This design comes from an exercise in tuning for small area and a short achievable clock period on the open sky130 flow, not from production work.
At most, simulation tests tie the RTL to the original design; equivalence was not proved.
Some runs may be left out. An edit can pass the tests and still lose a function that they never use.
Function not checked in runs 2 to 9: the RTL went through the layout flow alone.
Power is estimated from default activity; no workload was simulated.

==> design.v <==
`timescale 1ns / 1ps
`default_nettype none
module ArithmaticUnit(
		input wire clock_i, isWb_i, enable_i,
		input wire [4:0] wbAddress_i,
		input wire [6:0] opCode_i,
		input wire [15:0] pOperand_i, sOperand_i,
		output reg wbEnable_o, 
		output reg [4:0] wbAddress_o,
		output reg [15:0] wbData_o,
		output reg [1:0] statusWriteback_o  
    );
	always @(posedge clock_i)
	begin
		if(enable_i)
		begin
			wbEnable_o <= isWb_i;
			wbAddress_o <= wbAddress_i; 
			case(opCode_i)
			0: begin wbEnable_o <= 0; wbData_o <= 0; end 
			1: begin wbData_o <= pOperand_i + sOperand_i; if ((pOperand_i + sOperand_i) < pOperand_i) begin statusWriteback_o[0] <= 0; statusWriteback_o[1] <= 1; end else begin statusWriteback_o[0] <= 0; statusWriteback_o[1] <= 0; end end 
			2: begin wbData_o <= pOperand_i - sOperand_i; if ((pOperand_i - sOperand_i) > pOperand_i) begin statusWriteback_o[0] <= 1; statusWriteback_o[1] <= 0;end else begin statusWriteback_o[0] <= 0; statusWriteback_o[1] <= 0; end end 
			3: begin wbData_o <= pOperand_i * sOperand_i; end 
			endcase
		end
	end
endmodule
==> config.mk <==
export PLATFORM = sky130hd
export DESIGN_NAME = ArithmaticUnit
export DESIGN_NICKNAME = ArithmaticUnit
export VERILOG_FILES = /design/flow/design.v
export SDC_FILE = /design/flow/constraint.sdc
export NUM_CORES = 4
export LEC_CHECK = 0
export CAP_MARGIN = 20
export CORE_MARGIN = 2
export CORE_UTILIZATION = 40
export SLEW_MARGIN = 20
==> run.sh <==
#!/bin/bash
# synth_recipe.tcl (not shown) runs the flow's synth.tcl, then flattens the netlist and writes it again
# the make line also repeats each setting of config.mk as NAME=value (left out here)
make -C /OpenROAD-flow-scripts/flow DESIGN_CONFIG=/design/flow/config.mk WORK_HOME=/design/flow/orfs CLKGATE_MAP_FILE= SYNTH_SCRIPT=/design/flow/synth_recipe.tcl finish
==> constraint.sdc <==
create_clock -name core_clock -period 8.0 [get_ports {clock_i}]
set_input_delay 1.6000 -clock core_clock [delete_from_list [all_inputs] [get_ports {clock_i}]]
set_output_delay 1.6000 -clock core_clock [all_outputs]
set_load 0.01 [all_outputs]
==> run notes, run 1 <==
Outcome
The run finished with no timing, DRC or antenna violations.

Power
The total leakage power is between 0.003 and 0.004 uW. IR analysis of the VDD net gives a maximum drop of 0.1758 mV. Ranked by power, first place goes to combinational logic.

The switching part of the total power is 53.56%. The power per cell area is 255.8 nW/um^2. The clock network power share is approximately 4.9%.

Per report_power, the Sequential row totals 143 uW. Of the total power, registers draw 6.7%. The combinational power share is 88.4%. The cell-internal power is around 990 uW. The power dissipated in combinational cells is 1880 uW. Per report_power, the Clock row totals 104 uW.

The switching component of the power is 1138 uW.

Yosys
The mean post-synth cell area is 8.365 um^2. sky130_fd_sc_hd__fa_1 takes more of the synthesized area than any other cell. Of the total synthesized cell area, the portion taken by AND, OR, NAND and NOR gates is about 16%. For this run, the number of Yosys warnings is 1.

Measured against the total synthesized area, the mux share comes to 1.040%. The number of enable-type register cells in the synthesized netlist is 24. By area the synthesized netlist is led by sky130_fd_sc_hd__fa_1 (22%), sky130_fd_sc_hd__ha_1 (19%), sky130_fd_sc_hd__edfxtp_1 (10%). The arithmetic-cell share of the synthesized area counting full adders, half adders and majority gates is 41.70%. After technology mapping, the gate count stands at 863. After synthesis, the largest family of logic cells by area is adder cells. The xor/xnor cell area share of the yosys netlist is 7.712%.

The fraction of the mapped netlist area in compound gates is 13.29%. The fraction of synthesis flops using an asynchronous set or reset pin is 0%. The top flip-flop cell by instance count after synthesis is sky130_fd_sc_hd__edfxtp_1.

After synthesis, the most frequently instantiated cells are sky130_fd_sc_hd__inv_1 (157), sky130_fd_sc_hd__ha_1 (111), sky130_fd_sc_hd__nor2_1 (92). In this run the biggest area consumer among cell types represents 22.46% of the synthesized area. The most common cell in the netlist is sky130_fd_sc_hd__inv_1. The post-synth net total is approximately 1.1k. The flop and latch count out of synthesis is 24. The number of distinct standard cells referenced by the synthesized netlist is 72.

The cell area that synthesis handed to floorplanning was 7219 um^2. The sequential share of the synthesized area is roughly a tenth.

Global route
The met1 global-route usage is 30.90%. The global routing met3 resource utilization is 2.667%. The via count of the first global-routing pass is 6157. For this run the aggregate overflow at the end of global routing stands at 0. The largest net degree at the start of global routing is 22.

The met2 usage is 36.82%. The most congested layer reported by global routing is met2. The initial antenna violation count is 0. The global-route wire length before repair is 33.55 mm. The total routing usage reported by global routing is 22.03%.

Setup path
The worst setup path is captured at a register. On the worst path, the slowest cell contributes a delay of 0.64 ns. STA classifies the critical path startpoint as an input pin.

The critical path contains buffers and inverters numbering 6 combined. Data on the critical path is required at its endpoint by 8.10 ns. Of all nets on the critical path, the largest fanout is 8. The arrival time at the worst endpoint is 7.51 ns. In this design, the critical path's most frequently occurring cell is sky130_fd_sc_hd__fa_1. The cell type group with the largest total delay on the critical path is adder cells.

The critical path's slowest cell is sky130_fd_sc_hd__clkdlybuf4s50_1. Traced cell by cell, the critical path runs through clkdlybuf4s50_1 > clkinv_1 > nor2_1 > fa_1 > inv_1 > fa_1 > inv_1 > fa_1 > fa_1 > fa_1 > inv_1 > fa_1 > inv_1 > ha_1 > nand3_1 > a21oi_1 > nor3_1 > or3_2 > a21bo_2 > o211ai_2.

Place
The congestion estimate from routability-driven global placement came to ~0.93. The sum of net half-perimeters after detailed placement is roughly 18 mm. Buffers placed on the I/O ports in this run total 70.

STA
The final period utilization is between 90% and 100%. The final-layout setup total negative slack is 0 ns. The hold violation count in the final report is 0. The transition time of the tightest slew-check pin is 0.8826 ns. The clock period could shrink to 7.413 ns. The final-report max-slew violation count was 0.

Setup repair after global routing left no endpoint under its margin. Setup violations remaining at the end of the flow were counted as 0. Static timing analysis puts the maximum clock frequency at about 130 MHz. The worst pin sits at a relative slew slack of 40.98%.

Detailed routing
In the final routed layout, each cell accounts on average for 17.80 um. In the routed design, unresolved DRC markers number 0. The via count is approximately 6.1k. Dividing the detail-routed via count by the number of cells gives 5.226. The number of detailed-route iterations in the first pass is 5.

The count of nets left with antenna violations once routing finished came out at 0. The post-detailed-routing wire length is approximately 21 mm. The violation count after the first detailed-route iteration is about 470. Routed signal wires occupy layers up through met4. Detailed routing placed a total of around 1.2 mm of wire on met3. The routed length on met1 is 9.201 mm.

Clock network
The clock net sink count is 24. Buffers added to address setup during post-CTS repair amount to 0. Clock-pin slew was measured on the worst setup and hold paths at 0.06 ns. Post-CTS repair changed the size of 0 cells. TritonCTS built the clock tree. In this run the number of H-tree levels came out at 1. The clock buffer count from CTS is 3. In this run the clock root is driven by a sky130_fd_sc_hd__clkbuf_16.

The number of hold buffers added after CTS was 0. No sink is reached through more buffers than the 2 on the longest clock path.

Cells and area
The register area is between 700 and 800 um^2. The layout has 1760 filler cells. The post-layout instance area is 8309 um^2. From synthesis to final layout, the design area changed by 15.10%. The ratio of cells with drive above 1 in the final layout is about 4.5%. In the layout the commonest cells are sky130_fd_sc_hd__inv_1 (157), sky130_fd_sc_hd__ha_1 (111), sky130_fd_sc_hd__nor2_1 (92). The number of antenna diodes in the final layout is 0. The library cell used most frequently in the layout, excluding fill and tap cells, is sky130_fd_sc_hd__inv_1. At the end of the flow, the number of nets in the layout was 1176.

The multi-input logic area is 5776 um^2.

Die
The floorplan has 49 rows. The die is roughly 140 um tall. The total area inside the core boundary comes to about 18000 um^2. The starting density of the core is 40.47%. The die covers 19140 um^2.

For this design the top-level I/O count stands at 71. The floorplan step set the die width to 138.3 um.

Min path
The kind of path behind the tightest hold check is in2reg.

Flow run
Across the run, the number of max-cap violations was 0.
run 1: path summary, 6_finish.rpt:
check	cells past startpoint	slack (ns)	to	start
setup / recovery	20	0.59	wbData_o[15]	sOperand_i[5]
hold / removal	1	1.90	wbAddress_o[2]	wbAddress_i[2]
run 1: area by class of cell:
type | instances | share of cell area [%]
Clock buffer | 3 | 0.9035
Timing Repair Buffer | 89 | 10.15
Inverter | 162 | 7.318
Multi-Input combinational cell | 657 | 69.51
Tap cell | 229 | 3.448
Sequential cell | 24 | 8.673
run 1: state kept, by name (all words and copies together) (netlist names):
name,cells
wbData_o,16
wbAddress_o,5
statusWriteback_o,2
wbEnable_o,1
run 1: stage by stage:
stage | setup WS (ns) | std cells | total power (uW) | util [%] | hold WS (ns)
floorplan | 1.182 | 863 | 1465 | - | 1.699
global placement | 0.3458 | 1161 | 2010 | 46.15 | 2.155
detailed placement | 0.3727 | 1161 | 2019 | 46.15 | 2.159
CTS | 0.5942 | 1164 | 2140 | 46.57 | 1.901
global route | 0.3098 | 1164 | 2346 | 46.57 | 1.898
finish | 0.5874 | 1164 | 2126 | 46.57 | 1.902
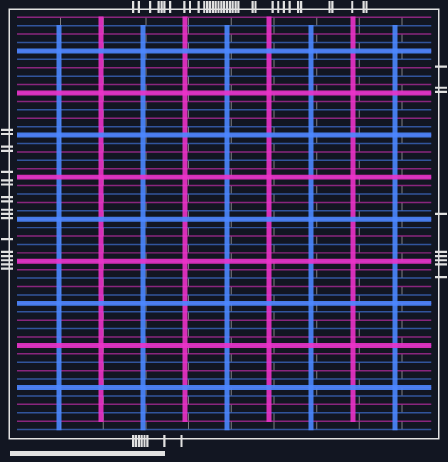
(run_1/floorplan.png)
Scale bar: 50 um. Pins as bars on the die edge. Tap cells in gray.
[VDD] magenta
[VSS] blue
rows: 49
met4 straps: 9
met1 rails: 50
tap cells: 229

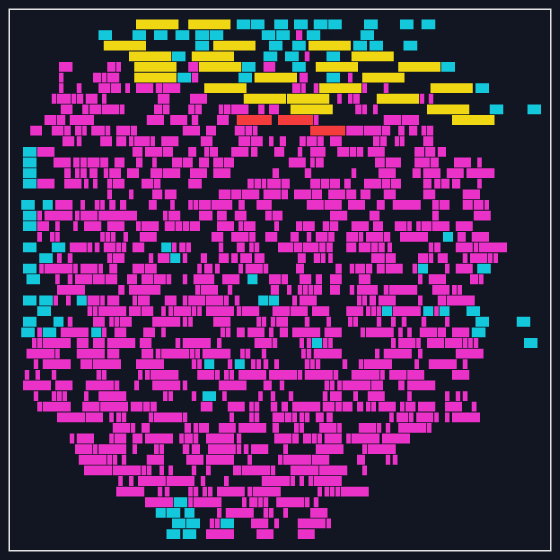
(run_1/class_map.png)
[registers] yellow | cells: 24
[remaining buffers and delay cells] cyan | cells: 89
[clock-net drivers] red | cells: 3
[remaining logic cells] magenta | cells: 819

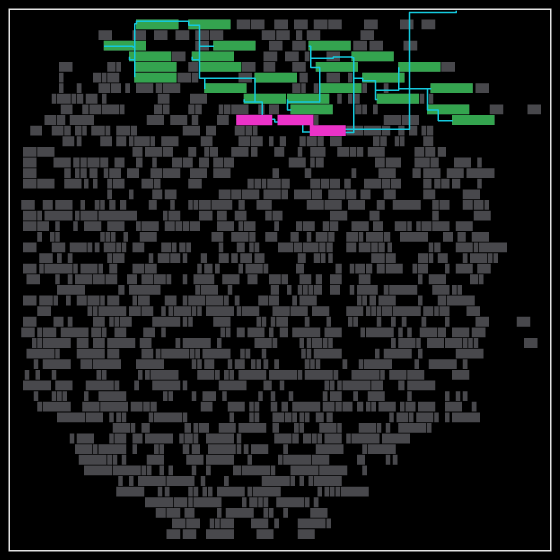
(run_1/clock_wires.png)
[clock-net drivers] magenta | count: 3
[clock wires] cyan | length: 306 um
[flip-flops] green | count: 24
routed clock nets: 4

==> run_1/layers.png <==
Scale bar: 50 um.
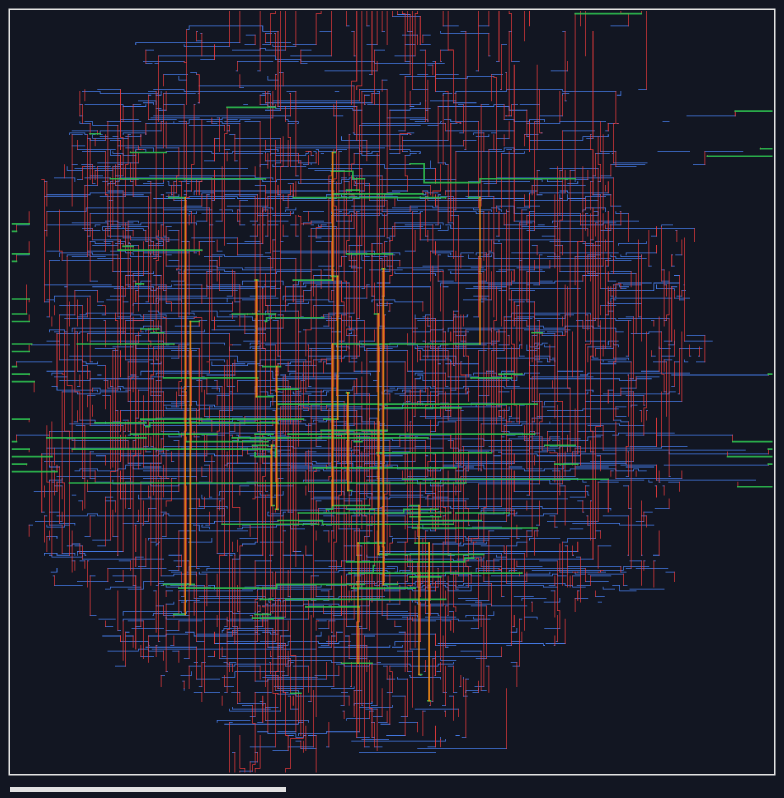

==> run 2: a larger rewrite; changed files in full <==
==> design.v <==
`timescale 1ns / 1ps
`default_nettype none
module ArithmaticUnit(
		input wire clock_i, isWb_i, enable_i,
		input wire [4:0] wbAddress_i,
		input wire [6:0] opCode_i,
		input wire [15:0] pOperand_i, sOperand_i,
		output reg wbEnable_o,
		output reg [4:0] wbAddress_o,
		output reg [15:0] wbData_o,
		output reg [1:0] statusWriteback_o  
    );
	wire [15:0] P = pOperand_i;
	wire [15:0] S = sOperand_i;
	wire mul = opCode_i[1] & opCode_i[0];
	wire sub = opCode_i[1] & ~opCode_i[0];
	wire as  = opCode_i[1] ^ opCode_i[0];
	wire [7:0] one, two, neg;
	assign one[0] = (mul & P[0]) | as;
	assign two[0] = mul & P[1] & ~P[0];
	assign neg[0] = (mul & P[1]) | sub;
	genvar k;
	generate for (k = 1; k < 8; k = k + 1) begin : enc
		assign one[k] = mul & (P[2*k] ^ P[2*k-1]);
		assign two[k] = mul & ((P[2*k+1] & ~P[2*k] & ~P[2*k-1]) | (~P[2*k+1] & P[2*k] & P[2*k-1]));
		assign neg[k] = mul & P[2*k+1];
	end endgenerate
	wire pp0_0 = ((one[0] & S[0]) | (two[0] & 1'b0)) ^ neg[0];
	wire pp0_1 = ((one[0] & S[1]) | (two[0] & S[0])) ^ neg[0];
	wire pp0_2 = ((one[0] & S[2]) | (two[0] & S[1])) ^ neg[0];
	wire pp0_3 = ((one[0] & S[3]) | (two[0] & S[2])) ^ neg[0];
	wire pp0_4 = ((one[0] & S[4]) | (two[0] & S[3])) ^ neg[0];
	wire pp0_5 = ((one[0] & S[5]) | (two[0] & S[4])) ^ neg[0];
	wire pp0_6 = ((one[0] & S[6]) | (two[0] & S[5])) ^ neg[0];
	wire pp0_7 = ((one[0] & S[7]) | (two[0] & S[6])) ^ neg[0];
	wire pp0_8 = ((one[0] & S[8]) | (two[0] & S[7])) ^ neg[0];
	wire pp0_9 = ((one[0] & S[9]) | (two[0] & S[8])) ^ neg[0];
	wire pp0_10 = ((one[0] & S[10]) | (two[0] & S[9])) ^ neg[0];
	wire pp0_11 = ((one[0] & S[11]) | (two[0] & S[10])) ^ neg[0];
	wire pp0_12 = ((one[0] & S[12]) | (two[0] & S[11])) ^ neg[0];
	wire pp0_13 = ((one[0] & S[13]) | (two[0] & S[12])) ^ neg[0];
	wire pp0_14 = ((one[0] & S[14]) | (two[0] & S[13])) ^ neg[0];
	wire pp0_15 = ((one[0] & S[15]) | (two[0] & S[14])) ^ neg[0];
	wire pp1_2 = (((one[1] & S[0]) | (two[1] & 1'b0)) ^ neg[1]) | (as & P[2]);
	wire pp1_3 = (((one[1] & S[1]) | (two[1] & S[0])) ^ neg[1]) | (as & P[3]);
	wire pp1_4 = (((one[1] & S[2]) | (two[1] & S[1])) ^ neg[1]) | (as & P[4]);
	wire pp1_5 = (((one[1] & S[3]) | (two[1] & S[2])) ^ neg[1]) | (as & P[5]);
	wire pp1_6 = (((one[1] & S[4]) | (two[1] & S[3])) ^ neg[1]) | (as & P[6]);
	wire pp1_7 = (((one[1] & S[5]) | (two[1] & S[4])) ^ neg[1]) | (as & P[7]);
	wire pp1_8 = (((one[1] & S[6]) | (two[1] & S[5])) ^ neg[1]) | (as & P[8]);
	wire pp1_9 = (((one[1] & S[7]) | (two[1] & S[6])) ^ neg[1]) | (as & P[9]);
	wire pp1_10 = (((one[1] & S[8]) | (two[1] & S[7])) ^ neg[1]) | (as & P[10]);
	wire pp1_11 = (((one[1] & S[9]) | (two[1] & S[8])) ^ neg[1]) | (as & P[11]);
	wire pp1_12 = (((one[1] & S[10]) | (two[1] & S[9])) ^ neg[1]) | (as & P[12]);
	wire pp1_13 = (((one[1] & S[11]) | (two[1] & S[10])) ^ neg[1]) | (as & P[13]);
	wire pp1_14 = (((one[1] & S[12]) | (two[1] & S[11])) ^ neg[1]) | (as & P[14]);
	wire pp1_15 = (((one[1] & S[13]) | (two[1] & S[12])) ^ neg[1]) | (as & P[15]);
	wire pp2_4 = ((one[2] & S[0]) | (two[2] & 1'b0)) ^ neg[2];
	wire pp2_5 = ((one[2] & S[1]) | (two[2] & S[0])) ^ neg[2];
	wire pp2_6 = ((one[2] & S[2]) | (two[2] & S[1])) ^ neg[2];
	wire pp2_7 = ((one[2] & S[3]) | (two[2] & S[2])) ^ neg[2];
	wire pp2_8 = ((one[2] & S[4]) | (two[2] & S[3])) ^ neg[2];
	wire pp2_9 = ((one[2] & S[5]) | (two[2] & S[4])) ^ neg[2];
	wire pp2_10 = ((one[2] & S[6]) | (two[2] & S[5])) ^ neg[2];
	wire pp2_11 = ((one[2] & S[7]) | (two[2] & S[6])) ^ neg[2];
	wire pp2_12 = ((one[2] & S[8]) | (two[2] & S[7])) ^ neg[2];
	wire pp2_13 = ((one[2] & S[9]) | (two[2] & S[8])) ^ neg[2];
	wire pp2_14 = ((one[2] & S[10]) | (two[2] & S[9])) ^ neg[2];
	wire pp2_15 = ((one[2] & S[11]) | (two[2] & S[10])) ^ neg[2];
	wire pp3_6 = ((one[3] & S[0]) | (two[3] & 1'b0)) ^ neg[3];
	wire pp3_7 = ((one[3] & S[1]) | (two[3] & S[0])) ^ neg[3];
	wire pp3_8 = ((one[3] & S[2]) | (two[3] & S[1])) ^ neg[3];
	wire pp3_9 = ((one[3] & S[3]) | (two[3] & S[2])) ^ neg[3];
	wire pp3_10 = ((one[3] & S[4]) | (two[3] & S[3])) ^ neg[3];
	wire pp3_11 = ((one[3] & S[5]) | (two[3] & S[4])) ^ neg[3];
	wire pp3_12 = ((one[3] & S[6]) | (two[3] & S[5])) ^ neg[3];
	wire pp3_13 = ((one[3] & S[7]) | (two[3] & S[6])) ^ neg[3];
	wire pp3_14 = ((one[3] & S[8]) | (two[3] & S[7])) ^ neg[3];
	wire pp3_15 = ((one[3] & S[9]) | (two[3] & S[8])) ^ neg[3];
	wire pp4_8 = ((one[4] & S[0]) | (two[4] & 1'b0)) ^ neg[4];
	wire pp4_9 = ((one[4] & S[1]) | (two[4] & S[0])) ^ neg[4];
	wire pp4_10 = ((one[4] & S[2]) | (two[4] & S[1])) ^ neg[4];
	wire pp4_11 = ((one[4] & S[3]) | (two[4] & S[2])) ^ neg[4];
	wire pp4_12 = ((one[4] & S[4]) | (two[4] & S[3])) ^ neg[4];
	wire pp4_13 = ((one[4] & S[5]) | (two[4] & S[4])) ^ neg[4];
	wire pp4_14 = ((one[4] & S[6]) | (two[4] & S[5])) ^ neg[4];
	wire pp4_15 = ((one[4] & S[7]) | (two[4] & S[6])) ^ neg[4];
	wire pp5_10 = ((one[5] & S[0]) | (two[5] & 1'b0)) ^ neg[5];
	wire pp5_11 = ((one[5] & S[1]) | (two[5] & S[0])) ^ neg[5];
	wire pp5_12 = ((one[5] & S[2]) | (two[5] & S[1])) ^ neg[5];
	wire pp5_13 = ((one[5] & S[3]) | (two[5] & S[2])) ^ neg[5];
	wire pp5_14 = ((one[5] & S[4]) | (two[5] & S[3])) ^ neg[5];
	wire pp5_15 = ((one[5] & S[5]) | (two[5] & S[4])) ^ neg[5];
	wire pp6_12 = ((one[6] & S[0]) | (two[6] & 1'b0)) ^ neg[6];
	wire pp6_13 = ((one[6] & S[1]) | (two[6] & S[0])) ^ neg[6];
	wire pp6_14 = ((one[6] & S[2]) | (two[6] & S[1])) ^ neg[6];
	wire pp6_15 = ((one[6] & S[3]) | (two[6] & S[2])) ^ neg[6];
	wire pp7_14 = ((one[7] & S[0]) | (two[7] & 1'b0)) ^ neg[7];
	wire pp7_15 = ((one[7] & S[1]) | (two[7] & S[0])) ^ neg[7];
	wire neg0 = neg[0];
	wire neg1 = neg[1];
	wire neg2 = neg[2];
	wire neg3 = neg[3];
	wire neg4 = neg[4];
	wire neg5 = neg[5];
	wire neg6 = neg[6];
	wire neg7 = neg[7];
	wire xp0 = as & P[0];
	wire xp1 = as & P[1];
	wire hs0 = neg5 ^ pp0_10;
	wire hc0 = neg5 & pp0_10;
	wire hs1 = pp0_11 ^ pp1_11;
	wire hc1 = pp0_11 & pp1_11;
	wire fs0 = neg6 ^ pp0_12 ^ pp1_12;
	wire fc0 = (neg6 & pp0_12) | (neg6 & pp1_12) | (pp0_12 & pp1_12);
	wire hs2 = pp2_12 ^ pp3_12;
	wire hc2 = pp2_12 & pp3_12;
	wire fs1 = pp0_13 ^ pp1_13 ^ pp2_13;
	wire fc1 = (pp0_13 & pp1_13) | (pp0_13 & pp2_13) | (pp1_13 & pp2_13);
	wire hs3 = pp3_13 ^ pp4_13;
	wire hc3 = pp3_13 & pp4_13;
	wire fs2 = neg7 ^ pp0_14 ^ pp1_14;
	wire fc2 = (neg7 & pp0_14) | (neg7 & pp1_14) | (pp0_14 & pp1_14);
	wire fs3 = pp2_14 ^ pp3_14 ^ pp4_14;
	wire fc3 = (pp2_14 & pp3_14) | (pp2_14 & pp4_14) | (pp3_14 & pp4_14);
	wire hs4 = pp5_14 ^ pp6_14;
	wire hc4 = pp5_14 & pp6_14;
	wire fs4 = pp0_15 ^ pp1_15 ^ pp2_15;
	wire fc4 = (pp0_15 & pp1_15) | (pp0_15 & pp2_15) | (pp1_15 & pp2_15);
	wire fs5 = pp3_15 ^ pp4_15 ^ pp5_15;
	wire fc5 = (pp3_15 & pp4_15) | (pp3_15 & pp5_15) | (pp4_15 & pp5_15);
	wire hs5 = pp6_15 ^ pp7_15;
	wire hc5 = pp6_15 & pp7_15;
	wire hs6 = neg3 ^ pp0_6;
	wire hc6 = neg3 & pp0_6;
	wire hs7 = pp0_7 ^ pp1_7;
	wire hc7 = pp0_7 & pp1_7;
	wire fs6 = neg4 ^ pp0_8 ^ pp1_8;
	wire fc6 = (neg4 & pp0_8) | (neg4 & pp1_8) | (pp0_8 & pp1_8);
	wire hs8 = pp2_8 ^ pp3_8;
	wire hc8 = pp2_8 & pp3_8;
	wire fs7 = pp0_9 ^ pp1_9 ^ pp2_9;
	wire fc7 = (pp0_9 & pp1_9) | (pp0_9 & pp2_9) | (pp1_9 & pp2_9);
	wire hs9 = pp3_9 ^ pp4_9;
	wire hc9 = pp3_9 & pp4_9;
	wire fs8 = pp1_10 ^ pp2_10 ^ pp3_10;
	wire fc8 = (pp1_10 & pp2_10) | (pp1_10 & pp3_10) | (pp2_10 & pp3_10);
	wire fs9 = pp4_10 ^ pp5_10 ^ hs0;
	wire fc9 = (pp4_10 & pp5_10) | (pp4_10 & hs0) | (pp5_10 & hs0);
	wire fs10 = pp2_11 ^ pp3_11 ^ pp4_11;
	wire fc10 = (pp2_11 & pp3_11) | (pp2_11 & pp4_11) | (pp3_11 & pp4_11);
	wire fs11 = pp5_11 ^ hc0 ^ hs1;
	wire fc11 = (pp5_11 & hc0) | (pp5_11 & hs1) | (hc0 & hs1);
	wire fs12 = pp4_12 ^ pp5_12 ^ pp6_12;
	wire fc12 = (pp4_12 & pp5_12) | (pp4_12 & pp6_12) | (pp5_12 & pp6_12);
	wire fs13 = hc1 ^ hs2 ^ fs0;
	wire fc13 = (hc1 & hs2) | (hc1 & fs0) | (hs2 & fs0);
	wire fs14 = pp5_13 ^ pp6_13 ^ hc2;
	wire fc14 = (pp5_13 & pp6_13) | (pp5_13 & hc2) | (pp6_13 & hc2);
	wire fs15 = hs3 ^ fc0 ^ fs1;
	wire fc15 = (hs3 & fc0) | (hs3 & fs1) | (fc0 & fs1);
	wire fs16 = pp7_14 ^ hc3 ^ hs4;
	wire fc16 = (pp7_14 & hc3) | (pp7_14 & hs4) | (hc3 & hs4);
	wire fs17 = fc1 ^ fs2 ^ fs3;
	wire fc17 = (fc1 & fs2) | (fc1 & fs3) | (fs2 & fs3);
	wire fs18 = hc4 ^ hs5 ^ fc2;
	wire fc18 = (hc4 & hs5) | (hc4 & fc2) | (hs5 & fc2);
	wire fs19 = fc3 ^ fs4 ^ fs5;
	wire fc19 = (fc3 & fs4) | (fc3 & fs5) | (fs4 & fs5);
	wire hs10 = neg2 ^ pp0_4;
	wire hc10 = neg2 & pp0_4;
	wire hs11 = pp0_5 ^ pp1_5;
	wire hc11 = pp0_5 & pp1_5;
	wire fs20 = pp1_6 ^ pp2_6 ^ pp3_6;
	wire fc20 = (pp1_6 & pp2_6) | (pp1_6 & pp3_6) | (pp2_6 & pp3_6);
	wire fs21 = pp2_7 ^ pp3_7 ^ hc6;
	wire fc21 = (pp2_7 & pp3_7) | (pp2_7 & hc6) | (pp3_7 & hc6);
	wire fs22 = pp4_8 ^ hc7 ^ hs8;
	wire fc22 = (pp4_8 & hc7) | (pp4_8 & hs8) | (hc7 & hs8);
	wire fs23 = hc8 ^ hs9 ^ fc6;
	wire fc23 = (hc8 & hs9) | (hc8 & fc6) | (hs9 & fc6);
	wire fs24 = hc9 ^ fc7 ^ fs8;
	wire fc24 = (hc9 & fc7) | (hc9 & fs8) | (fc7 & fs8);
	wire fs25 = fc8 ^ fs10 ^ fc9;
	wire fc25 = (fc8 & fs10) | (fc8 & fc9) | (fs10 & fc9);
	wire fs26 = fc10 ^ fs12 ^ fc11;
	wire fc26 = (fc10 & fs12) | (fc10 & fc11) | (fs12 & fc11);
	wire fs27 = fc12 ^ fs14 ^ fc13;
	wire fc27 = (fc12 & fs14) | (fc12 & fc13) | (fs14 & fc13);
	wire fs28 = fc14 ^ fs16 ^ fc15;
	wire fc28 = (fc14 & fs16) | (fc14 & fc15) | (fs16 & fc15);
	wire fs29 = fc16 ^ fc17 ^ fs18;
	wire fc29 = (fc16 & fc17) | (fc16 & fs18) | (fc17 & fs18);
	wire hs12 = xp0 ^ neg0;
	wire hc12 = xp0 & neg0;
	wire hs13 = xp1 ^ pp0_1;
	wire hc13 = xp1 & pp0_1;
	wire fs30 = neg1 ^ pp0_2 ^ pp1_2;
	wire fc30 = (neg1 & pp0_2) | (neg1 & pp1_2) | (pp0_2 & pp1_2);
	wire hs14 = pp0_3 ^ pp1_3;
	wire hc14 = pp0_3 & pp1_3;
	wire fs31 = pp1_4 ^ pp2_4 ^ hs10;
	wire fc31 = (pp1_4 & pp2_4) | (pp1_4 & hs10) | (pp2_4 & hs10);
	wire fs32 = pp2_5 ^ hc10 ^ hs11;
	wire fc32 = (pp2_5 & hc10) | (pp2_5 & hs11) | (hc10 & hs11);
	wire fs33 = hc11 ^ hs6 ^ fs20;
	wire fc33 = (hc11 & hs6) | (hc11 & fs20) | (hs6 & fs20);
	wire fs34 = hs7 ^ fc20 ^ fs21;
	wire fc34 = (hs7 & fc20) | (hs7 & fs21) | (fc20 & fs21);
	wire fs35 = fs6 ^ fc21 ^ fs22;
	wire fc35 = (fs6 & fc21) | (fs6 & fs22) | (fc21 & fs22);
	wire fs36 = fs7 ^ fc22 ^ fs23;
	wire fc36 = (fs7 & fc22) | (fs7 & fs23) | (fc22 & fs23);
	wire fs37 = fs9 ^ fc23 ^ fs24;
	wire fc37 = (fs9 & fc23) | (fs9 & fs24) | (fc23 & fs24);
	wire fs38 = fs11 ^ fc24 ^ fs25;
	wire fc38 = (fs11 & fc24) | (fs11 & fs25) | (fc24 & fs25);
	wire fs39 = fs13 ^ fc25 ^ fs26;
	wire fc39 = (fs13 & fc25) | (fs13 & fs26) | (fc25 & fs26);
	wire fs40 = fs15 ^ fc26 ^ fs27;
	wire fc40 = (fs15 & fc26) | (fs15 & fs27) | (fc26 & fs27);
	wire fs41 = fs17 ^ fc27 ^ fs28;
	wire fc41 = (fs17 & fc27) | (fs17 & fs28) | (fc27 & fs28);
	wire fs42 = fs19 ^ fc28 ^ fs29;
	wire fc42 = (fs19 & fc28) | (fs19 & fs29) | (fc28 & fs29);
	wire [15:0] ra = {fc41, fc40, fc39, fc38, fc37, fc36, fc35, fc34, fc33, fc32, fc31, hc14, fc30, hc13, hc12, hs12};
	wire [15:0] rb = {fs42, fs41, fs40, fs39, fs38, fs37, fs36, fs35, fs34, fs33, fs32, fs31, hs14, fs30, hs13, pp0_0};
	wire [16:0] sum = ra + rb;
	wire cout = sum[16] | fc4 | fc5 | hc5 | fc18 | fc19 | fc29 | fc42;
	wire arith = ~|opCode_i[6:2];
	always @(posedge clock_i)
	begin
		if (enable_i)
		begin
			wbEnable_o <= isWb_i & |opCode_i;
			wbAddress_o <= wbAddress_i;
			if (arith) wbData_o <= sum[15:0];
			if (arith & as) statusWriteback_o <= {~opCode_i[1] & cout, opCode_i[1] & ~cout};
		end
	end
endmodule
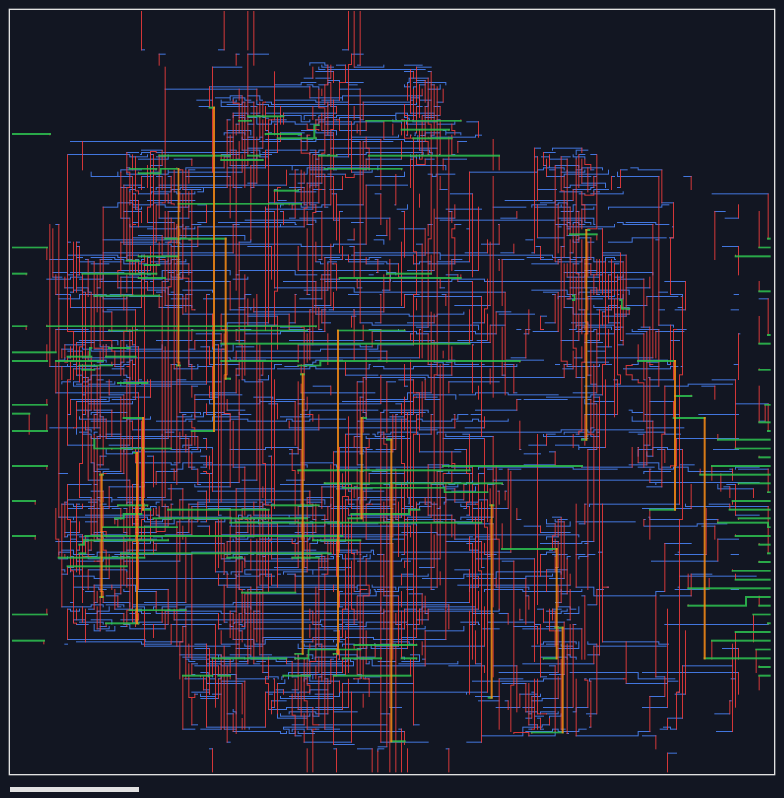
(run_2/layers.png)
Scale bar: 20 um.
[M3] green | wire length: 1130 um
[M2] red | wire length: 6960 um
[M4] orange | wire length: 475 um
[M1] blue | wire length: 6630 um

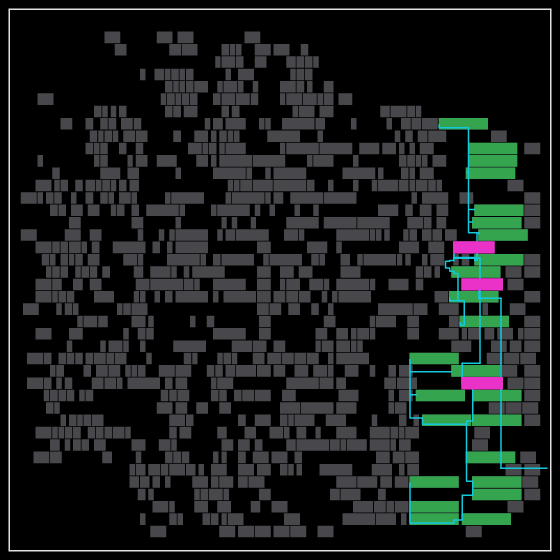
(run_2/clock_wires.png)
[clock wires] cyan | length: 272 um
[flip-flops] green | count: 24
[clock-net drivers] magenta | count: 3
routed clock nets: 4

==> run 2 against run 1 <==
Against the previous run:
- global-route usage is 0.82 points lower
- first-iteration DRC count is 1.5% lower
- sequential share of layout area is 3.1 points higher
- via count is 15% lower
- combinational power is 56% lower
- power is 48% lower
- sequential cell count stayed put
- area after synthesis is 27% lower
- critical endpoint unchanged
==> run notes, run 2 <==
Yosys
The largest family of logic cells by synthesized area is compound AO/OA/AOI/OAI gates. The number of enable-type register cells in the synthesized netlist came to 24 (unchanged). The flop and latch count out of synthesis is 24 (unchanged). The top flip-flop cell by instance count after synthesis is sky130_fd_sc_hd__edfxtp_1. The sequential share of the synthesized area is 13.65% (+3.7 points).

The post-synthesis mux area share came to 0.1895% (-0.85 points). The arithmetic-cell share of the synthesized area counting full adders, half adders and majority gates is 25.49% (-16 points). The most common cell in the netlist is sky130_fd_sc_hd__o21ai_0. The count of warnings emitted by yosys is 1 (unchanged). The xor/xnor cell area share of the yosys netlist came to 6.799% (-0.91 points). The proportion of netlist area held by the largest area contributor is 16.68% (-5.8 points). The library cell occupying the most area in the post-synthesis netlist is sky130_fd_sc_hd__fa_1. The cell count after synthesis is 693 (-20%). The synthesized-area fraction occupied by and/or/nand/nor cells came to 15.45% (-0.81 points).

The fraction of the mapped netlist area in compound gates is 29.00% (+16 points).

Die
The core box area is 12770 um^2 (-28%). The number of cell rows came to 41 (-16%). The die outline width came to 118.9 um (-14%).

The die outline height is 118.9 um (-14%). The starting density of the core was 41.35% (+0.88 points). The number of primary I/O pins is 71 (unchanged).

Detailed routing
The post-route antenna net violation count is 0 (unchanged). The average wire per standard cell is 17.08 um (-4.0%). The number of detailed-route iterations in the first pass is 6 (+1). The vias per cell is 5.776 (+11%). The via count is 5141 (-15%).

Setup path
The maximum cell stage delay along the critical path is 0.77 ns (+0.13 ns). The critical path's slowest cell is sky130_fd_sc_hd__ha_1. STA classifies the critical path endpoint as a register. The number of buffers and inverters on the critical path is 3 (-3). The critical path goes through clkdlybuf4s50_1 > ha_1 > a21o_1 > a22oi_1 > xnor2_1 > ha_1 > fa_1 > inv_1 > fa_1 > fa_1 > inv_1 > ha_1 > a21oi_1 > nand2_1 > and3_1 > or4b_1 > nand4bb_1.

The capturing element of the worst setup path is wbData_o[15]. Among cell families on the critical path, the largest total delay comes from adder cells. The number of cells on the critical path is 17 (-15%).

Flow run
The max capacitance violation total is 0 (unchanged).

Global route
The global route total overflow came to 0 (unchanged). The largest net degree at the start of global routing is 45 (+100%). The total routing usage reported by global routing is 21.21% (-0.82 points).

The initial antenna violation count is 0 (unchanged).

Power
The cell-internal power is 592.0 uW (-40%). The total leakage power came to 0.002495 uW (-37%). The switching component of the power is 516.2 uW (-55%). The clock network power share is 9.4% (+4.5 points). The total power consumption of the routed design is 1108 uW (-48%). Ranked by power, first place goes to combinational logic. The combinational power share is 74.4% (-14 points). The switching part of the total power is 46.58% (-7.0 points). The largest vdd supply drop was 0.09422 mV (-46%). The register share of total power is 16.2% (+9.5 points). The power of the sequential group is 179 uW (+25%). The power dissipated in combinational cells came to 825 uW (-56%). The power per cell area was 181.0 nW/um^2 (-29%).

STA
The hold violation count in the final report is 0 (unchanged). The fmax is 143.7 MHz (+6.5%). The transition time of the tightest slew-check pin is 0.9062 ns (+0.02366 ns). The max-slew headroom at the worst pin came to 39.59% (-1.4 points).

The final period utilization is 86.98% (-5.7 points). The final hold slack is 1.903 ns (+0.001080 ns). The post-layout minimum cycle time is 6.958 ns (-0.4544 ns). The worst setup slack after layout is 1.042 ns (+0.4544 ns). Setup repair after global routing left no endpoint under its margin.

Clock network
The total number of H-tree levels is 1 (unchanged). The hold buffer count at cts is 0 (unchanged). The count of instances resized after the clock tree is built is 0 (unchanged).

The clock tree from TritonCTS is yes. The root buffer cell chosen for the clock tree is sky130_fd_sc_hd__clkbuf_16. The clock-pin slew on the worst setup and hold paths is 0.06 ns (about the same).

Cells and area
Relative to the synthesized area, the layout overhead comes to 15.94%. The ratio of cells with drive above 1 in the final layout came to 3.760% (-0.73 points). Leaving out fill and tap cells, the most frequent cells in the layout are sky130_fd_sc_hd__o21ai_0 (94), sky130_fd_sc_hd__clkdlybuf4s50_1 (70), sky130_fd_sc_hd__nor2_1 (67).

Counting flops per register, the top entry is wbData_o. The library cell used most frequently in the layout, excluding fill and tap cells, is sky130_fd_sc_hd__o21ai_0. The largest registers in the layout are wbData_o x16, wbAddress_o x5, statusWriteback_o x2.

The number of flip-flops in the largest register is 16 (unchanged). The fill cell instance count of the final layout is 1214 (-31%). The number of cells in the finished layout apart from fillers is 890 (-24%). The post-layout instance area was 6123 um^2 (-26%).

Place
The post-placement cell count was 886 (-24%). The sum of net half-perimeters after detailed placement is 11.78 mm (-34%). The number of input and output port buffers inserted came to 70 (unchanged). The final weighted congestion of routability-driven global placement is 0.9353 (+0.72%).

The worst slack after detailed placement was 0.7908 ns (+0.4180 ns).

Min path
The kind of path behind the tightest hold check is in2reg.

Outcome
The flow ran to the end and the layout has no timing, DRC or antenna violations.
run 2: layer usage:
metal	wire length, um	up-vias	global-route usage [%]
met2	6964	251	35.09
met5	0	-	0
li1	-	2473	-
met1	6631	2383	28.67
met3	1133	34	2.299
met4	475	0	7.589
run 2: worst min-delay path by stage:
| stage | cells after the start | to | slack, ns | startpoint |
|---|---|---|---|---|
| after CTS | 1 | wbAddress_o[3] | 1.90 | wbAddress_i[3] |
| final | 1 | wbAddress_o[3] | 1.90 | wbAddress_i[3] |
| after detailed placement | 1 | wbAddress_o[3] | 2.16 | wbAddress_i[3] |
| after global routing | 1 | wbAddress_o[3] | 1.90 | wbAddress_i[3] |
| after floorplan | 0 | wbAddress_o[0] | 1.70 | wbAddress_i[0] |
| after global placement | 1 | wbAddress_o[1] | 2.16 | wbAddress_i[1] |
run 2: final cells by class:
cell class	count	area [um^2]	share of cell area, %
Sequential cell	24	720.7	11.77
Clock buffer	3	75.07	1.226
Clock inverter	1	3.754	0.06130
Timing Repair Buffer	82	790.8	12.91
Tap cell	172	215.2	3.515
Inverter	68	255.2	4.168
Multi-Input combinational cell	540	4063	66.35
==> run_2/floorplan.png <==
Scale bar: 20 um. Pins as bars on the die edge. Tap cells in gray.
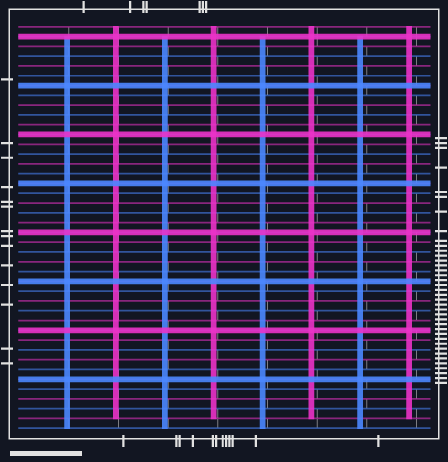

==> run 3, diff against run 2 <==
--- a/config.mk
+++ b/config.mk
@@ -8,4 +8,5 @@
 export CAP_MARGIN = 20
 export CORE_MARGIN = 2
 export CORE_UTILIZATION = 40
+export SETUP_SLACK_MARGIN = 2.5
 export SLEW_MARGIN = 20
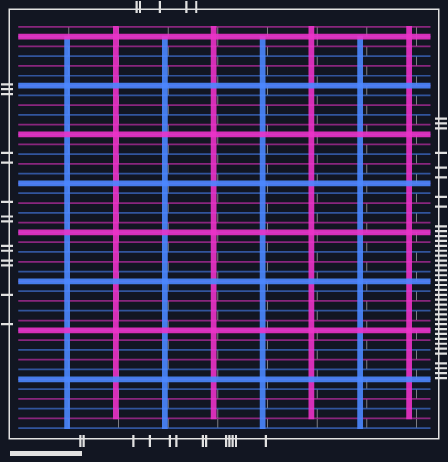
(run_3/floorplan.png)
Scale bar: 20 um. Pins as bars on the die edge. Tap cells in gray.
[VSS] blue
[VDD] magenta
met5 straps: 8
tap cells: 172
signal pins: 71
met4 straps: 8

==> run 3 against run 2 <==
Against the previous run:
- setup slack improved by 1.4 ns
- area after synthesis did not move
- critical path depth fell by 1
- clock power barely moved
- sequential cell count did not move
- power rose by 23%
- cell count rose by 4.5%
- synthesized cell count did not move
==> run notes, run 3 <==
Outcome
The flow ran to the end and the layout has no timing, DRC or antenna violations.

STA
The final-report max-slew violation count is 0. Setup violations remaining at the end of the flow were counted as 0. The max-slew headroom at the worst pin is 52.65% (+13 points). The worst setup slack after layout was 2.489 ns (+1.447 ns). The final hold slack is 1.817 ns (-0.08668 ns). The fmax is 181.5 MHz (+26%). Setup repair after global routing could not meet its margin everywhere. The transition time of the tightest slew-check pin is 0.7103 ns (-0.1959 ns). The final period utilization is 68.89% (-18 points). The hold violation count in the final report is 0 (unchanged).

Yosys
The top flip-flop cell by instance count after synthesis is sky130_fd_sc_hd__edfxtp_1. The synthesized-area fraction occupied by and/or/nand/nor cells is 15.45% (unchanged). The count of warnings emitted by yosys was 1 (unchanged).

The largest family of logic cells by synthesized area is compound AO/OA/AOI/OAI gates. Counting every net in the synthesized netlist gives 818. By instance count, the leading cell after synthesis is sky130_fd_sc_hd__o21ai_0. The proportion of netlist area held by the largest area contributor is 16.68% (unchanged).

The sequential share of the synthesized area is 13.65% (unchanged). The cell count after synthesis is 693 (unchanged). The arithmetic-cell share of the synthesized area counting full adders, half adders and majority gates is 25.49% (unchanged). The number of enable-type register cells in the synthesized netlist is 24 (unchanged). The fraction of the mapped netlist area in compound gates is 29.00% (unchanged).

The post-synthesis mux area share is 0.1895% (unchanged). The xor/xnor cell area share of the yosys netlist is 6.799% (unchanged). The flop and latch count out of synthesis came to 24 (unchanged).

Min path
The startpoint identified for the worst hold timing path is opCode_i[1]. The worst hold path belongs to the class in2reg. The worst-case hold path end point is statusWriteback_o[1]. The worst hold path cell count is 4 (+3).

Detailed routing
The average wire per standard cell is 18.72 um (+9.6%). The number of detailed-route iterations in the first pass is 7 (+1). The met3 wire length is 1.277 mm (+13%). The vias per cell is 5.859 (+1.4%). The routed length on met1 was 7.340 mm (+11%).

The top metal layer carrying routed signals is met4. The post-route antenna net violation count is 0 (unchanged).

Global route
The most congested layer reported by global routing is met2. The initial antenna violation count is 0 (unchanged). The total routing usage reported by global routing is 23.70% (+2.5 points).

The met2 usage was 39.80% (+4.7 points). The global route total overflow was 0 (unchanged). The largest net degree at the start of global routing is 31 (-31%).

Die
The starting density of the core came to 41.35% (unchanged). The number of primary I/O pins came to 71 (unchanged).

Power
The largest vdd supply drop came to 0.1105 mV (+17%). The total leakage power is 0.002832 uW (+14%). The power per cell area is 195.8 nW/um^2 (+8.2%). The total power consumption of the routed design came to 1360 uW (+23%).

Cells and area
The fill cell instance count of the final layout is 1169 (-3.7%). The number of cells in the finished layout apart from fillers is 930 (+4.5%). The ratio of cells with drive above 1 in the final layout is 22.03% (+18 points). In the final layout, the registers with the most flip-flops are wbData_o x16, wbAddress_o x5, statusWriteback_o x2. The register bank with the most flops is wbData_o.

Compared with the post-synthesis result, the final layout area differs by 31.49%. The library cell used most frequently in the layout, excluding fill and tap cells, is sky130_fd_sc_hd__o21ai_0. The post-layout instance area is 6944 um^2 (+13%). The library cells used most frequently in the layout, excluding fill and tap cells, are sky130_fd_sc_hd__o21ai_0 (83), sky130_fd_sc_hd__nor2_1 (57), sky130_fd_sc_hd__inv_1 (56). The number of flip-flops in the largest register came to 16 (unchanged).

Clock network
The clock tree from TritonCTS is yes. The total number of H-tree levels is 1 (unchanged). The hold buffer count at cts is 0 (unchanged).

The clock root buffer master is sky130_fd_sc_hd__clkbuf_16. The clock-pin slew on the worst setup and hold paths is 0.06 ns (about the same).

Setup path
The cell family contributing the most delay on the critical path is adder cells. The number of buffers and inverters on the critical path is 3 (unchanged). Walking the worst path, the cells encountered are buf_4 > inv_1 > o21ai_0 > o221ai_1 > a222oi_1 > a2bb2oi_2 > fa_1 > fa_1 > inv_1 > fa_1 > fa_2 > ha_2 > or4_4 > a21oi_2 > nand4_1 > o21a_1. For this design, the slowest cell found on the critical path is sky130_fd_sc_hd__fa_1. The maximum cell stage delay along the critical path is 0.48 ns (-0.29 ns).

Place
The final weighted congestion of routability-driven global placement came to 0.9605 (+2.7%). The sum of net half-perimeters after detailed placement is 12.24 mm (+3.9%).

Flow run
The max capacitance violation total is 0 (unchanged).
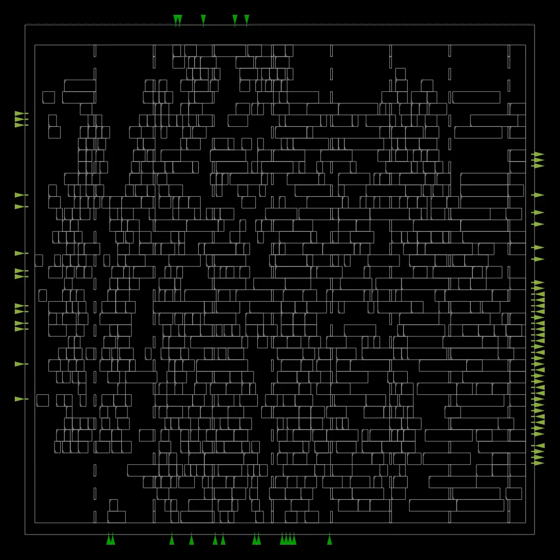
(run_3/placed.png)
post-layout utilization of the core: 54.36%
tap cell count: 172
Placeable Area: 12770 um^2
number of core rows: 41
share of the final layout cell area in sequential cells: 10.38%

==> run 3: cell count changes in the layout (fill, tap and decap cells not counted), sizes merged, moves of 2 or more <==
cell / delta
dlygate4sd2: +2
clkdlybuf4s15: +2
clkdlybuf4s50: -31
clkbuf: +8
bufbuf: +3
buf: +55
==> run 3: worst max path at each step <==
stage	startpoint	to	slack, ns	cells past startpoint
finish	sOperand_i[11]	statusWriteback_o[1]	2.49	16
global route	pOperand_i[11]	statusWriteback_o[1]	2.37	19
CTS	opCode_i[1]	wbData_o[15]	2.43	16
detailed placement	opCode_i[1]	wbData_o[15]	1.19	18
global placement	opCode_i[1]	wbData_o[15]	1.32	18
floorplan	pOperand_i[2]	wbData_o[15]	2.33	20
==> run 3: where the power goes <==
group          switching (uW)  leakage, uW  internal (uW)
Sequential               1.06     0.000220            178
Clock                    40.2    0.0000385           66.8
Combinational             582      0.00257            492
==> run 3: final cells by class <==
type                    count  area (um^2)  area share [%]
clock buffers               3        75.07           1.081
clock inverters             1        3.754         0.05405
inverters                  68        272.8           3.928
multi-input cells         541         4448           64.05
flip-flops and latches     24        720.7           10.38
well taps                 172        215.2           3.099
repair buffers            121         1209           17.41
==> run_3/class_map.png <==
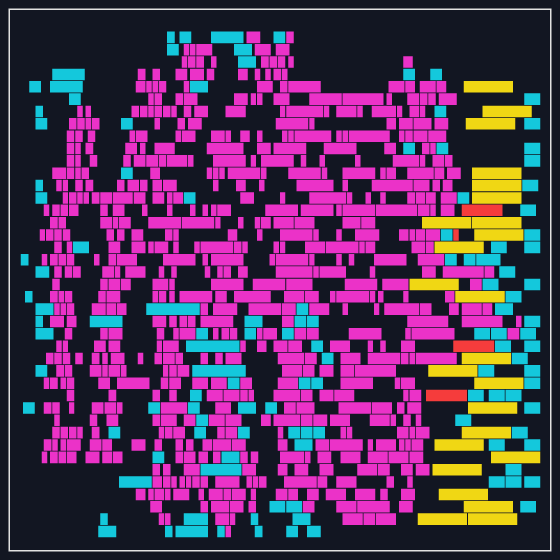

==> run 4, diff against run 3 <==
--- a/config.mk
+++ b/config.mk
@@ -8,5 +8,5 @@
 export CAP_MARGIN = 20
 export CORE_MARGIN = 2
 export CORE_UTILIZATION = 40
-export SETUP_SLACK_MARGIN = 2.5
+export SETUP_SLACK_MARGIN = 3.5
 export SLEW_MARGIN = 20
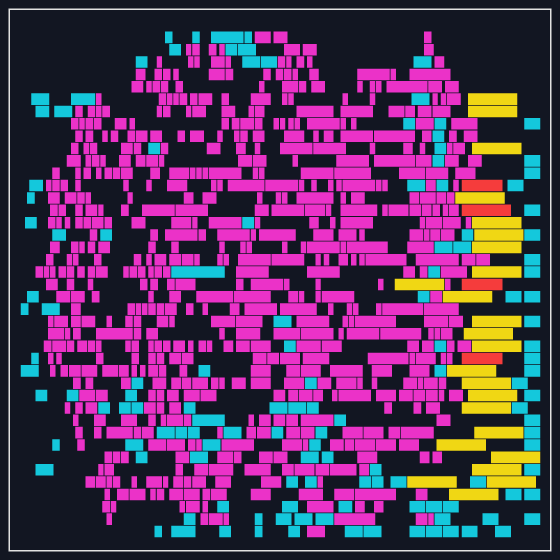
(run_4/class_map.png)
[remaining logic cells] magenta | cells: 609
[registers] yellow | cells: 24
[remaining buffers and delay cells] cyan | cells: 131
[clock drivers and dummy loads] red | cells: 4

==> run 4 against run 3 <==
Against the previous run:
- via count decreased by 1.3%
- die area is the same
- sequential power about the same
- critical path type unchanged
- maximum frequency about the same
- clock-buffer cell count is the same
==> run notes, run 4 <==
Outcome
The run finished with no timing, DRC or antenna violations.

Place
The final weighted congestion of routability-driven global placement was 0.9247 (-3.7%). The sum of net half-perimeters after detailed placement is 12.10 mm (-1.2%).

Power
The largest share of the power goes to combinational logic. The power per cell area was 213.0 nW/um^2 (+8.8%). The power of the sequential group is 179 uW (about the same). The switching component of the power is 665.7 uW (+6.8%).

The power dissipated in combinational cells is 1190 uW (+11%). The total leakage power was 0.002852 uW (+0.70%). The switching part of the total power came to 44.19% (-1.6 points).

The largest vdd supply drop is 0.1156 mV (+4.7%). The cell-internal power is 840.7 uW (+14%). The power in the clock group came to 140 uW (+31%).

Yosys
The synthesized-area fraction occupied by and/or/nand/nor cells is 15.45% (unchanged). The post-synth net total is 818 (unchanged). The post-synthesis mux area share is 0.1895% (unchanged). The xor/xnor cell area share of the yosys netlist was 6.799% (unchanged).

The flop and latch count out of synthesis is 24 (unchanged). The largest family of logic cells by synthesized area is compound AO/OA/AOI/OAI gates. The top flip-flop cell by instance count after synthesis is sky130_fd_sc_hd__edfxtp_1. The sequential share of the synthesized area is 13.65% (unchanged). The count of warnings emitted by yosys is 1 (unchanged). The cell count after synthesis came to 693 (unchanged).

Setup path
The number of buffers and inverters on the critical path was 3 (unchanged). Walking the worst path, the cells encountered are buf_12 > and2_4 > buf_6 > a222oi_1 > a2bb2oi_2 > fa_1 > fa_2 > inv_1 > fa_1 > fa_2 > ha_4 > or4_4 > a21oi_2 > nand4_1 > o21a_1. The maximum cell stage delay along the critical path came to 0.56 ns (+0.08 ns). The cell family contributing the most delay on the critical path is adder cells.

Clock network
The hold buffer count at cts is 0 (unchanged). The total number of H-tree levels is 1 (unchanged). The clock root buffer master is sky130_fd_sc_hd__clkbuf_16. The clock-pin slew on the worst setup and hold paths was 0.06 ns (about the same).

Detailed routing
The number of detailed-route iterations in the first pass is 6 (-1). The average wire per standard cell came to 18.00 um (-3.8%). The met3 wire length came to 1.063 mm (-17%).

The routed length on met1 was 7.494 mm (+2.1%). The vias per cell is 5.720 (-2.4%). The highest metal layer carrying signal wires in the routed design is met4.

Cells and area
The ratio of cells with drive above 1 in the final layout came to 25.39% (+3.4 points). The area growth from synthesis to layout is 33.90%. The number of flip-flops in the largest register was 16 (unchanged). The most frequent standard cell in the layout excluding fill and tap cells is sky130_fd_sc_hd__o21ai_0.

The post-layout instance area is 7072 um^2 (+1.8%). Counting flops per register, the top entry is wbData_o. In the layout the commonest cells are sky130_fd_sc_hd__o21ai_0 (76), sky130_fd_sc_hd__nor2_1 (59), sky130_fd_sc_hd__nand2_1 (53).

Global route
The met2 usage is 38.61% (-1.2 points). The initial antenna violation count is 0 (unchanged). met2 is the most crowded layer. The total routing usage reported by global routing is 23.54% (-0.16 points). The global route total overflow came to 0 (unchanged).

Die
The number of primary I/O pins was 71 (unchanged). The core box area is 12770 um^2 (unchanged). The starting density of the core is 41.35% (unchanged).

Min path
In this run the worst hold path is classified as in2reg.

Flow run
The max capacitance violation total was 0 (unchanged).

STA
The final-report max-slew violation count is 0 (unchanged). The fmax came to 181.4 MHz (about the same). The hold violation count in the final report came to 0 (unchanged).

The final period utilization is 68.90% (about the same).
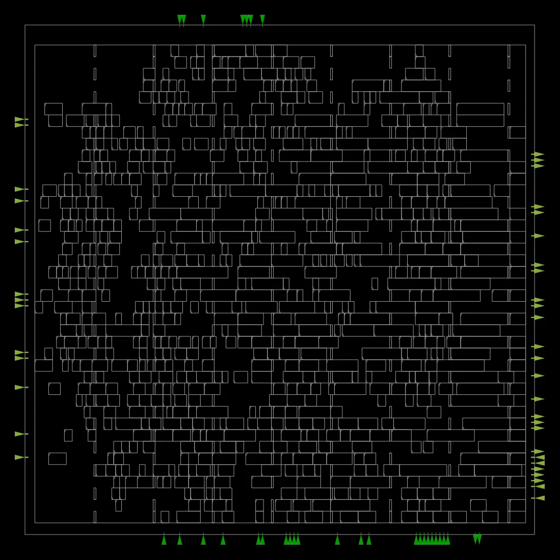
(run_4/placed.png)
final std cells w/o fill: 940
number of flip-flops and latches: 24
post-layout utilization of the core: 55.36%
fillers: 1129
share of the final layout cell area in sequential cells: 10.19%

run 4: cell counts after synthesis:
No cell type changed its count.
run 4: layout make-up:
class | instances | area [um^2]
timing repair buffer | 131 | 1220
tap | 172 | 215.2
clock buffer | 3 | 75.07
clock inverter | 1 | 30.03
sequential | 24 | 720.7
multi-input combinational | 541 | 4539
inverter | 68 | 271.5
fill | 1129 | 5702
run 4: worst paths after layout:
check,start,endpoint,slack (ns),cells after the start
setup / recovery,pOperand_i[1],statusWriteback_o[1],2.49,15
hold / removal,opCode_i[1],statusWriteback_o[0],1.74,3
run 4: cells by family after synthesis:
kind of cell	count (synthesis)
AND/OR/NAND/NOR	178
AO/OA/AOI/OAI	238
XOR/XNOR	41
adder cells (fa/ha/maj)	82
flip-flops	24
multiplexers	1
buffers and inverters	129
run 4: through the flow:
step | hold slack [ns] | setup slack, ns | utilization [%] | total power [uW]
2_1_floorplan | 1.699 | 2.420 | - | 936.9
3_3_place_gp | 2.157 | 1.199 | 49.18 | 1109
3_5_place_dp | 2.158 | 1.109 | 49.18 | 1131
4_1_cts | 1.744 | 2.510 | 54.19 | 1408
5_1_grt | 1.746 | 2.335 | 55.36 | 1617
6_report | 1.740 | 2.488 | 55.36 | 1506
==> run_4/floorplan.png <==
Scale bar: 20 um. Pins as bars on the die edge. Tap cells in gray.
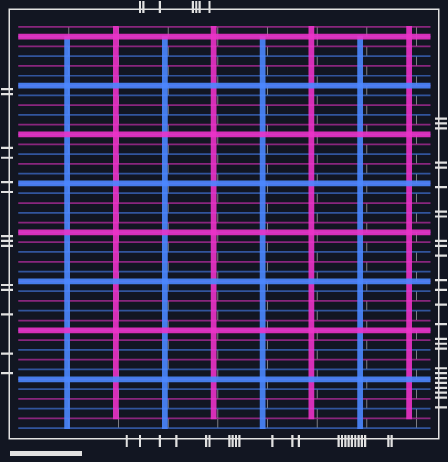

==> run 5, diff against run 4 <==
--- a/config.mk
+++ b/config.mk
@@ -7,6 +7,6 @@
 export LEC_CHECK = 0
 export CAP_MARGIN = 20
 export CORE_MARGIN = 2
-export CORE_UTILIZATION = 40
-export SETUP_SLACK_MARGIN = 3.5
+export CORE_UTILIZATION = 60
+export SETUP_SLACK_MARGIN = 2.5
 export SLEW_MARGIN = 20
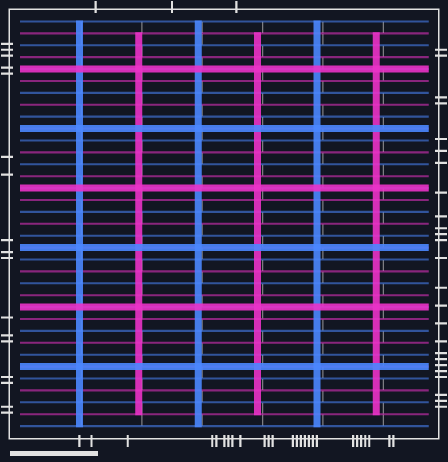
(run_5/floorplan.png)
Scale bar: 20 um. Pins as bars on the die edge. Tap cells in gray.
[VDD] magenta
[VSS] blue
met4 straps: 6
rows: 34
met1 rails: 35
signal pins: 71
met5 straps: 6

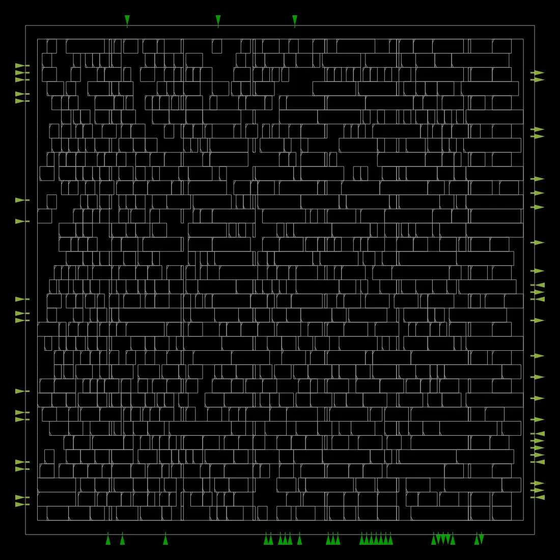
(run_5/placed.png)
fillers: 633
tap cell count: 108
final std cells w/o fill: 872

==> run 5 against run 4 <==
Against the previous run:
- design area down 4.4%
- maximum frequency down 1.2%
- non-clock buffer count down 3
- first-iteration DRC count up 39%
- routed wire length up 1.2%
- via count up 4.9%
- sequential share of layout area up 0.47 points
- critical path depth up 1
- clock-buffer cell count unchanged
- critical path type unchanged
- largest power group unchanged
- highest routed layer unchanged
==> run notes, run 5 <==
Clock network
The clock-pin slew on the worst setup and hold paths came to 0.08 ns (+0.02 ns). The tree is rooted in a sky130_fd_sc_hd__clkbuf_8. The total number of H-tree levels was 1 (unchanged). The hold buffer count at cts was 0 (unchanged). The clock tree from TritonCTS is yes.

No sink is reached through more buffers than the 2 on the longest clock path.

Setup path
Traced cell by cell, the critical path runs through buf_12 > or2_4 > buf_6 > buf_4 > o221ai_1 > a222oi_1 > a2bb2oi_1 > fa_1 > inv_1 > fa_2 > fa_2 > fa_1 > ha_4 > a21o_2 > or4b_1 > nand4bb_1. The maximum cell stage delay along the critical path is 0.55 ns (about the same). The critical path's slowest cell is sky130_fd_sc_hd__fa_2.

The biggest fanout along the worst timing path is 5. The setup path with the least slack is of type in2reg. The critical path starts at pOperand_i[1]. Data on the critical path is required at its endpoint by 8.12 ns. The arrival time at the worst endpoint is around 5.7 ns. The number of buffers and inverters on the critical path came to 4 (+1). Broken down by cell family, the worst path's largest delay share belongs to adder cells.

The worst setup path is captured at a register. The critical path ends at wbData_o[15]. The sort of element at the start of the critical path is an input pin. The number of cells on the critical path is 16 (+1).

Yosys
The cell count after synthesis is 693 (unchanged). The proportion of netlist area held by the largest area contributor is 16.68%. The synthesized-area fraction occupied by and/or/nand/nor cells came to 15.45% (unchanged).

The flop and latch count out of synthesis is 24 (unchanged). The post-synthesis instance area is 5281 um^2. The fraction of synthesis flops using an asynchronous set or reset pin is 0%. The sequential share of the synthesized area came to 13.65% (unchanged). The count of warnings emitted by yosys is 1 (unchanged). Averaged over all synthesized cells, the footprint is 7.621 um^2. The xor/xnor cell area share of the yosys netlist was 6.799% (unchanged). The post-synthesis mux area share came to 0.1895% (unchanged). The top flip-flop cell by instance count after synthesis is sky130_fd_sc_hd__edfxtp_1. Counting flops with a built-in enable in the synthesized netlist gives 24. The arithmetic-cell share of the synthesized area counting full adders, half adders and majority gates is between 20% and 30%.

The number of distinct standard cells referenced by the synthesized netlist is 54. After synthesis, the largest family of logic cells by area is compound AO/OA/AOI/OAI gates. Ranked by instance count, the synthesized netlist is headed by sky130_fd_sc_hd__o21ai_0 (94), sky130_fd_sc_hd__nor2_1 (67), sky130_fd_sc_hd__inv_1 (66). Sorting the synthesized cells by area gives the leading types as sky130_fd_sc_hd__fa_1 (17%), sky130_fd_sc_hd__edfxtp_1 (14%), sky130_fd_sc_hd__o21ai_0 (8.9%). The post-synth net total came to 818 (unchanged). Summed over all instances, the cell type with the most area after synthesis is sky130_fd_sc_hd__fa_1.

Power
The cell-internal power came to 681.0 uW (-19%). The total power consumption of the routed design was 1302 uW (-14%). The power in the clock group came to 70.7 uW (-50%). The switching component of the power is 621.2 uW (-6.7%).

The power dissipated in combinational cells was 1050 uW (-12%). The combinational power share is 80.8%. The total leakage power is 0.002801 uW (-1.8%). The power per cell area is 192.7 nW/um^2 (-9.6%). The largest power group is combinational logic. The largest vdd supply drop was 0.1405 mV (+22%). The power of the sequential group is 179 uW (about the same). Per report_power, the clock group accounts for 5.4% of the total. The switching part of the total power is 47.70% (+3.5 points).

Die
The number of primary I/O pins is 71 (unchanged). The starting density of the core is 61.16% (+20 points). The die covers between 9000 and 10000 um^2.

The die is 97.82 um wide. The number of cell rows is 34. From bottom edge to top edge, the die measures 97.82 um. The core box area came to 8636 um^2 (-32%).

STA
The final hold slack is 1.826 ns (+0.08581 ns). Setup violations remaining at the end of the flow were counted as 0. The final-report max-slew violation count came to 0 (unchanged). The hold violation count in the final report came to 0 (unchanged). The fmax came to 179.2 MHz (-1.2%).

The worst setup slack after layout came to 2.420 ns (-0.06779 ns). For the finished layout, the period the worst path requires is 5.580 ns. The final period utilization was 69.75% (+0.85 points).

Detailed routing
The violation count after the first detailed-route iteration is 633. The vias per cell is 6.469 (+13%). The average wire per standard cell is 19.64 um (+9.1%). The count of nets left with antenna violations once routing finished came out at 0.

The routed design has 17.13 mm of wire. The via count is 5641. The number of remaining DRC errors is 0.

The number of detailed-route iterations in the first pass is 6 (unchanged).

Cells and area
The register bank with the most flops is wbData_o. The number of antenna repair diodes is 0. The register area is 720.7 um^2 (unchanged). From synthesis to final layout, the design area changed by 27.98%. The post-layout instance area is 6759 um^2 (-4.4%). In the final design database the tool counted 890 nets.

The ratio of cells with drive above 1 in the final layout is 22.12% (-3.3 points). The most frequent standard cell in the layout excluding fill and tap cells is sky130_fd_sc_hd__o21ai_0. The top cell types in the final layout, fill and taps aside, are sky130_fd_sc_hd__o21ai_0 (76), sky130_fd_sc_hd__nor2_1 (58), sky130_fd_sc_hd__inv_1 (56). The largest registers in the layout are wbData_o x16, wbAddress_o x5, statusWriteback_o x2. The share of the core filled with cells is 78.27% (+23 points). The number of flip-flops in the largest register was 16 (unchanged).

The multi-input logic area was 4422 um^2 (-2.6%).

Min path
The worst hold path cell count came to 4 (+1). The startpoint identified for the worst hold timing path is opCode_i[1]. For hold timing, the worst endpoint is statusWriteback_o[0]. The kind of path behind the tightest hold check is in2reg.

Place
The number of input and output port buffers inserted is 70. The sum of net half-perimeters after detailed placement is 11.78 mm (-2.6%). The final weighted congestion of routability-driven global placement came to 1.034 (+12%). The worst slack after detailed placement is 1.032 ns (-0.07715 ns).

Global route
The global-route wire length before repair is around 27 mm. The global route total overflow is 0 (unchanged). The largest net degree at the start of global routing is 42. The initial antenna violation count came to 0 (unchanged). The total routing usage reported by global routing is 34.75% (+11 points). The via count of the first global-routing pass came to 5409.

Outcome
The flow ran to the end and the layout has no timing, DRC or antenna violations.

Flow run
The max capacitance violation total is 0 (unchanged).
## run 5: cell counts after synthesis
Identical to the previous run, type by type.
## run 5: cells by family after synthesis
group / after synthesis
AOI/OAI and AO/OA: 238
buffers and inverters: 129
muxes: 1
and+or+nand+nor: 178
DFF: 24
adders and majority gates: 82
xor gates and xnor gates: 41
## run 5: cell type report
| cell class | instances | area share [%] |
|---|---|---|
| timing repair buffer | 128 | 17.27 |
| clock inverter | 1 | 0.05554 |
| multi-input combinational | 540 | 65.42 |
| tap | 108 | 1.999 |
| sequential | 24 | 10.66 |
| inverter | 68 | 3.980 |
| clock buffer | 3 | 0.6109 |
## run 5: routing by layer
| layer | vias to the layer above | global-route usage (%) | routed length, um | part of all wire [%] |
|---|---|---|---|---|
| li1 | 2568 | - | - | - |
| met1 | 2634 | 45.77 | 6666 | 39 |
| met2 | 371 | 59.38 | 8128 | 47 |
| met3 | 68 | 3.436 | 1536 | 9.0 |
| met4 | 0 | 13.03 | 798 | 4.7 |
| met5 | - | 0 | 0 | 0 |
## run 5: timing repair
item	CTS	global route
endpoints found under the hold margin	0	0
pin swaps	55	40
gates cloned	2	0
buffers inserted	42	7
setup endpoints to repair	13	7
resized for setup	208	43
==> run_5/clock_wires.png <==
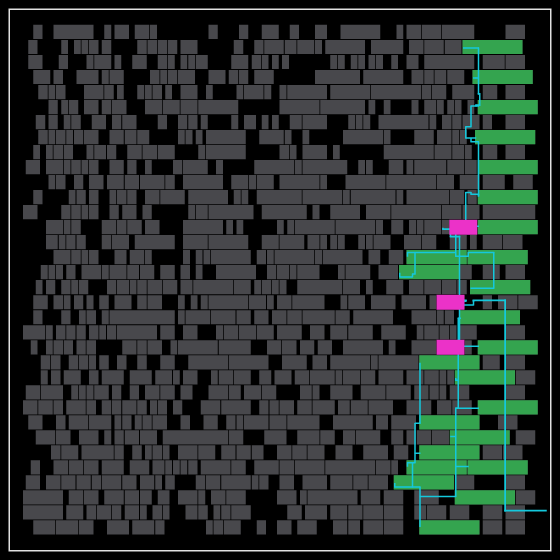

==> run 6, diff against run 5 <==
--- a/config.mk
+++ b/config.mk
@@ -5,8 +5,9 @@
 export SDC_FILE = /design/flow/constraint.sdc
 export NUM_CORES = 4
 export LEC_CHECK = 0
+export ABC_CLOCK_PERIOD_IN_PS = 1000
 export CAP_MARGIN = 20
 export CORE_MARGIN = 2
-export CORE_UTILIZATION = 60
+export CORE_UTILIZATION = 40
 export SETUP_SLACK_MARGIN = 2.5
 export SLEW_MARGIN = 20
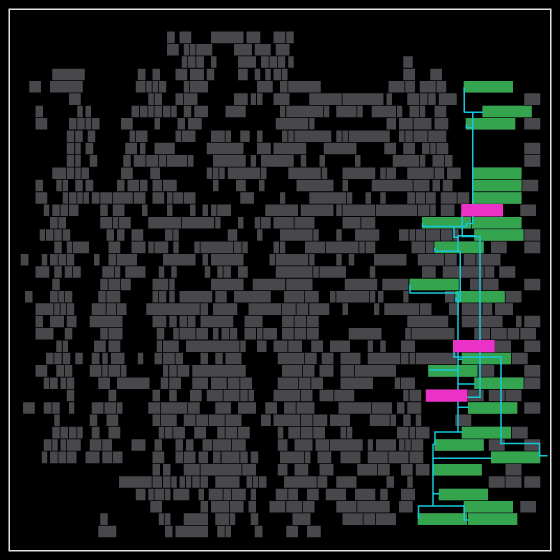
(run_6/clock_wires.png)
[clock-net drivers] magenta | count: 3
[clock wires] cyan | length: 297 um
[flip-flops] green | count: 24
routed clock nets: 4

==> run 6 against run 5 <==
Against the previous run:
- still clean
- power up 4.4%
- first-iteration DRC count down 0.16%
- clock-buffer cell count unchanged
- routed wire length up 1.6%
- critical path type unchanged
- critical endpoint is now statusWriteback_o[1]
- largest power group unchanged
- highest routed layer unchanged
==> run notes, run 6 <==
Power
The switching component of the power is 623.2 uW (+0.32%). The total power consumption of the routed design is 1360 uW (+4.4%). The power in the clock group is 107 uW (+51%). Ranked by power, first place goes to combinational logic. The power dissipated in combinational cells is 1070 uW (about the same). The power per cell area is 195.8 nW/um^2 (+1.6%).

The combinational power share came to 79.0% (-1.8 points). The largest vdd supply drop is 0.1105 mV (-21%).

Cells and area
In the final layout, the registers with the most flip-flops are wbData_o x16, wbAddress_o x5, statusWriteback_o x2. The number of cells in the finished layout apart from fillers was 930 (+6.7%). The share of the core filled with cells is 54.36% (-24 points). The share of final layout cell area taken by clock buffers and inverters is 1.135% (+0.47 points). The flip-flop and latch share of the layout cell area is 10.38% (-0.28 points). The area added between synthesis and finish is 31.49%. The number of flip-flops in the largest register was 16 (unchanged). The fill cell instance count of the final layout is 1169 (+85%).

The final net count was 884 (-0.67%). The register area is 720.7 um^2 (unchanged). The count of clock buffers in the final design is 3 (unchanged). The sequential cell count is 24 (unchanged). The top cell types in the final layout, fill and taps aside, are sky130_fd_sc_hd__o21ai_0 (83), sky130_fd_sc_hd__nor2_1 (57), sky130_fd_sc_hd__inv_1 (56). The post-layout instance area was 6944 um^2 (+2.7%).

The register bank with the most flops is wbData_o. The most frequent standard cell in the layout excluding fill and tap cells is sky130_fd_sc_hd__o21ai_0. The final-layout non-clock buffer area share was 17.41% (+0.13 points). The number of multi-input logic gates is 541 (+0.19%).

Setup path
The kind of end point of the critical path is a register. The worst endpoint required time is 8.01 ns (-0.11 ns). The critical path is of the in2reg type. The arrival time at the worst endpoint was 5.52 ns (-0.18 ns).

The biggest fanout along the worst timing path came to 9 (+4).

Detailed routing
The routed length on met1 came to 7.340 mm (+10%). Routed signal wires occupy layers up through met4. The via count is 5449 (-3.4%). The met2 wire length came to 8.005 mm (-1.5%). The number of detailed-route iterations in the first pass is 7 (+1).

The average wire per standard cell came to 18.72 um (-4.7%). The met3 wire length came to 1.277 mm (-17%). The post-detailed-routing wire length is 17.41 mm (+1.6%).

The violation count after the first detailed-route iteration came to 632 (-0.16%).

Clock network
The maximum buffer depth of the clock tree came to 2 (unchanged). The clock tree from TritonCTS is yes. The total number of H-tree levels is 1 (unchanged). The clock-pin slew on the worst setup and hold paths is 0.06 ns (-0.02 ns). The number of buffers inserted to repair setup after CTS is 28 (-33%).

Yosys
The proportion of netlist area held by the largest area contributor came to 16.68% (unchanged). The flop and latch count out of synthesis was 24 (unchanged). The mean post-synth cell area was 7.621 um^2 (unchanged). The post-synthesis instance area was 5281 um^2 (unchanged). By count the netlist is led by sky130_fd_sc_hd__o21ai_0 (94), sky130_fd_sc_hd__nor2_1 (67), sky130_fd_sc_hd__inv_1 (66).

The cell count after synthesis is 693 (unchanged). The xor/xnor cell area share of the yosys netlist is 6.799% (unchanged). The number of distinct standard cells referenced by the synthesized netlist is 54 (unchanged). The synthesized-area fraction occupied by and/or/nand/nor cells is 15.45% (unchanged). In the post-synthesis netlist, the biggest area contributors are sky130_fd_sc_hd__fa_1 (17%), sky130_fd_sc_hd__edfxtp_1 (14%), sky130_fd_sc_hd__o21ai_0 (8.9%).

The number of enable-type register cells in the synthesized netlist came to 24 (unchanged). The count of warnings emitted by yosys is 1 (unchanged). The post-synthesis mux area share is 0.1895% (unchanged). The largest family of logic cells by synthesized area is compound AO/OA/AOI/OAI gates. The fraction of synthesis flops using an asynchronous set or reset pin is 0% (unchanged).

STA
The fmax is 181.5 MHz (+1.3%). The final period utilization is 68.89% (-0.86 points). The worst setup slack after layout is 2.489 ns (+0.06899 ns). The post-layout minimum cycle time is 5.511 ns (-0.06899 ns).

Global route
The most congested layer reported by global routing is met2. The initial antenna violation count is 0 (unchanged). The global routing met3 resource utilization is 2.634% (-0.80 points). The total routing usage reported by global routing is 23.70% (-11 points). The met2 usage was 39.80% (-20 points). The met1 global-route usage was 30.87% (-15 points). The global-route wire length before repair is 26.85 mm (-0.99%). The largest net degree at the start of global routing is 31 (-26%).

Min path
The worst hold path belongs to the class in2reg.

Die
The number of well taps is 172 (+59%). The core box area came to 12770 um^2 (+48%). The number of primary I/O pins came to 71 (unchanged). The number of cell rows is 41 (+21%).

The die outline height came to 118.9 um (+22%).

Outcome
The run finished with no timing, DRC or antenna violations.

Place
The worst slack after detailed placement is 1.186 ns (+0.1540 ns). The final weighted congestion of routability-driven global placement came to 0.9605 (-7.1%). The sum of net half-perimeters after detailed placement is 12.24 mm (+3.9%).

Flow run
The max capacitance violation total was 0 (unchanged).
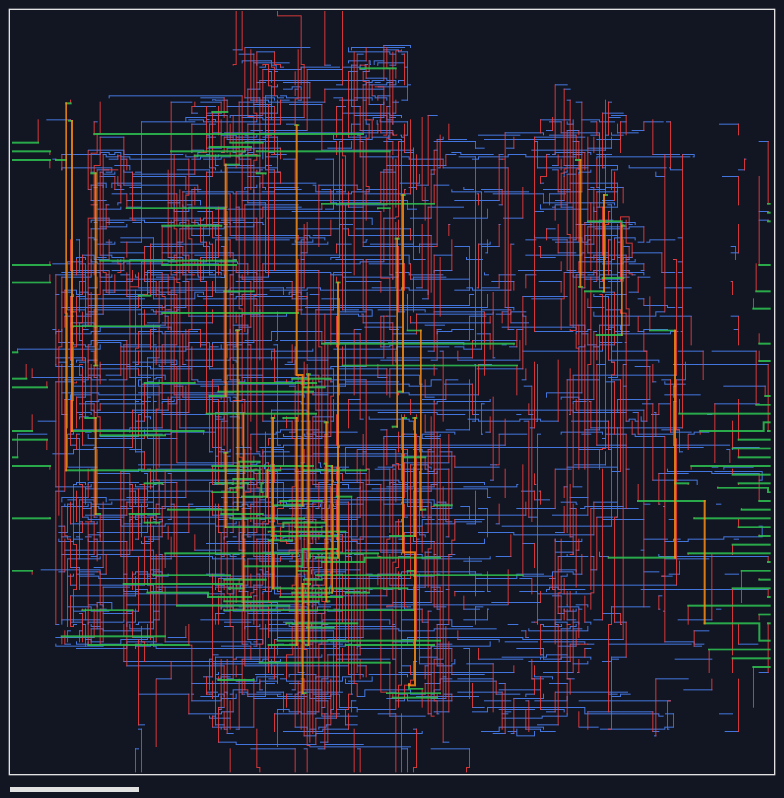
(run_6/layers.png)
Scale bar: 20 um.
[M3] green | wire length: 1280 um
[M2] red | wire length: 8010 um
[M1] blue | wire length: 7340 um
[M4] orange | wire length: 789 um

run 6: cell counts after synthesis:
Identical to the previous run, type by type.
run 6: final timing paths:
check                 depth (start not counted)                   end  slack (ns)            from
worst max-delay path                         16  statusWriteback_o[1]        2.49  sOperand_i[11]
worst min-delay path                          4  statusWriteback_o[1]        1.82     opCode_i[1]
run 6: worst max-delay path, stage by stage:
cell and delay [ns]:
sky130_fd_sc_hd__buf_4 0.16, sky130_fd_sc_hd__inv_1 0.07, sky130_fd_sc_hd__o21ai_0 0.14, sky130_fd_sc_hd__o221ai_1 0.14
sky130_fd_sc_hd__a222oi_1 0.47, sky130_fd_sc_hd__a2bb2oi_2 0.19, sky130_fd_sc_hd__fa_1 0.48, sky130_fd_sc_hd__fa_1 0.39
sky130_fd_sc_hd__inv_1 0.08, sky130_fd_sc_hd__fa_1 0.42, sky130_fd_sc_hd__fa_2 0.37, sky130_fd_sc_hd__ha_2 0.18
sky130_fd_sc_hd__or4_4 0.41, sky130_fd_sc_hd__a21oi_2 0.11, sky130_fd_sc_hd__nand4_1 0.13, sky130_fd_sc_hd__o21a_1 0.19
==> run 7, diff against run 6 <==
--- a/design.v
+++ b/design.v
@@ -41,6 +41,7 @@
 	wire pp0_13 = ((one[0] & S[13]) | (two[0] & S[12])) ^ neg[0];
 	wire pp0_14 = ((one[0] & S[14]) | (two[0] & S[13])) ^ neg[0];
 	wire pp0_15 = ((one[0] & S[15]) | (two[0] & S[14])) ^ neg[0];
+	wire ng0 = neg[0];
 	wire pp1_2 = (((one[1] & S[0]) | (two[1] & 1'b0)) ^ neg[1]) | (as & P[2]);
 	wire pp1_3 = (((one[1] & S[1]) | (two[1] & S[0])) ^ neg[1]) | (as & P[3]);
 	wire pp1_4 = (((one[1] & S[2]) | (two[1] & S[1])) ^ neg[1]) | (as & P[4]);
@@ -55,6 +56,7 @@
 	wire pp1_13 = (((one[1] & S[11]) | (two[1] & S[10])) ^ neg[1]) | (as & P[13]);
 	wire pp1_14 = (((one[1] & S[12]) | (two[1] & S[11])) ^ neg[1]) | (as & P[14]);
 	wire pp1_15 = (((one[1] & S[13]) | (two[1] & S[12])) ^ neg[1]) | (as & P[15]);
+	wire ng1 = neg[1];
 	wire pp2_4 = ((one[2] & S[0]) | (two[2] & 1'b0)) ^ neg[2];
 	wire pp2_5 = ((one[2] & S[1]) | (two[2] & S[0])) ^ neg[2];
 	wire pp2_6 = ((one[2] & S[2]) | (two[2] & S[1])) ^ neg[2];
@@ -67,6 +69,7 @@
 	wire pp2_13 = ((one[2] & S[9]) | (two[2] & S[8])) ^ neg[2];
 	wire pp2_14 = ((one[2] & S[10]) | (two[2] & S[9])) ^ neg[2];
 	wire pp2_15 = ((one[2] & S[11]) | (two[2] & S[10])) ^ neg[2];
+	wire ng2 = neg[2];
 	wire pp3_6 = ((one[3] & S[0]) | (two[3] & 1'b0)) ^ neg[3];
 	wire pp3_7 = ((one[3] & S[1]) | (two[3] & S[0])) ^ neg[3];
 	wire pp3_8 = ((one[3] & S[2]) | (two[3] & S[1])) ^ neg[3];
@@ -77,6 +80,7 @@
 	wire pp3_13 = ((one[3] & S[7]) | (two[3] & S[6])) ^ neg[3];
 	wire pp3_14 = ((one[3] & S[8]) | (two[3] & S[7])) ^ neg[3];
 	wire pp3_15 = ((one[3] & S[9]) | (two[3] & S[8])) ^ neg[3];
+	wire ng3 = neg[3];
 	wire pp4_8 = ((one[4] & S[0]) | (two[4] & 1'b0)) ^ neg[4];
 	wire pp4_9 = ((one[4] & S[1]) | (two[4] & S[0])) ^ neg[4];
 	wire pp4_10 = ((one[4] & S[2]) | (two[4] & S[1])) ^ neg[4];
@@ -85,42 +89,38 @@
 	wire pp4_13 = ((one[4] & S[5]) | (two[4] & S[4])) ^ neg[4];
 	wire pp4_14 = ((one[4] & S[6]) | (two[4] & S[5])) ^ neg[4];
 	wire pp4_15 = ((one[4] & S[7]) | (two[4] & S[6])) ^ neg[4];
+	wire ng4 = neg[4];
 	wire pp5_10 = ((one[5] & S[0]) | (two[5] & 1'b0)) ^ neg[5];
 	wire pp5_11 = ((one[5] & S[1]) | (two[5] & S[0])) ^ neg[5];
 	wire pp5_12 = ((one[5] & S[2]) | (two[5] & S[1])) ^ neg[5];
 	wire pp5_13 = ((one[5] & S[3]) | (two[5] & S[2])) ^ neg[5];
 	wire pp5_14 = ((one[5] & S[4]) | (two[5] & S[3])) ^ neg[5];
 	wire pp5_15 = ((one[5] & S[5]) | (two[5] & S[4])) ^ neg[5];
+	wire ng5 = neg[5];
 	wire pp6_12 = ((one[6] & S[0]) | (two[6] & 1'b0)) ^ neg[6];
 	wire pp6_13 = ((one[6] & S[1]) | (two[6] & S[0])) ^ neg[6];
 	wire pp6_14 = ((one[6] & S[2]) | (two[6] & S[1])) ^ neg[6];
 	wire pp6_15 = ((one[6] & S[3]) | (two[6] & S[2])) ^ neg[6];
+	wire ng6 = neg[6];
 	wire pp7_14 = ((one[7] & S[0]) | (two[7] & 1'b0)) ^ neg[7];
 	wire pp7_15 = ((one[7] & S[1]) | (two[7] & S[0])) ^ neg[7];
-	wire neg0 = neg[0];
-	wire neg1 = neg[1];
-	wire neg2 = neg[2];
-	wire neg3 = neg[3];
-	wire neg4 = neg[4];
-	wire neg5 = neg[5];
-	wire neg6 = neg[6];
-	wire neg7 = neg[7];
+	wire ng7 = neg[7];
 	wire xp0 = as & P[0];
 	wire xp1 = as & P[1];
-	wire hs0 = neg5 ^ pp0_10;
-	wire hc0 = neg5 & pp0_10;
+	wire hs0 = ng5 ^ pp0_10;
+	wire hc0 = ng5 & pp0_10;
 	wire hs1 = pp0_11 ^ pp1_11;
 	wire hc1 = pp0_11 & pp1_11;
-	wire fs0 = neg6 ^ pp0_12 ^ pp1_12;
-	wire fc0 = (neg6 & pp0_12) | (neg6 & pp1_12) | (pp0_12 & pp1_12);
+	wire fs0 = ng6 ^ pp0_12 ^ pp1_12;
+	wire fc0 = (ng6 & pp0_12) | (ng6 & pp1_12) | (pp0_12 & pp1_12);
 	wire hs2 = pp2_12 ^ pp3_12;
 	wire hc2 = pp2_12 & pp3_12;
 	wire fs1 = pp0_13 ^ pp1_13 ^ pp2_13;
 	wire fc1 = (pp0_13 & pp1_13) | (pp0_13 & pp2_13) | (pp1_13 & pp2_13);
 	wire hs3 = pp3_13 ^ pp4_13;
 	wire hc3 = pp3_13 & pp4_13;
-	wire fs2 = neg7 ^ pp0_14 ^ pp1_14;
-	wire fc2 = (neg7 & pp0_14) | (neg7 & pp1_14) | (pp0_14 & pp1_14);
+	wire fs2 = ng7 ^ pp0_14 ^ pp1_14;
+	wire fc2 = (ng7 & pp0_14) | (ng7 & pp1_14) | (pp0_14 & pp1_14);
 	wire fs3 = pp2_14 ^ pp3_14 ^ pp4_14;
 	wire fc3 = (pp2_14 & pp3_14) | (pp2_14 & pp4_14) | (pp3_14 & pp4_14);
 	wire hs4 = pp5_14 ^ pp6_14;
@@ -131,12 +131,12 @@
 	wire fc5 = (pp3_15 & pp4_15) | (pp3_15 & pp5_15) | (pp4_15 & pp5_15);
 	wire hs5 = pp6_15 ^ pp7_15;
 	wire hc5 = pp6_15 & pp7_15;
-	wire hs6 = neg3 ^ pp0_6;
-	wire hc6 = neg3 & pp0_6;
+	wire hs6 = ng3 ^ pp0_6;
+	wire hc6 = ng3 & pp0_6;
 	wire hs7 = pp0_7 ^ pp1_7;
 	wire hc7 = pp0_7 & pp1_7;
-	wire fs6 = neg4 ^ pp0_8 ^ pp1_8;
-	wire fc6 = (neg4 & pp0_8) | (neg4 & pp1_8) | (pp0_8 & pp1_8);
+	wire fs6 = ng4 ^ pp0_8 ^ pp1_8;
+	wire fc6 = (ng4 & pp0_8) | (ng4 & pp1_8) | (pp0_8 & pp1_8);
 	wire hs8 = pp2_8 ^ pp3_8;
 	wire hc8 = pp2_8 & pp3_8;
 	wire fs7 = pp0_9 ^ pp1_9 ^ pp2_9;
@@ -167,8 +167,8 @@
 	wire fc18 = (hc4 & hs5) | (hc4 & fc2) | (hs5 & fc2);
 	wire fs19 = fc3 ^ fs4 ^ fs5;
 	wire fc19 = (fc3 & fs4) | (fc3 & fs5) | (fs4 & fs5);
-	wire hs10 = neg2 ^ pp0_4;
-	wire hc10 = neg2 & pp0_4;
+	wire hs10 = ng2 ^ pp0_4;
+	wire hc10 = ng2 & pp0_4;
 	wire hs11 = pp0_5 ^ pp1_5;
 	wire hc11 = pp0_5 & pp1_5;
 	wire fs20 = pp1_6 ^ pp2_6 ^ pp3_6;
@@ -191,12 +191,12 @@
 	wire fc28 = (fc14 & fs16) | (fc14 & fc15) | (fs16 & fc15);
 	wire fs29 = fc16 ^ fc17 ^ fs18;
 	wire fc29 = (fc16 & fc17) | (fc16 & fs18) | (fc17 & fs18);
-	wire hs12 = xp0 ^ neg0;
-	wire hc12 = xp0 & neg0;
+	wire hs12 = xp0 ^ ng0;
+	wire hc12 = xp0 & ng0;
 	wire hs13 = xp1 ^ pp0_1;
 	wire hc13 = xp1 & pp0_1;
-	wire fs30 = neg1 ^ pp0_2 ^ pp1_2;
-	wire fc30 = (neg1 & pp0_2) | (neg1 & pp1_2) | (pp0_2 & pp1_2);
+	wire fs30 = ng1 ^ pp0_2 ^ pp1_2;
+	wire fc30 = (ng1 & pp0_2) | (ng1 & pp1_2) | (pp0_2 & pp1_2);
 	wire hs14 = pp0_3 ^ pp1_3;
 	wire hc14 = pp0_3 & pp1_3;
 	wire fs31 = pp1_4 ^ pp2_4 ^ hs10;
==> config.mk (replaced) <==
export PLATFORM = sky130hd
export DESIGN_NAME = ArithmaticUnit
export DESIGN_NICKNAME = ArithmaticUnit
export VERILOG_FILES = /design/flow/design.v
export SDC_FILE = /design/flow/constraint.sdc
export NUM_CORES = 4
export LEC_CHECK = 0
export CAP_MARGIN = 20
export CORE_MARGIN = 2
export CORE_UTILIZATION = 60
export SETUP_SLACK_MARGIN = 2.0
export SLEW_MARGIN = 20
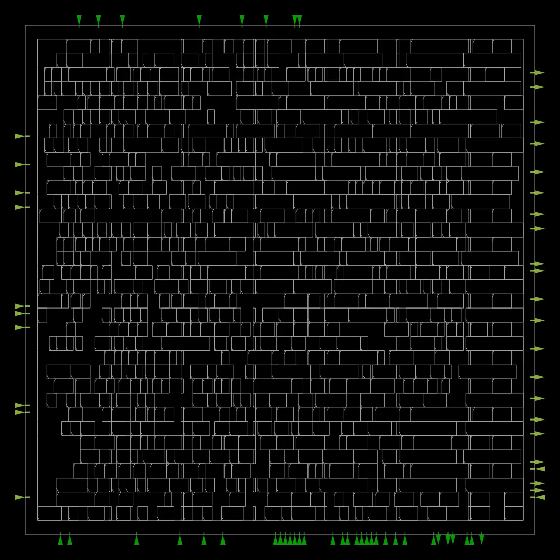
(run_7/placed.png)
number of core rows: 34
share of the final layout cell area in sequential cells: 11.49%
Placeable Area: 8636 um^2
post-layout utilization of the core: 72.63%
fillers: 682

==> run 7 against run 6 <==
Against the previous run:
- design area decreased by 9.7%
- sequential share of layout area up 1.1 points
- sequential cell count unchanged
- setup slack got worse by 0.50 ns
- area after synthesis unchanged
==> run notes, run 7 <==
Global route
The met2 usage is 50.74% (+11 points). The most congested layer reported by global routing is met2. The largest net degree at the start of global routing is 31 (unchanged). The global routing met3 resource utilization is 2.219% (-0.42 points). The initial antenna violation count is 0 (unchanged). The total routing usage reported by global routing is 31.09% (+7.4 points).

The global-route wire length before repair is 24.61 mm (-8.4%).

Place
The final weighted congestion of routability-driven global placement was 0.9504 (-1.1%). Port buffering added 70 buffers. The worst slack after detailed placement came to 0.8147 ns (-0.3713 ns). The sum of net half-perimeters after detailed placement was 11.50 mm (-6.1%).

Cells and area
The area added between synthesis and finish is 18.76%. The share of final layout cell area taken by clock buffers and inverters came to 0.7181% (-0.42 points). The number of flip-flops in the largest register is 16 (unchanged). The library cell used most frequently in the layout, excluding fill and tap cells, is sky130_fd_sc_hd__o21ai_0. The register area is 720.7 um^2 (unchanged).

The ratio of cells with drive above 1 in the final layout is 12.14%. The register bank with the most flops is wbData_o. Non-clock buffers in the final layout number 97.

The count of clock buffers in the final design is 3 (unchanged). The final net count is 859 (-2.8%). In the final layout, the registers with the most flip-flops are wbData_o x16, wbAddress_o x5, statusWriteback_o x2. The multi-input combinational cells in the finished layout cover a total of 4212 um^2. In the layout the commonest cells are sky130_fd_sc_hd__o21ai_0 (91), sky130_fd_sc_hd__inv_1 (64), sky130_fd_sc_hd__nor2_1 (61).

The sequential cell count is 24 (unchanged).

Setup path
The number of buffers and inverters on the critical path is 6 (+3). STA classifies the critical path endpoint as a register. The number of cells on the critical path is 19 (+3). The worst endpoint required time is 8.03 ns (+0.02 ns).

The maximum cell stage delay along the critical path is 0.67 ns (+0.19 ns). The arrival time at the worst endpoint is 6.04 ns (+0.52 ns). The cell type group with the largest total delay on the critical path is adder cells.

The library cell appearing most often on the critical path is sky130_fd_sc_hd__inv_1. The setup path with the least slack is of type in2reg. The critical path's slowest cell is sky130_fd_sc_hd__a222oi_1. Walking the worst path, the cells encountered are buf_4 > and2_4 > buf_6 > nor3_4 > a222oi_1 > o21ai_1 > fa_2 > inv_1 > fa_1 > inv_1 > fa_1 > inv_1 > fa_1 > inv_1 > ha_1 > or4_1 > a21oi_2 > nand4_1 > o21a_1.

Yosys
The xor/xnor cell area share of the yosys netlist is 6.799% (unchanged). The post-synthesis instance area was 5281 um^2 (unchanged). The number of enable-type register cells in the synthesized netlist is 24 (unchanged). The proportion of netlist area held by the largest area contributor is 16.68% (unchanged).

The synthesized-area fraction occupied by and/or/nand/nor cells is 15.45% (unchanged). The mean post-synth cell area is 7.621 um^2 (unchanged). The largest family of logic cells by synthesized area is compound AO/OA/AOI/OAI gates. The number of distinct standard cells referenced by the synthesized netlist is 54 (unchanged). The post-synthesis mux area share is 0.1895% (unchanged).

Yosys attributes the largest share of cell area to sky130_fd_sc_hd__fa_1 (17%), sky130_fd_sc_hd__edfxtp_1 (14%), sky130_fd_sc_hd__o21ai_0 (8.9%). After synthesis, the most frequently instantiated cells are sky130_fd_sc_hd__o21ai_0 (94), sky130_fd_sc_hd__nor2_1 (67), sky130_fd_sc_hd__inv_1 (66). The flop and latch count out of synthesis came to 24 (unchanged).

Power
The switching component of the power is 557.6 uW (-11%). The combinational power share is 78.3% (-0.7 points). The power dissipated in combinational cells is 901 uW (-16%). The largest power group is combinational logic. The total power consumption of the routed design is 1151 uW (-15%). The power per cell area is 183.6 nW/um^2 (-6.3%).

The power in the clock group was 70.9 uW (-34%).

STA
The final period utilization is 75.20% (+6.3 points). The worst setup slack after layout was 1.984 ns (-0.5049 ns). The fmax is 166.2 MHz (-8.4%).

Detailed routing
The number of detailed-route iterations in the first pass is 8 (+1). The via count came to 5298 (-2.8%). The post-detailed-routing wire length is 15.40 mm (-12%). The violation count after the first detailed-route iteration is 548 (-13%).

Clock network
The total number of H-tree levels is 1 (unchanged). The clock-pin slew on the worst setup and hold paths was 0.08 ns (+0.02 ns). The clock tree from TritonCTS is yes.

Die
The die outline height is 97.82 um (-18%). The number of well taps is 108 (-37%). The number of primary I/O pins is 71 (unchanged).

Outcome
The flow ran to the end and the layout has no timing, DRC or antenna violations.

Min path
The worst hold path cell count is 3 (-1).
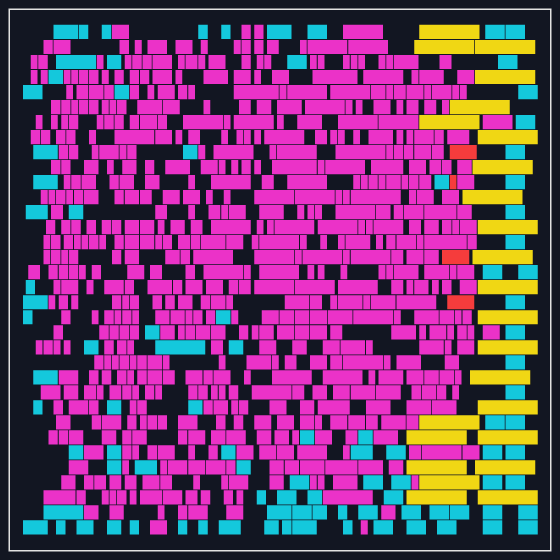
(run_7/class_map.png)
[remaining logic cells] magenta | cells: 608
[clock drivers and dummy loads] red | cells: 4
[registers] yellow | cells: 24
[remaining buffers and delay cells] cyan | cells: 97

[run 7: cell counts after synthesis]
No cell type changed its count.
[run 7: kinds of logic after synthesis]
group / after synthesis
AND/OR/NAND/NOR: 178
adder cells (fa/ha/maj): 82
flip-flops: 24
buffers and inverters: 129
multiplexers: 1
AO/OA/AOI/OAI: 238
XOR/XNOR: 41
[run 7: path summary, 6_finish.rpt]
check              endpoint  slack, ns          start
max    statusWriteback_o[1]       1.98  pOperand_i[2]
min    statusWriteback_o[1]       1.80    opCode_i[1]
[run 7: what timing repair did]
item | CTS | global route
hold endpoints to repair | 0 | 0
setup buffers | 5 | 10
gates resized for setup | 60 | 67
setup endpoints to repair | 9 | 7
gates cloned | 0 | 1
pin swaps | 11 | 20
[run 7: stage by stage]
step                cells  utilization, %  area, um^2  hold WS, ns
floorplan             693               -        5281        1.699
global placement      821           68.98        5957        2.159
detailed placement    821           68.98        5957        2.164
CTS                   830           70.78        6112        1.894
global route          841           72.63        6272        1.837
finish                841           72.63        6272        1.803
[run 7: routing by layer]
layer	routed length [um]	part of all wire, %
met3	1151	7.5
met5	0	0
met2	7129	46
met4	597	3.9
met1	6516	42
==> run_7/clock_wires.png <==
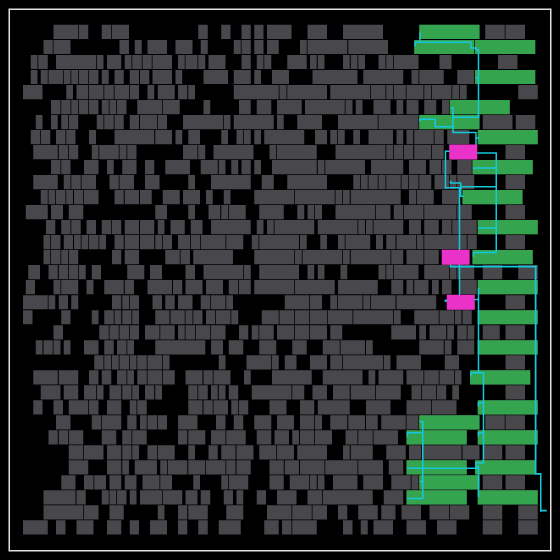

==> run 8, diff against run 7 <==
--- a/design.v
+++ b/design.v
@@ -225,7 +225,75 @@
 	wire fc42 = (fs19 & fc28) | (fs19 & fs29) | (fc28 & fs29);
 	wire [15:0] ra = {fc41, fc40, fc39, fc38, fc37, fc36, fc35, fc34, fc33, fc32, fc31, hc14, fc30, hc13, hc12, hs12};
 	wire [15:0] rb = {fs42, fs41, fs40, fs39, fs38, fs37, fs36, fs35, fs34, fs33, fs32, fs31, hs14, fs30, hs13, pp0_0};
-	wire [16:0] sum = ra + rb;
+	wire [15:0] g0 = ra & rb;
+	wire [15:0] p0 = ra ^ rb;
+	wire g1_1 = g0[1] | (p0[1] & g0[0]);
+	wire g1_3 = g0[3] | (p0[3] & g0[2]);
+	wire p1_3 = p0[3] & p0[2];
+	wire g1_5 = g0[5] | (p0[5] & g0[4]);
+	wire p1_5 = p0[5] & p0[4];
+	wire g1_7 = g0[7] | (p0[7] & g0[6]);
+	wire p1_7 = p0[7] & p0[6];
+	wire g1_9 = g0[9] | (p0[9] & g0[8]);
+	wire p1_9 = p0[9] & p0[8];
+	wire g1_11 = g0[11] | (p0[11] & g0[10]);
+	wire p1_11 = p0[11] & p0[10];
+	wire g1_13 = g0[13] | (p0[13] & g0[12]);
+	wire p1_13 = p0[13] & p0[12];
+	wire g1_15 = g0[15] | (p0[15] & g0[14]);
+	wire p1_15 = p0[15] & p0[14];
+	wire g2_2 = g0[2] | (p0[2] & g1_1);
+	wire g2_3 = g1_3 | (p1_3 & g1_1);
+	wire g2_6 = g0[6] | (p0[6] & g1_5);
+	wire p2_6 = p0[6] & p1_5;
+	wire g2_7 = g1_7 | (p1_7 & g1_5);
+	wire p2_7 = p1_7 & p1_5;
+	wire g2_10 = g0[10] | (p0[10] & g1_9);
+	wire p2_10 = p0[10] & p1_9;
+	wire g2_11 = g1_11 | (p1_11 & g1_9);
+	wire p2_11 = p1_11 & p1_9;
+	wire g2_14 = g0[14] | (p0[14] & g1_13);
+	wire p2_14 = p0[14] & p1_13;
+	wire g2_15 = g1_15 | (p1_15 & g1_13);
+	wire p2_15 = p1_15 & p1_13;
+	wire g3_4 = g0[4] | (p0[4] & g2_3);
+	wire g3_5 = g1_5 | (p1_5 & g2_3);
+	wire g3_6 = g2_6 | (p2_6 & g2_3);
+	wire g3_7 = g2_7 | (p2_7 & g2_3);
+	wire g3_12 = g0[12] | (p0[12] & g2_11);
+	wire p3_12 = p0[12] & p2_11;
+	wire g3_13 = g1_13 | (p1_13 & g2_11);
+	wire p3_13 = p1_13 & p2_11;
+	wire g3_14 = g2_14 | (p2_14 & g2_11);
+	wire p3_14 = p2_14 & p2_11;
+	wire g3_15 = g2_15 | (p2_15 & g2_11);
+	wire p3_15 = p2_15 & p2_11;
+	wire g4_8 = g0[8] | (p0[8] & g3_7);
+	wire g4_9 = g1_9 | (p1_9 & g3_7);
+	wire g4_10 = g2_10 | (p2_10 & g3_7);
+	wire g4_11 = g2_11 | (p2_11 & g3_7);
+	wire g4_12 = g3_12 | (p3_12 & g3_7);
+	wire g4_13 = g3_13 | (p3_13 & g3_7);
+	wire g4_14 = g3_14 | (p3_14 & g3_7);
+	wire g4_15 = g3_15 | (p3_15 & g3_7);
+	wire [16:0] sum;
+	assign sum[0] = p0[0];
+	assign sum[1] = p0[1] ^ g0[0];
+	assign sum[2] = p0[2] ^ g1_1;
+	assign sum[3] = p0[3] ^ g2_2;
+	assign sum[4] = p0[4] ^ g2_3;
+	assign sum[5] = p0[5] ^ g3_4;
+	assign sum[6] = p0[6] ^ g3_5;
+	assign sum[7] = p0[7] ^ g3_6;
+	assign sum[8] = p0[8] ^ g3_7;
+	assign sum[9] = p0[9] ^ g4_8;
+	assign sum[10] = p0[10] ^ g4_9;
+	assign sum[11] = p0[11] ^ g4_10;
+	assign sum[12] = p0[12] ^ g4_11;
+	assign sum[13] = p0[13] ^ g4_12;
+	assign sum[14] = p0[14] ^ g4_13;
+	assign sum[15] = p0[15] ^ g4_14;
+	assign sum[16] = g4_15;
 	wire cout = sum[16] | fc4 | fc5 | hc5 | fc18 | fc19 | fc29 | fc42;
 	wire arith = ~|opCode_i[6:2];
 	always @(posedge clock_i)
--- a/config.mk
+++ b/config.mk
@@ -8,5 +8,5 @@
 export CAP_MARGIN = 20
 export CORE_MARGIN = 2
 export CORE_UTILIZATION = 60
-export SETUP_SLACK_MARGIN = 2.0
+export SETUP_SLACK_MARGIN = 2.5
 export SLEW_MARGIN = 20
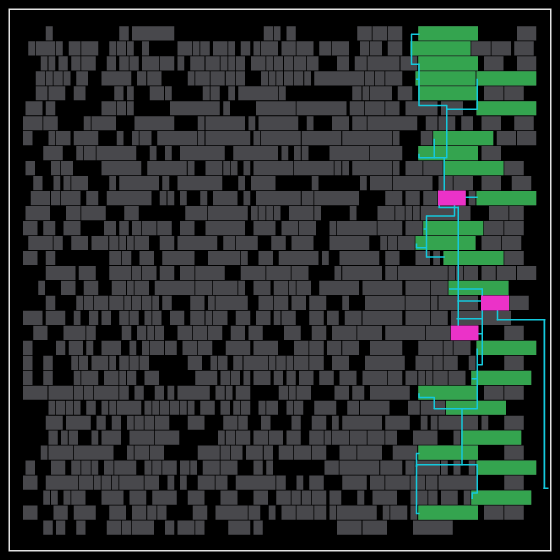
(run_8/clock_wires.png)
[clock-net drivers] magenta | count: 3
[clock wires] cyan | length: 261 um
[flip-flops] green | count: 24
routed clock nets: 4

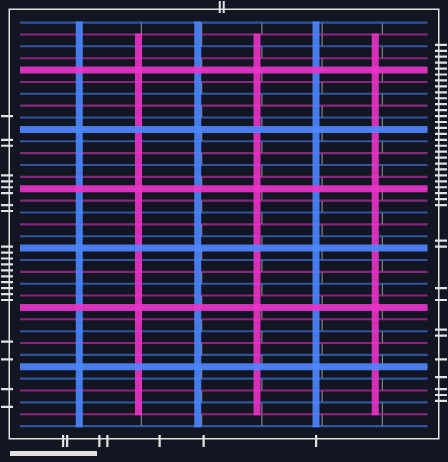
(run_8/floorplan.png)
Scale bar: 20 um. Pins as bars on the die edge. Tap cells in gray.
[VSS] blue
[VDD] magenta
met4 straps: 6
signal pins: 71
rows: 34

==> run 8 against run 7 <==
Against the previous run:
- area after synthesis grew 0.57%
- cell count shrank 2.0%
- worst hold slack lost 0.18 ns
- clock-buffer cell count is the same
- first-iteration DRC count grew 14%
- largest cell class unchanged
- routed wire length shrank 0.94%
- sequential share of layout area shrank 0.38 points
- still clean on timing, DRC and antenna
- via count shrank 2.8%
- sequential cell count is the same
- maximum frequency grew 10%
- power grew 4.3%
==> run notes, run 8 <==
Outcome
The run finished with no timing, DRC or antenna violations.

Place
The sum of net half-perimeters after detailed placement is 10.63 mm (-7.6%). The number of input and output port buffers inserted came to 70 (unchanged). The final weighted congestion of routability-driven global placement was 0.9527 (+0.24%).

Power
The power dissipated in combinational cells came to 918 uW (+2%). The combinational power share is 76.5% (-1.8 points). The switching component of the power is 528.5 uW (-5.2%). The largest power group is combinational logic. The power per cell area is 185.0 nW/um^2 (+0.78%).

The power in the clock group is 104 uW (+47%). The total power consumption of the routed design is 1200 uW (+4.3%).

Cells and area
Compared with the post-synthesis result, the final layout area differs by 22.17%. The share of the core filled with cells is 75.14% (+2.5 points). The register area came to 720.7 um^2 (unchanged).

The number of cells in the finished layout apart from fillers is 824 (-2.0%). The register bank with the most flops is wbData_o. The number of flip-flops in the largest register is 16 (unchanged).

The fill cell instance count of the final layout came to 646 (-5.3%). In the layout the commonest cells are sky130_fd_sc_hd__o21ai_0 (89), sky130_fd_sc_hd__inv_1 (54), sky130_fd_sc_hd__nand2_1 (54). The most frequent standard cell in the layout excluding fill and tap cells is sky130_fd_sc_hd__o21ai_0. The final net count is 844 (-1.7%). The multi-input logic area was 4409 um^2 (+4.7%). The largest registers in the layout are wbData_o x16, wbAddress_o x5, statusWriteback_o x2.

Yosys
The number of distinct standard cells referenced by the synthesized netlist is 59 (+9.3%). The post-synthesis instance area came to 5311 um^2 (+0.57%). The number of enable-type register cells in the synthesized netlist is 24 (unchanged). The proportion of netlist area held by the largest area contributor is 17.71% (+1.0 points). The flop and latch count out of synthesis came to 24 (unchanged). The commonest cells after synthesis are sky130_fd_sc_hd__o21ai_0 (91), sky130_fd_sc_hd__inv_1 (59), sky130_fd_sc_hd__nand2_1 (58).

Die
The core box area came to 8636 um^2 (unchanged). The number of cell rows is 34 (unchanged). The die outline height is 98.09 um (+0.27%).

STA
The fmax is 182.8 MHz (+10%). The final period utilization is 68.37% (-6.8 points). The worst setup slack after layout is 2.531 ns (+0.5468 ns). The final hold slack is 1.627 ns (-0.1764 ns).

Detailed routing
The violation count after the first detailed-route iteration is 624 (+14%). The met3 wire length is 1.334 mm (+16%). The number of detailed-route iterations in the first pass was 6 (-2). The met2 wire length is 7.184 mm (+0.77%). The via count came to 5150 (-2.8%).

Setup path
The number of buffers and inverters on the critical path was 4 (-2). The maximum cell stage delay along the critical path is 0.56 ns (-0.11 ns). The arrival time at the worst endpoint was 5.50 ns (-0.54 ns).

The startpoint-to-endpoint class of the critical path is in2reg. Among the stages of the critical path, the cell type that occurs most often is sky130_fd_sc_hd__fa_2. The critical path's slowest cell is sky130_fd_sc_hd__fa_2.

Global route
The total routing usage reported by global routing is 31.74% (+0.65 points). The initial antenna violation count is 0 (unchanged). The most congested layer reported by global routing is met2. The largest net degree at the start of global routing is 43 (+39%). The global-route wire length before repair is 24.99 mm (+1.6%).

Clock network
The total number of H-tree levels is 1 (unchanged). The clock tree from TritonCTS is yes.
-- run 8: cell types whose count changed in the layout (fill, tap and decap cells not counted), sizes merged, moves of 5 or more --
cell / change
a21oi: -27
a22oi: +23
nor2: -8
o21a: -10
buf: +17
a22o: +10
a222oi: -13
dlymetal6s2s: -6
a32oi: -5
a21boi: +22
inv: -5
-- run 8: worst paths after layout --
path	start	end	slack (ns)	cells after the start
worst min-delay path	opCode_i[1]	statusWriteback_o[1]	1.63	2
worst max-delay path	opCode_i[0]	statusWriteback_o[0]	2.53	16
-- run 8: logic make-up after synthesis --
logic type / Yosys count / share of synthesized area (%)
AO/OA/AOI/OAI: 230 / 29.35
AND/OR/NAND/NOR: 166 / 14.51
adder cells (fa/ha/maj): 84 / 26.24
flip-flops: 24 / 13.57
multiplexers: 2 / 0.3769
XOR/XNOR: 37 / 6.243
buffers and inverters: 121 / 9.705
-- run 8: layout make-up --
| cell class | count | area share (%) |
|---|---|---|
| multi-input cells | 520 | 67.95 |
| repair buffers | 108 | 14.25 |
| flip-flops and latches | 24 | 11.11 |
| inverters | 60 | 3.509 |
| well taps | 108 | 2.083 |
| clock buffers | 3 | 0.6363 |
| clock inverters | 1 | 0.4628 |
==> run_8/layers.png <==
Scale bar: 20 um.
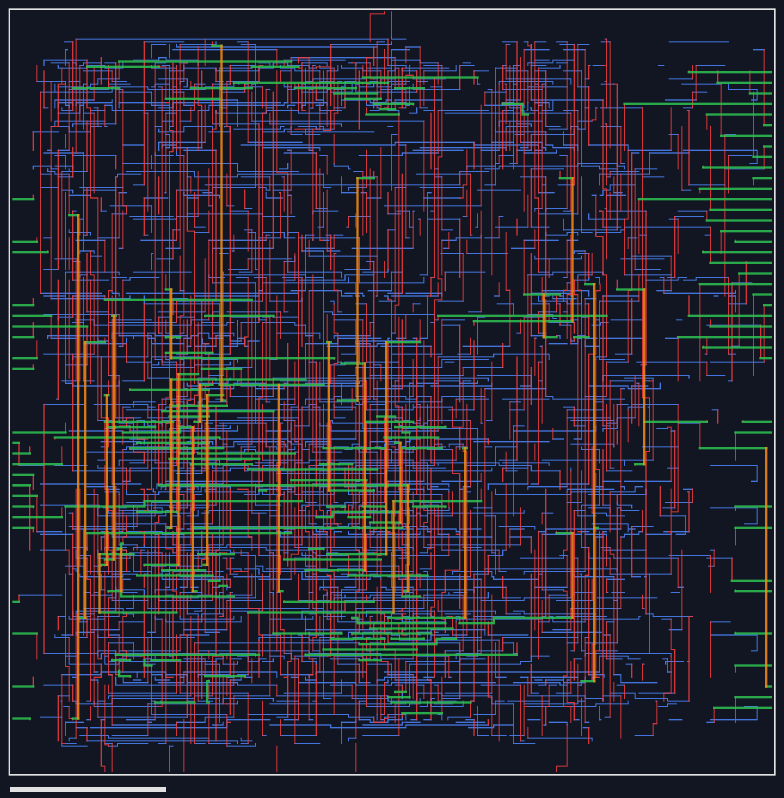

==> run 9, diff against run 8 <==
--- a/design.v
+++ b/design.v
@@ -228,53 +228,87 @@
 	wire [15:0] g0 = ra & rb;
 	wire [15:0] p0 = ra ^ rb;
 	wire g1_1 = g0[1] | (p0[1] & g0[0]);
+	wire g1_2 = g0[2] | (p0[2] & g0[1]);
+	wire p1_2 = p0[2] & p0[1];
 	wire g1_3 = g0[3] | (p0[3] & g0[2]);
 	wire p1_3 = p0[3] & p0[2];
+	wire g1_4 = g0[4] | (p0[4] & g0[3]);
+	wire p1_4 = p0[4] & p0[3];
 	wire g1_5 = g0[5] | (p0[5] & g0[4]);
 	wire p1_5 = p0[5] & p0[4];
+	wire g1_6 = g0[6] | (p0[6] & g0[5]);
+	wire p1_6 = p0[6] & p0[5];
 	wire g1_7 = g0[7] | (p0[7] & g0[6]);
 	wire p1_7 = p0[7] & p0[6];
+	wire g1_8 = g0[8] | (p0[8] & g0[7]);
+	wire p1_8 = p0[8] & p0[7];
 	wire g1_9 = g0[9] | (p0[9] & g0[8]);
 	wire p1_9 = p0[9] & p0[8];
+	wire g1_10 = g0[10] | (p0[10] & g0[9]);
+	wire p1_10 = p0[10] & p0[9];
 	wire g1_11 = g0[11] | (p0[11] & g0[10]);
 	wire p1_11 = p0[11] & p0[10];
+	wire g1_12 = g0[12] | (p0[12] & g0[11]);
+	wire p1_12 = p0[12] & p0[11];
 	wire g1_13 = g0[13] | (p0[13] & g0[12]);
 	wire p1_13 = p0[13] & p0[12];
+	wire g1_14 = g0[14] | (p0[14] & g0[13]);
+	wire p1_14 = p0[14] & p0[13];
 	wire g1_15 = g0[15] | (p0[15] & g0[14]);
 	wire p1_15 = p0[15] & p0[14];
-	wire g2_2 = g0[2] | (p0[2] & g1_1);
+	wire g2_2 = g1_2 | (p1_2 & g0[0]);
 	wire g2_3 = g1_3 | (p1_3 & g1_1);
-	wire g2_6 = g0[6] | (p0[6] & g1_5);
-	wire p2_6 = p0[6] & p1_5;
+	wire g2_4 = g1_4 | (p1_4 & g1_2);
+	wire p2_4 = p1_4 & p1_2;
+	wire g2_5 = g1_5 | (p1_5 & g1_3);
+	wire p2_5 = p1_5 & p1_3;
+	wire g2_6 = g1_6 | (p1_6 & g1_4);
+	wire p2_6 = p1_6 & p1_4;
 	wire g2_7 = g1_7 | (p1_7 & g1_5);
 	wire p2_7 = p1_7 & p1_5;
-	wire g2_10 = g0[10] | (p0[10] & g1_9);
-	wire p2_10 = p0[10] & p1_9;
+	wire g2_8 = g1_8 | (p1_8 & g1_6);
+	wire p2_8 = p1_8 & p1_6;
+	wire g2_9 = g1_9 | (p1_9 & g1_7);
+	wire p2_9 = p1_9 & p1_7;
+	wire g2_10 = g1_10 | (p1_10 & g1_8);
+	wire p2_10 = p1_10 & p1_8;
 	wire g2_11 = g1_11 | (p1_11 & g1_9);
 	wire p2_11 = p1_11 & p1_9;
-	wire g2_14 = g0[14] | (p0[14] & g1_13);
-	wire p2_14 = p0[14] & p1_13;
+	wire g2_12 = g1_12 | (p1_12 & g1_10);
+	wire p2_12 = p1_12 & p1_10;
+	wire g2_13 = g1_13 | (p1_13 & g1_11);
+	wire p2_13 = p1_13 & p1_11;
+	wire g2_14 = g1_14 | (p1_14 & g1_12);
+	wire p2_14 = p1_14 & p1_12;
 	wire g2_15 = g1_15 | (p1_15 & g1_13);
 	wire p2_15 = p1_15 & p1_13;
-	wire g3_4 = g0[4] | (p0[4] & g2_3);
-	wire g3_5 = g1_5 | (p1_5 & g2_3);
-	wire g3_6 = g2_6 | (p2_6 & g2_3);
+	wire g3_4 = g2_4 | (p2_4 & g0[0]);
+	wire g3_5 = g2_5 | (p2_5 & g1_1);
+	wire g3_6 = g2_6 | (p2_6 & g2_2);
 	wire g3_7 = g2_7 | (p2_7 & g2_3);
-	wire g3_12 = g0[12] | (p0[12] & g2_11);
-	wire p3_12 = p0[12] & p2_11;
-	wire g3_13 = g1_13 | (p1_13 & g2_11);
-	wire p3_13 = p1_13 & p2_11;
-	wire g3_14 = g2_14 | (p2_14 & g2_11);
-	wire p3_14 = p2_14 & p2_11;
+	wire g3_8 = g2_8 | (p2_8 & g2_4);
+	wire p3_8 = p2_8 & p2_4;
+	wire g3_9 = g2_9 | (p2_9 & g2_5);
+	wire p3_9 = p2_9 & p2_5;
+	wire g3_10 = g2_10 | (p2_10 & g2_6);
+	wire p3_10 = p2_10 & p2_6;
+	wire g3_11 = g2_11 | (p2_11 & g2_7);
+	wire p3_11 = p2_11 & p2_7;
+	wire g3_12 = g2_12 | (p2_12 & g2_8);
+	wire p3_12 = p2_12 & p2_8;
+	wire g3_13 = g2_13 | (p2_13 & g2_9);
+	wire p3_13 = p2_13 & p2_9;
+	wire g3_14 = g2_14 | (p2_14 & g2_10);
+	wire p3_14 = p2_14 & p2_10;
 	wire g3_15 = g2_15 | (p2_15 & g2_11);
 	wire p3_15 = p2_15 & p2_11;
-	wire g4_8 = g0[8] | (p0[8] & g3_7);
-	wire g4_9 = g1_9 | (p1_9 & g3_7);
-	wire g4_10 = g2_10 | (p2_10 & g3_7);
-	wire g4_11 = g2_11 | (p2_11 & g3_7);
-	wire g4_12 = g3_12 | (p3_12 & g3_7);
-	wire g4_13 = g3_13 | (p3_13 & g3_7);
-	wire g4_14 = g3_14 | (p3_14 & g3_7);
+	wire g4_8 = g3_8 | (p3_8 & g0[0]);
+	wire g4_9 = g3_9 | (p3_9 & g1_1);
+	wire g4_10 = g3_10 | (p3_10 & g2_2);
+	wire g4_11 = g3_11 | (p3_11 & g2_3);
+	wire g4_12 = g3_12 | (p3_12 & g3_4);
+	wire g4_13 = g3_13 | (p3_13 & g3_5);
+	wire g4_14 = g3_14 | (p3_14 & g3_6);
 	wire g4_15 = g3_15 | (p3_15 & g3_7);
 	wire [16:0] sum;
 	assign sum[0] = p0[0];
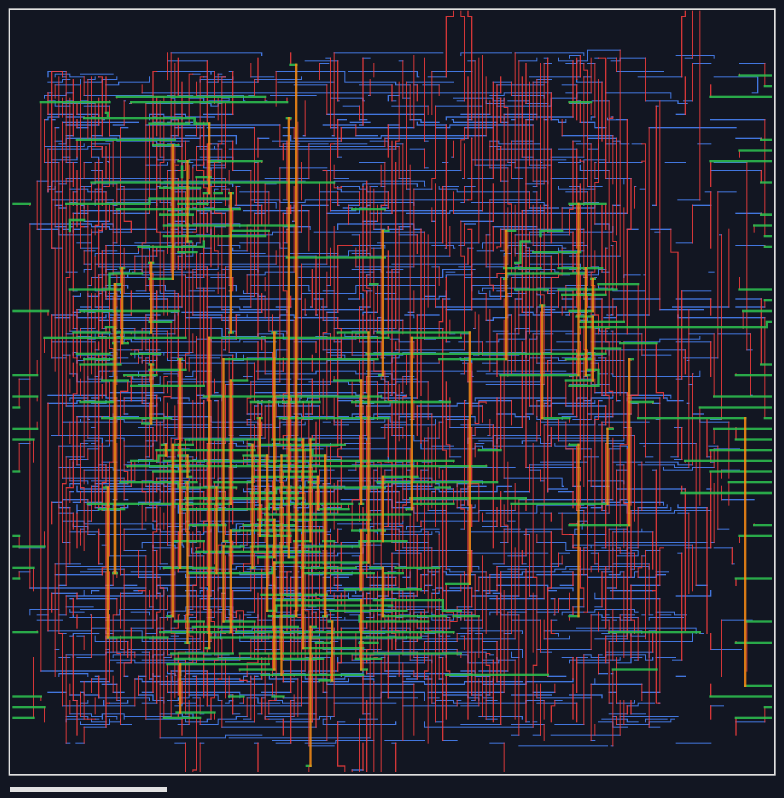
(run_9/layers.png)
Scale bar: 20 um.
[M2] red | wire length: 8190 um
[M3] green | wire length: 1700 um
[M1] blue | wire length: 6480 um
[M4] orange | wire length: 972 um

==> run 9 against run 8 <==
Against the previous run:
- largest power group unchanged
- clock power hardly changed
- area after synthesis is 2.2% lower
- sequential cell count stayed put
- setup slack worse by 0.11 ns
- design area is 3.0% higher
- critical endpoint unchanged
- routed wire length is 14% higher
- critical path type unchanged
- utilization is 5.4 points higher
- sequential share of layout area is 0.32 points lower
- combinational power is 18% higher
- synthesized cell count is 3.2% higher
- critical path depth is 1 higher
- still clean
- non-clock buffer count is 11 higher
==> run notes, run 9 <==
Place
The sum of net half-perimeters after detailed placement is 11.70 mm (+10%). The final weighted congestion of routability-driven global placement is 0.9948 (+4.4%). The number of input and output port buffers inserted is 70 (unchanged).

Cells and area
The multi-input logic area is 4417 um^2 (+0.17%). The sequential cell count is 24 (unchanged). The fraction of area in multi-input gates is 66.09% (-1.9 points). The fill cell instance count of the final layout is 551 (-15%). The non-clock buffer instance count of the final layout is 119 (+10%). The number of multi-input logic gates is 542 (+4.2%).

The most area-hungry cell class in the final design is multi-input combinational cells. The flip-flop and latch share of the layout cell area is 10.78% (-0.32 points). In the layout the commonest cells are sky130_fd_sc_hd__o21ai_0 (93), sky130_fd_sc_hd__nand2_1 (57), sky130_fd_sc_hd__nor2_1 (55). The most frequent standard cell in the layout excluding fill and tap cells is sky130_fd_sc_hd__o21ai_0.

The largest registers in the layout are wbData_o x16, wbAddress_o x5, statusWriteback_o x2. The number of flip-flops in the largest register is 16 (unchanged). The count of clock buffers in the final design is 3 (unchanged).

The register area is 720.7 um^2 (unchanged). The final-layout non-clock buffer area share was 16.53% (+2.3 points). The share of final layout cell area taken by clock buffers and inverters is 1.067% (-0.032 points).

Global route
The global-route wire length before repair was 26.52 mm (+6.1%). The largest net degree at the start of global routing is 31 (-28%). The initial antenna violation count is 0 (unchanged). The total routing usage reported by global routing came to 34.06% (+2.3 points).

Min path
The path with the worst hold slack has its endpoint at statusWriteback_o[1]. The worst hold path cell count is 2 (unchanged).

Setup path
The arrival time at the worst endpoint was 5.61 ns (+0.11 ns). The number of buffers and inverters on the critical path is 3 (-1). For this design, the slowest cell found on the critical path is sky130_fd_sc_hd__fa_2.

STA
The final period utilization is 69.76% (+1.4 points). The fmax is 179.2 MHz (-2.0%).

Yosys
The post-synthesis instance area is 5196 um^2 (-2.2%). The proportion of netlist area held by the largest area contributor came to 16.95% (-0.76 points). The flop and latch count out of synthesis was 24 (unchanged). The synthesized-area fraction occupied by and/or/nand/nor cells came to 14.40% (-0.11 points). The number of enable-type register cells in the synthesized netlist is 24 (unchanged). The number of distinct standard cells referenced by the synthesized netlist is 52 (-12%). The fraction of the mapped netlist area in compound gates is 29.86% (+0.51 points). The post-synthesis mux area share was 0.1926% (-0.18 points). The arithmetic-cell share of the synthesized area counting full adders, half adders and majority gates came to 25.91% (-0.33 points).

Die
The number of cell rows came to 33 (-2.9%). The core box area is 8299 um^2 (-3.9%). The number of well taps is 105 (-2.8%).

Clock network
The clock tree from TritonCTS is yes. The total number of H-tree levels is 1 (unchanged).

Power
The total power consumption of the routed design is 1367 uW (+14%).

Detailed routing
The number of detailed-route iterations in the first pass is 7 (+1).

Outcome
The flow ran to the end and the layout has no timing, DRC or antenna violations.
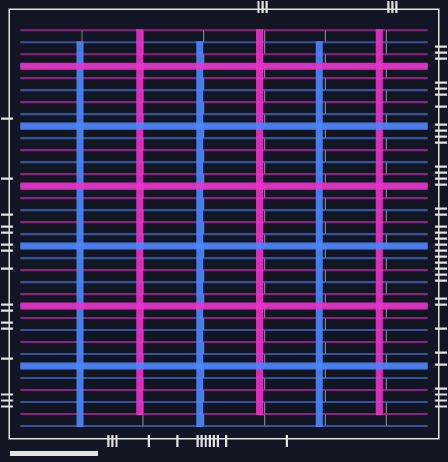
(run_9/floorplan.png)
Scale bar: 20 um. Pins as bars on the die edge. Tap cells in gray.
[VSS] blue
[VDD] magenta
met4 straps: 6
tap cells: 105
met5 straps: 6
rows: 33
met1 rails: 34

-- run 9: worst max path at each step --
stage              startpoint                   end  cells after the start
3_3_place_gp      opCode_i[1]  statusWriteback_o[0]                     17
5_1_grt         pOperand_i[1]          wbData_o[13]                     18
3_5_place_dp      opCode_i[1]  statusWriteback_o[0]                     17
2_1_floorplan     opCode_i[1]          wbData_o[15]                     17
6_report        pOperand_i[2]  statusWriteback_o[0]                     17
4_1_cts        sOperand_i[11]  statusWriteback_o[1]                     16
-- run 9: stage by stage --
step           cell area [um^2]  cells  setup slack (ns)  hold slack (ns)
3_5_place_dp               5943    803             1.036            2.159
6_report                   6683    851             2.419            1.677
2_1_floorplan              5361    685             2.380            1.699
3_3_place_gp               5943    803             1.157            2.155
5_1_grt                    6683    851             2.276            1.689
4_1_cts                    6425    833             2.501            1.722
-- run 9: routing by layer --
metal,GRT usage (%),part of all wire [%],up-vias
met3,3.381,9.8,113
met5,0,0,-
li1,-,-,2520
met2,59.29,47,431
met4,12.03,5.6,0
met1,44.28,37,2624
-- run 9: power by group --
part	switching (uW)	internal, uW
clock network	38.4	66.9
registers	1.41	178
logic	584	499

==> layout pictures side by side <==
Signal wires by layer.
Scale bar: 20 um.
picture 1
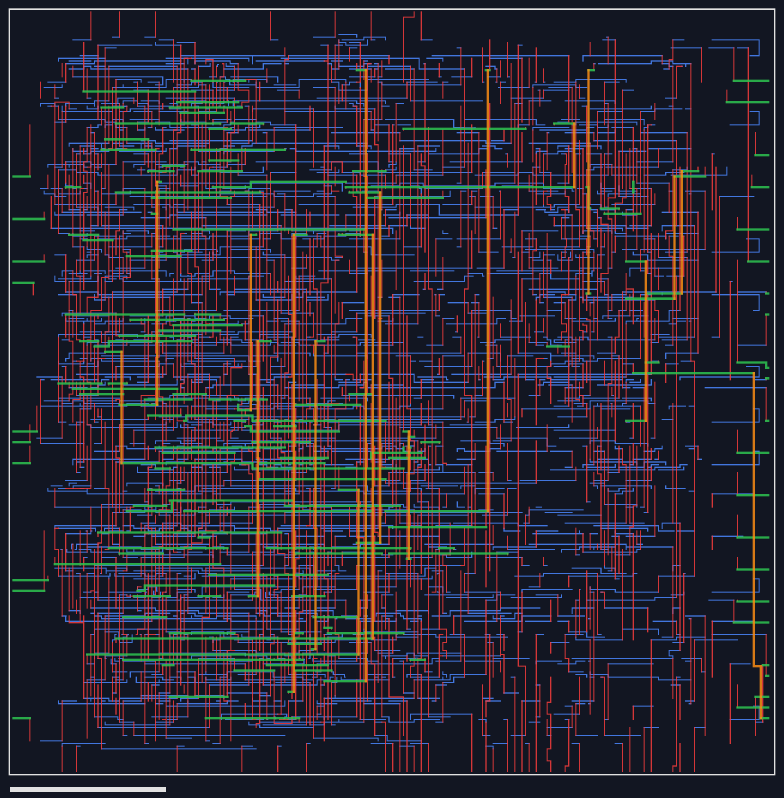
picture 2
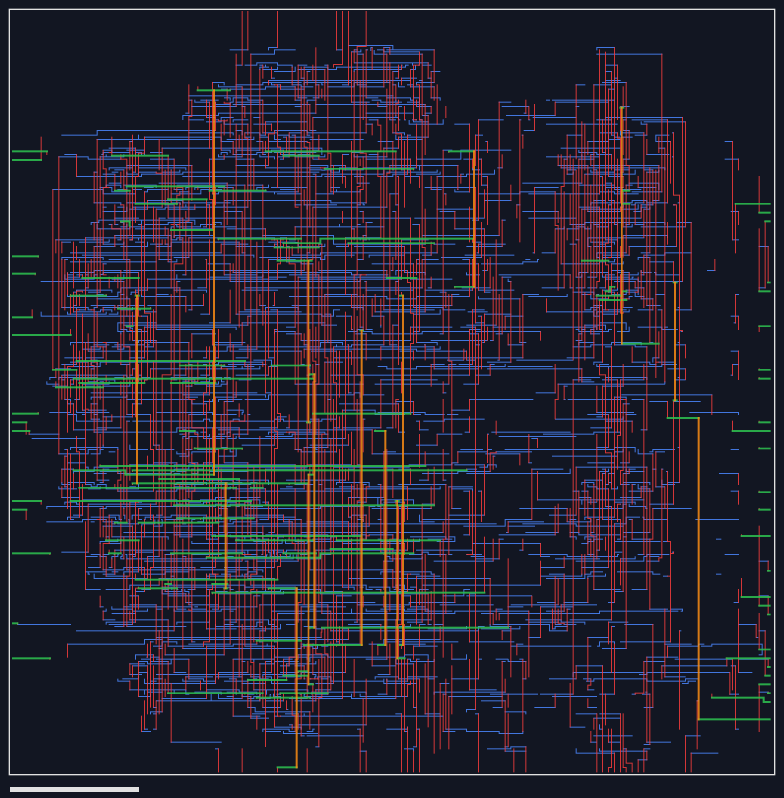
For run 7, see picture 1.
For run 4, see picture 2.

Key to picture 1:
[M2] red | wire length: 7130 um
[M4] orange | wire length: 598 um
[M3] green | wire length: 1150 um
[M1] blue | wire length: 6520 um


## Gallery

Cells colored by class.
panel A
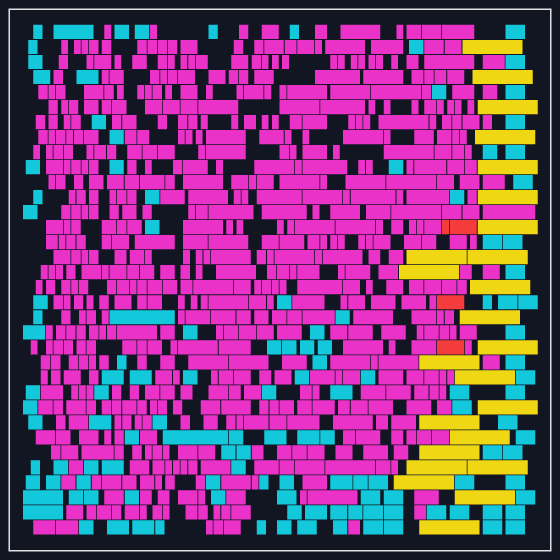
panel B
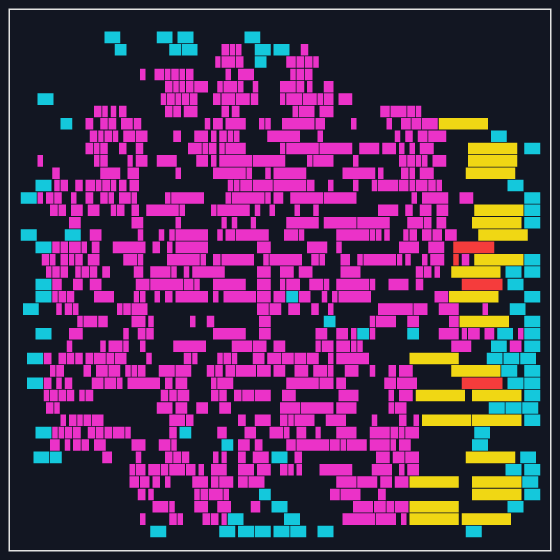
panel C
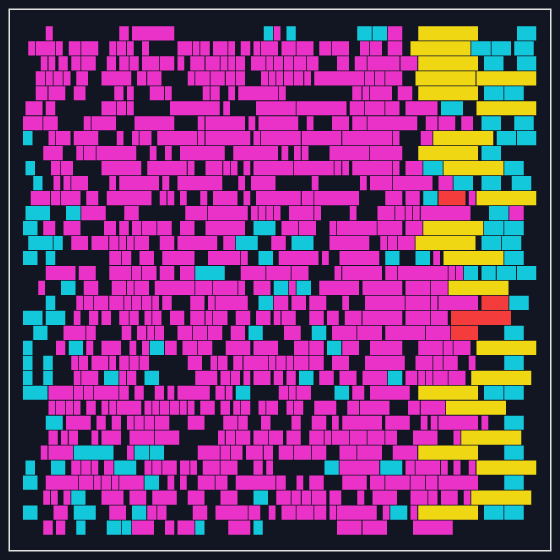
| from | picture |
|---|---|
| run 5 | panel A |
| run 2 | panel B |
| run 8 | panel C |
- lowest utilization: panel B

static timing again, ports no longer ideal:
No port has a modelled driver above. Below, the same layouts with a new extraction and two added sets of constraints.
Step 1: set_driving_cell puts a clkbuf_16 on clock_i and a buf_2 on each other input, an assumption about the parent block.
Step 2, shift: input delay + t, output delay - t, t = (earliest + latest rising clock arrival at the registers) / 2. This alone moves slack from input paths to output paths.
a / b / c = ideal ports / drivers / drivers and shift; a / b = the first two.
| run | shift t [ns] | slack for setup (ns) | clock arrival spread, ns | slew at the worst register clock pin (ns) | worst slew at a driven data input, ns |
|---|---|---|---|---|---|
| run 1 | 0.282 | 0.587 / 0.570 / 0.288 | 0.002 / 0.002 | 0.06 / 0.06 | 0.05 |
| run 2 | 0.282 | 1.042 / 1.040 / 0.758 | 0.004 / 0.004 | 0.06 / 0.06 | 0.04 |
| run 3 | 0.283 | 2.489 / 2.476 / 2.192 | 0.004 / 0.005 | 0.06 / 0.06 | 0.06 |
| run 4 | 0.286 | 2.488 / 2.454 / 2.168 | 0.003 / 0.002 | 0.06 / 0.06 | 0.09 |
| run 5 | 0.286 | 2.420 / 2.384 / 2.097 | 0.003 / 0.003 | 0.08 / 0.08 | 0.11 |
| run 6 | 0.283 | 2.489 / 2.476 / 2.192 | 0.004 / 0.005 | 0.06 / 0.06 | 0.06 |
| run 7 | 0.289 | 1.984 / 1.985 / 1.696 | 0.006 / 0.006 | 0.08 / 0.08 | 0.04 |
| run 8 | 0.284 | 2.531 / 2.523 / 2.239 | 0.001 / 0.001 | 0.08 / 0.08 | 0.05 |
| run 9 | 0.290 | 2.419 / 2.390 / 2.100 | 0.003 / 0.002 | 0.08 / 0.08 | 0.06 |
After both steps every run listed still meets setup and hold. For run 5, which loses most, drivers alone change the setup slack by -0.036 ns; drivers and shift together by -0.323 ns.
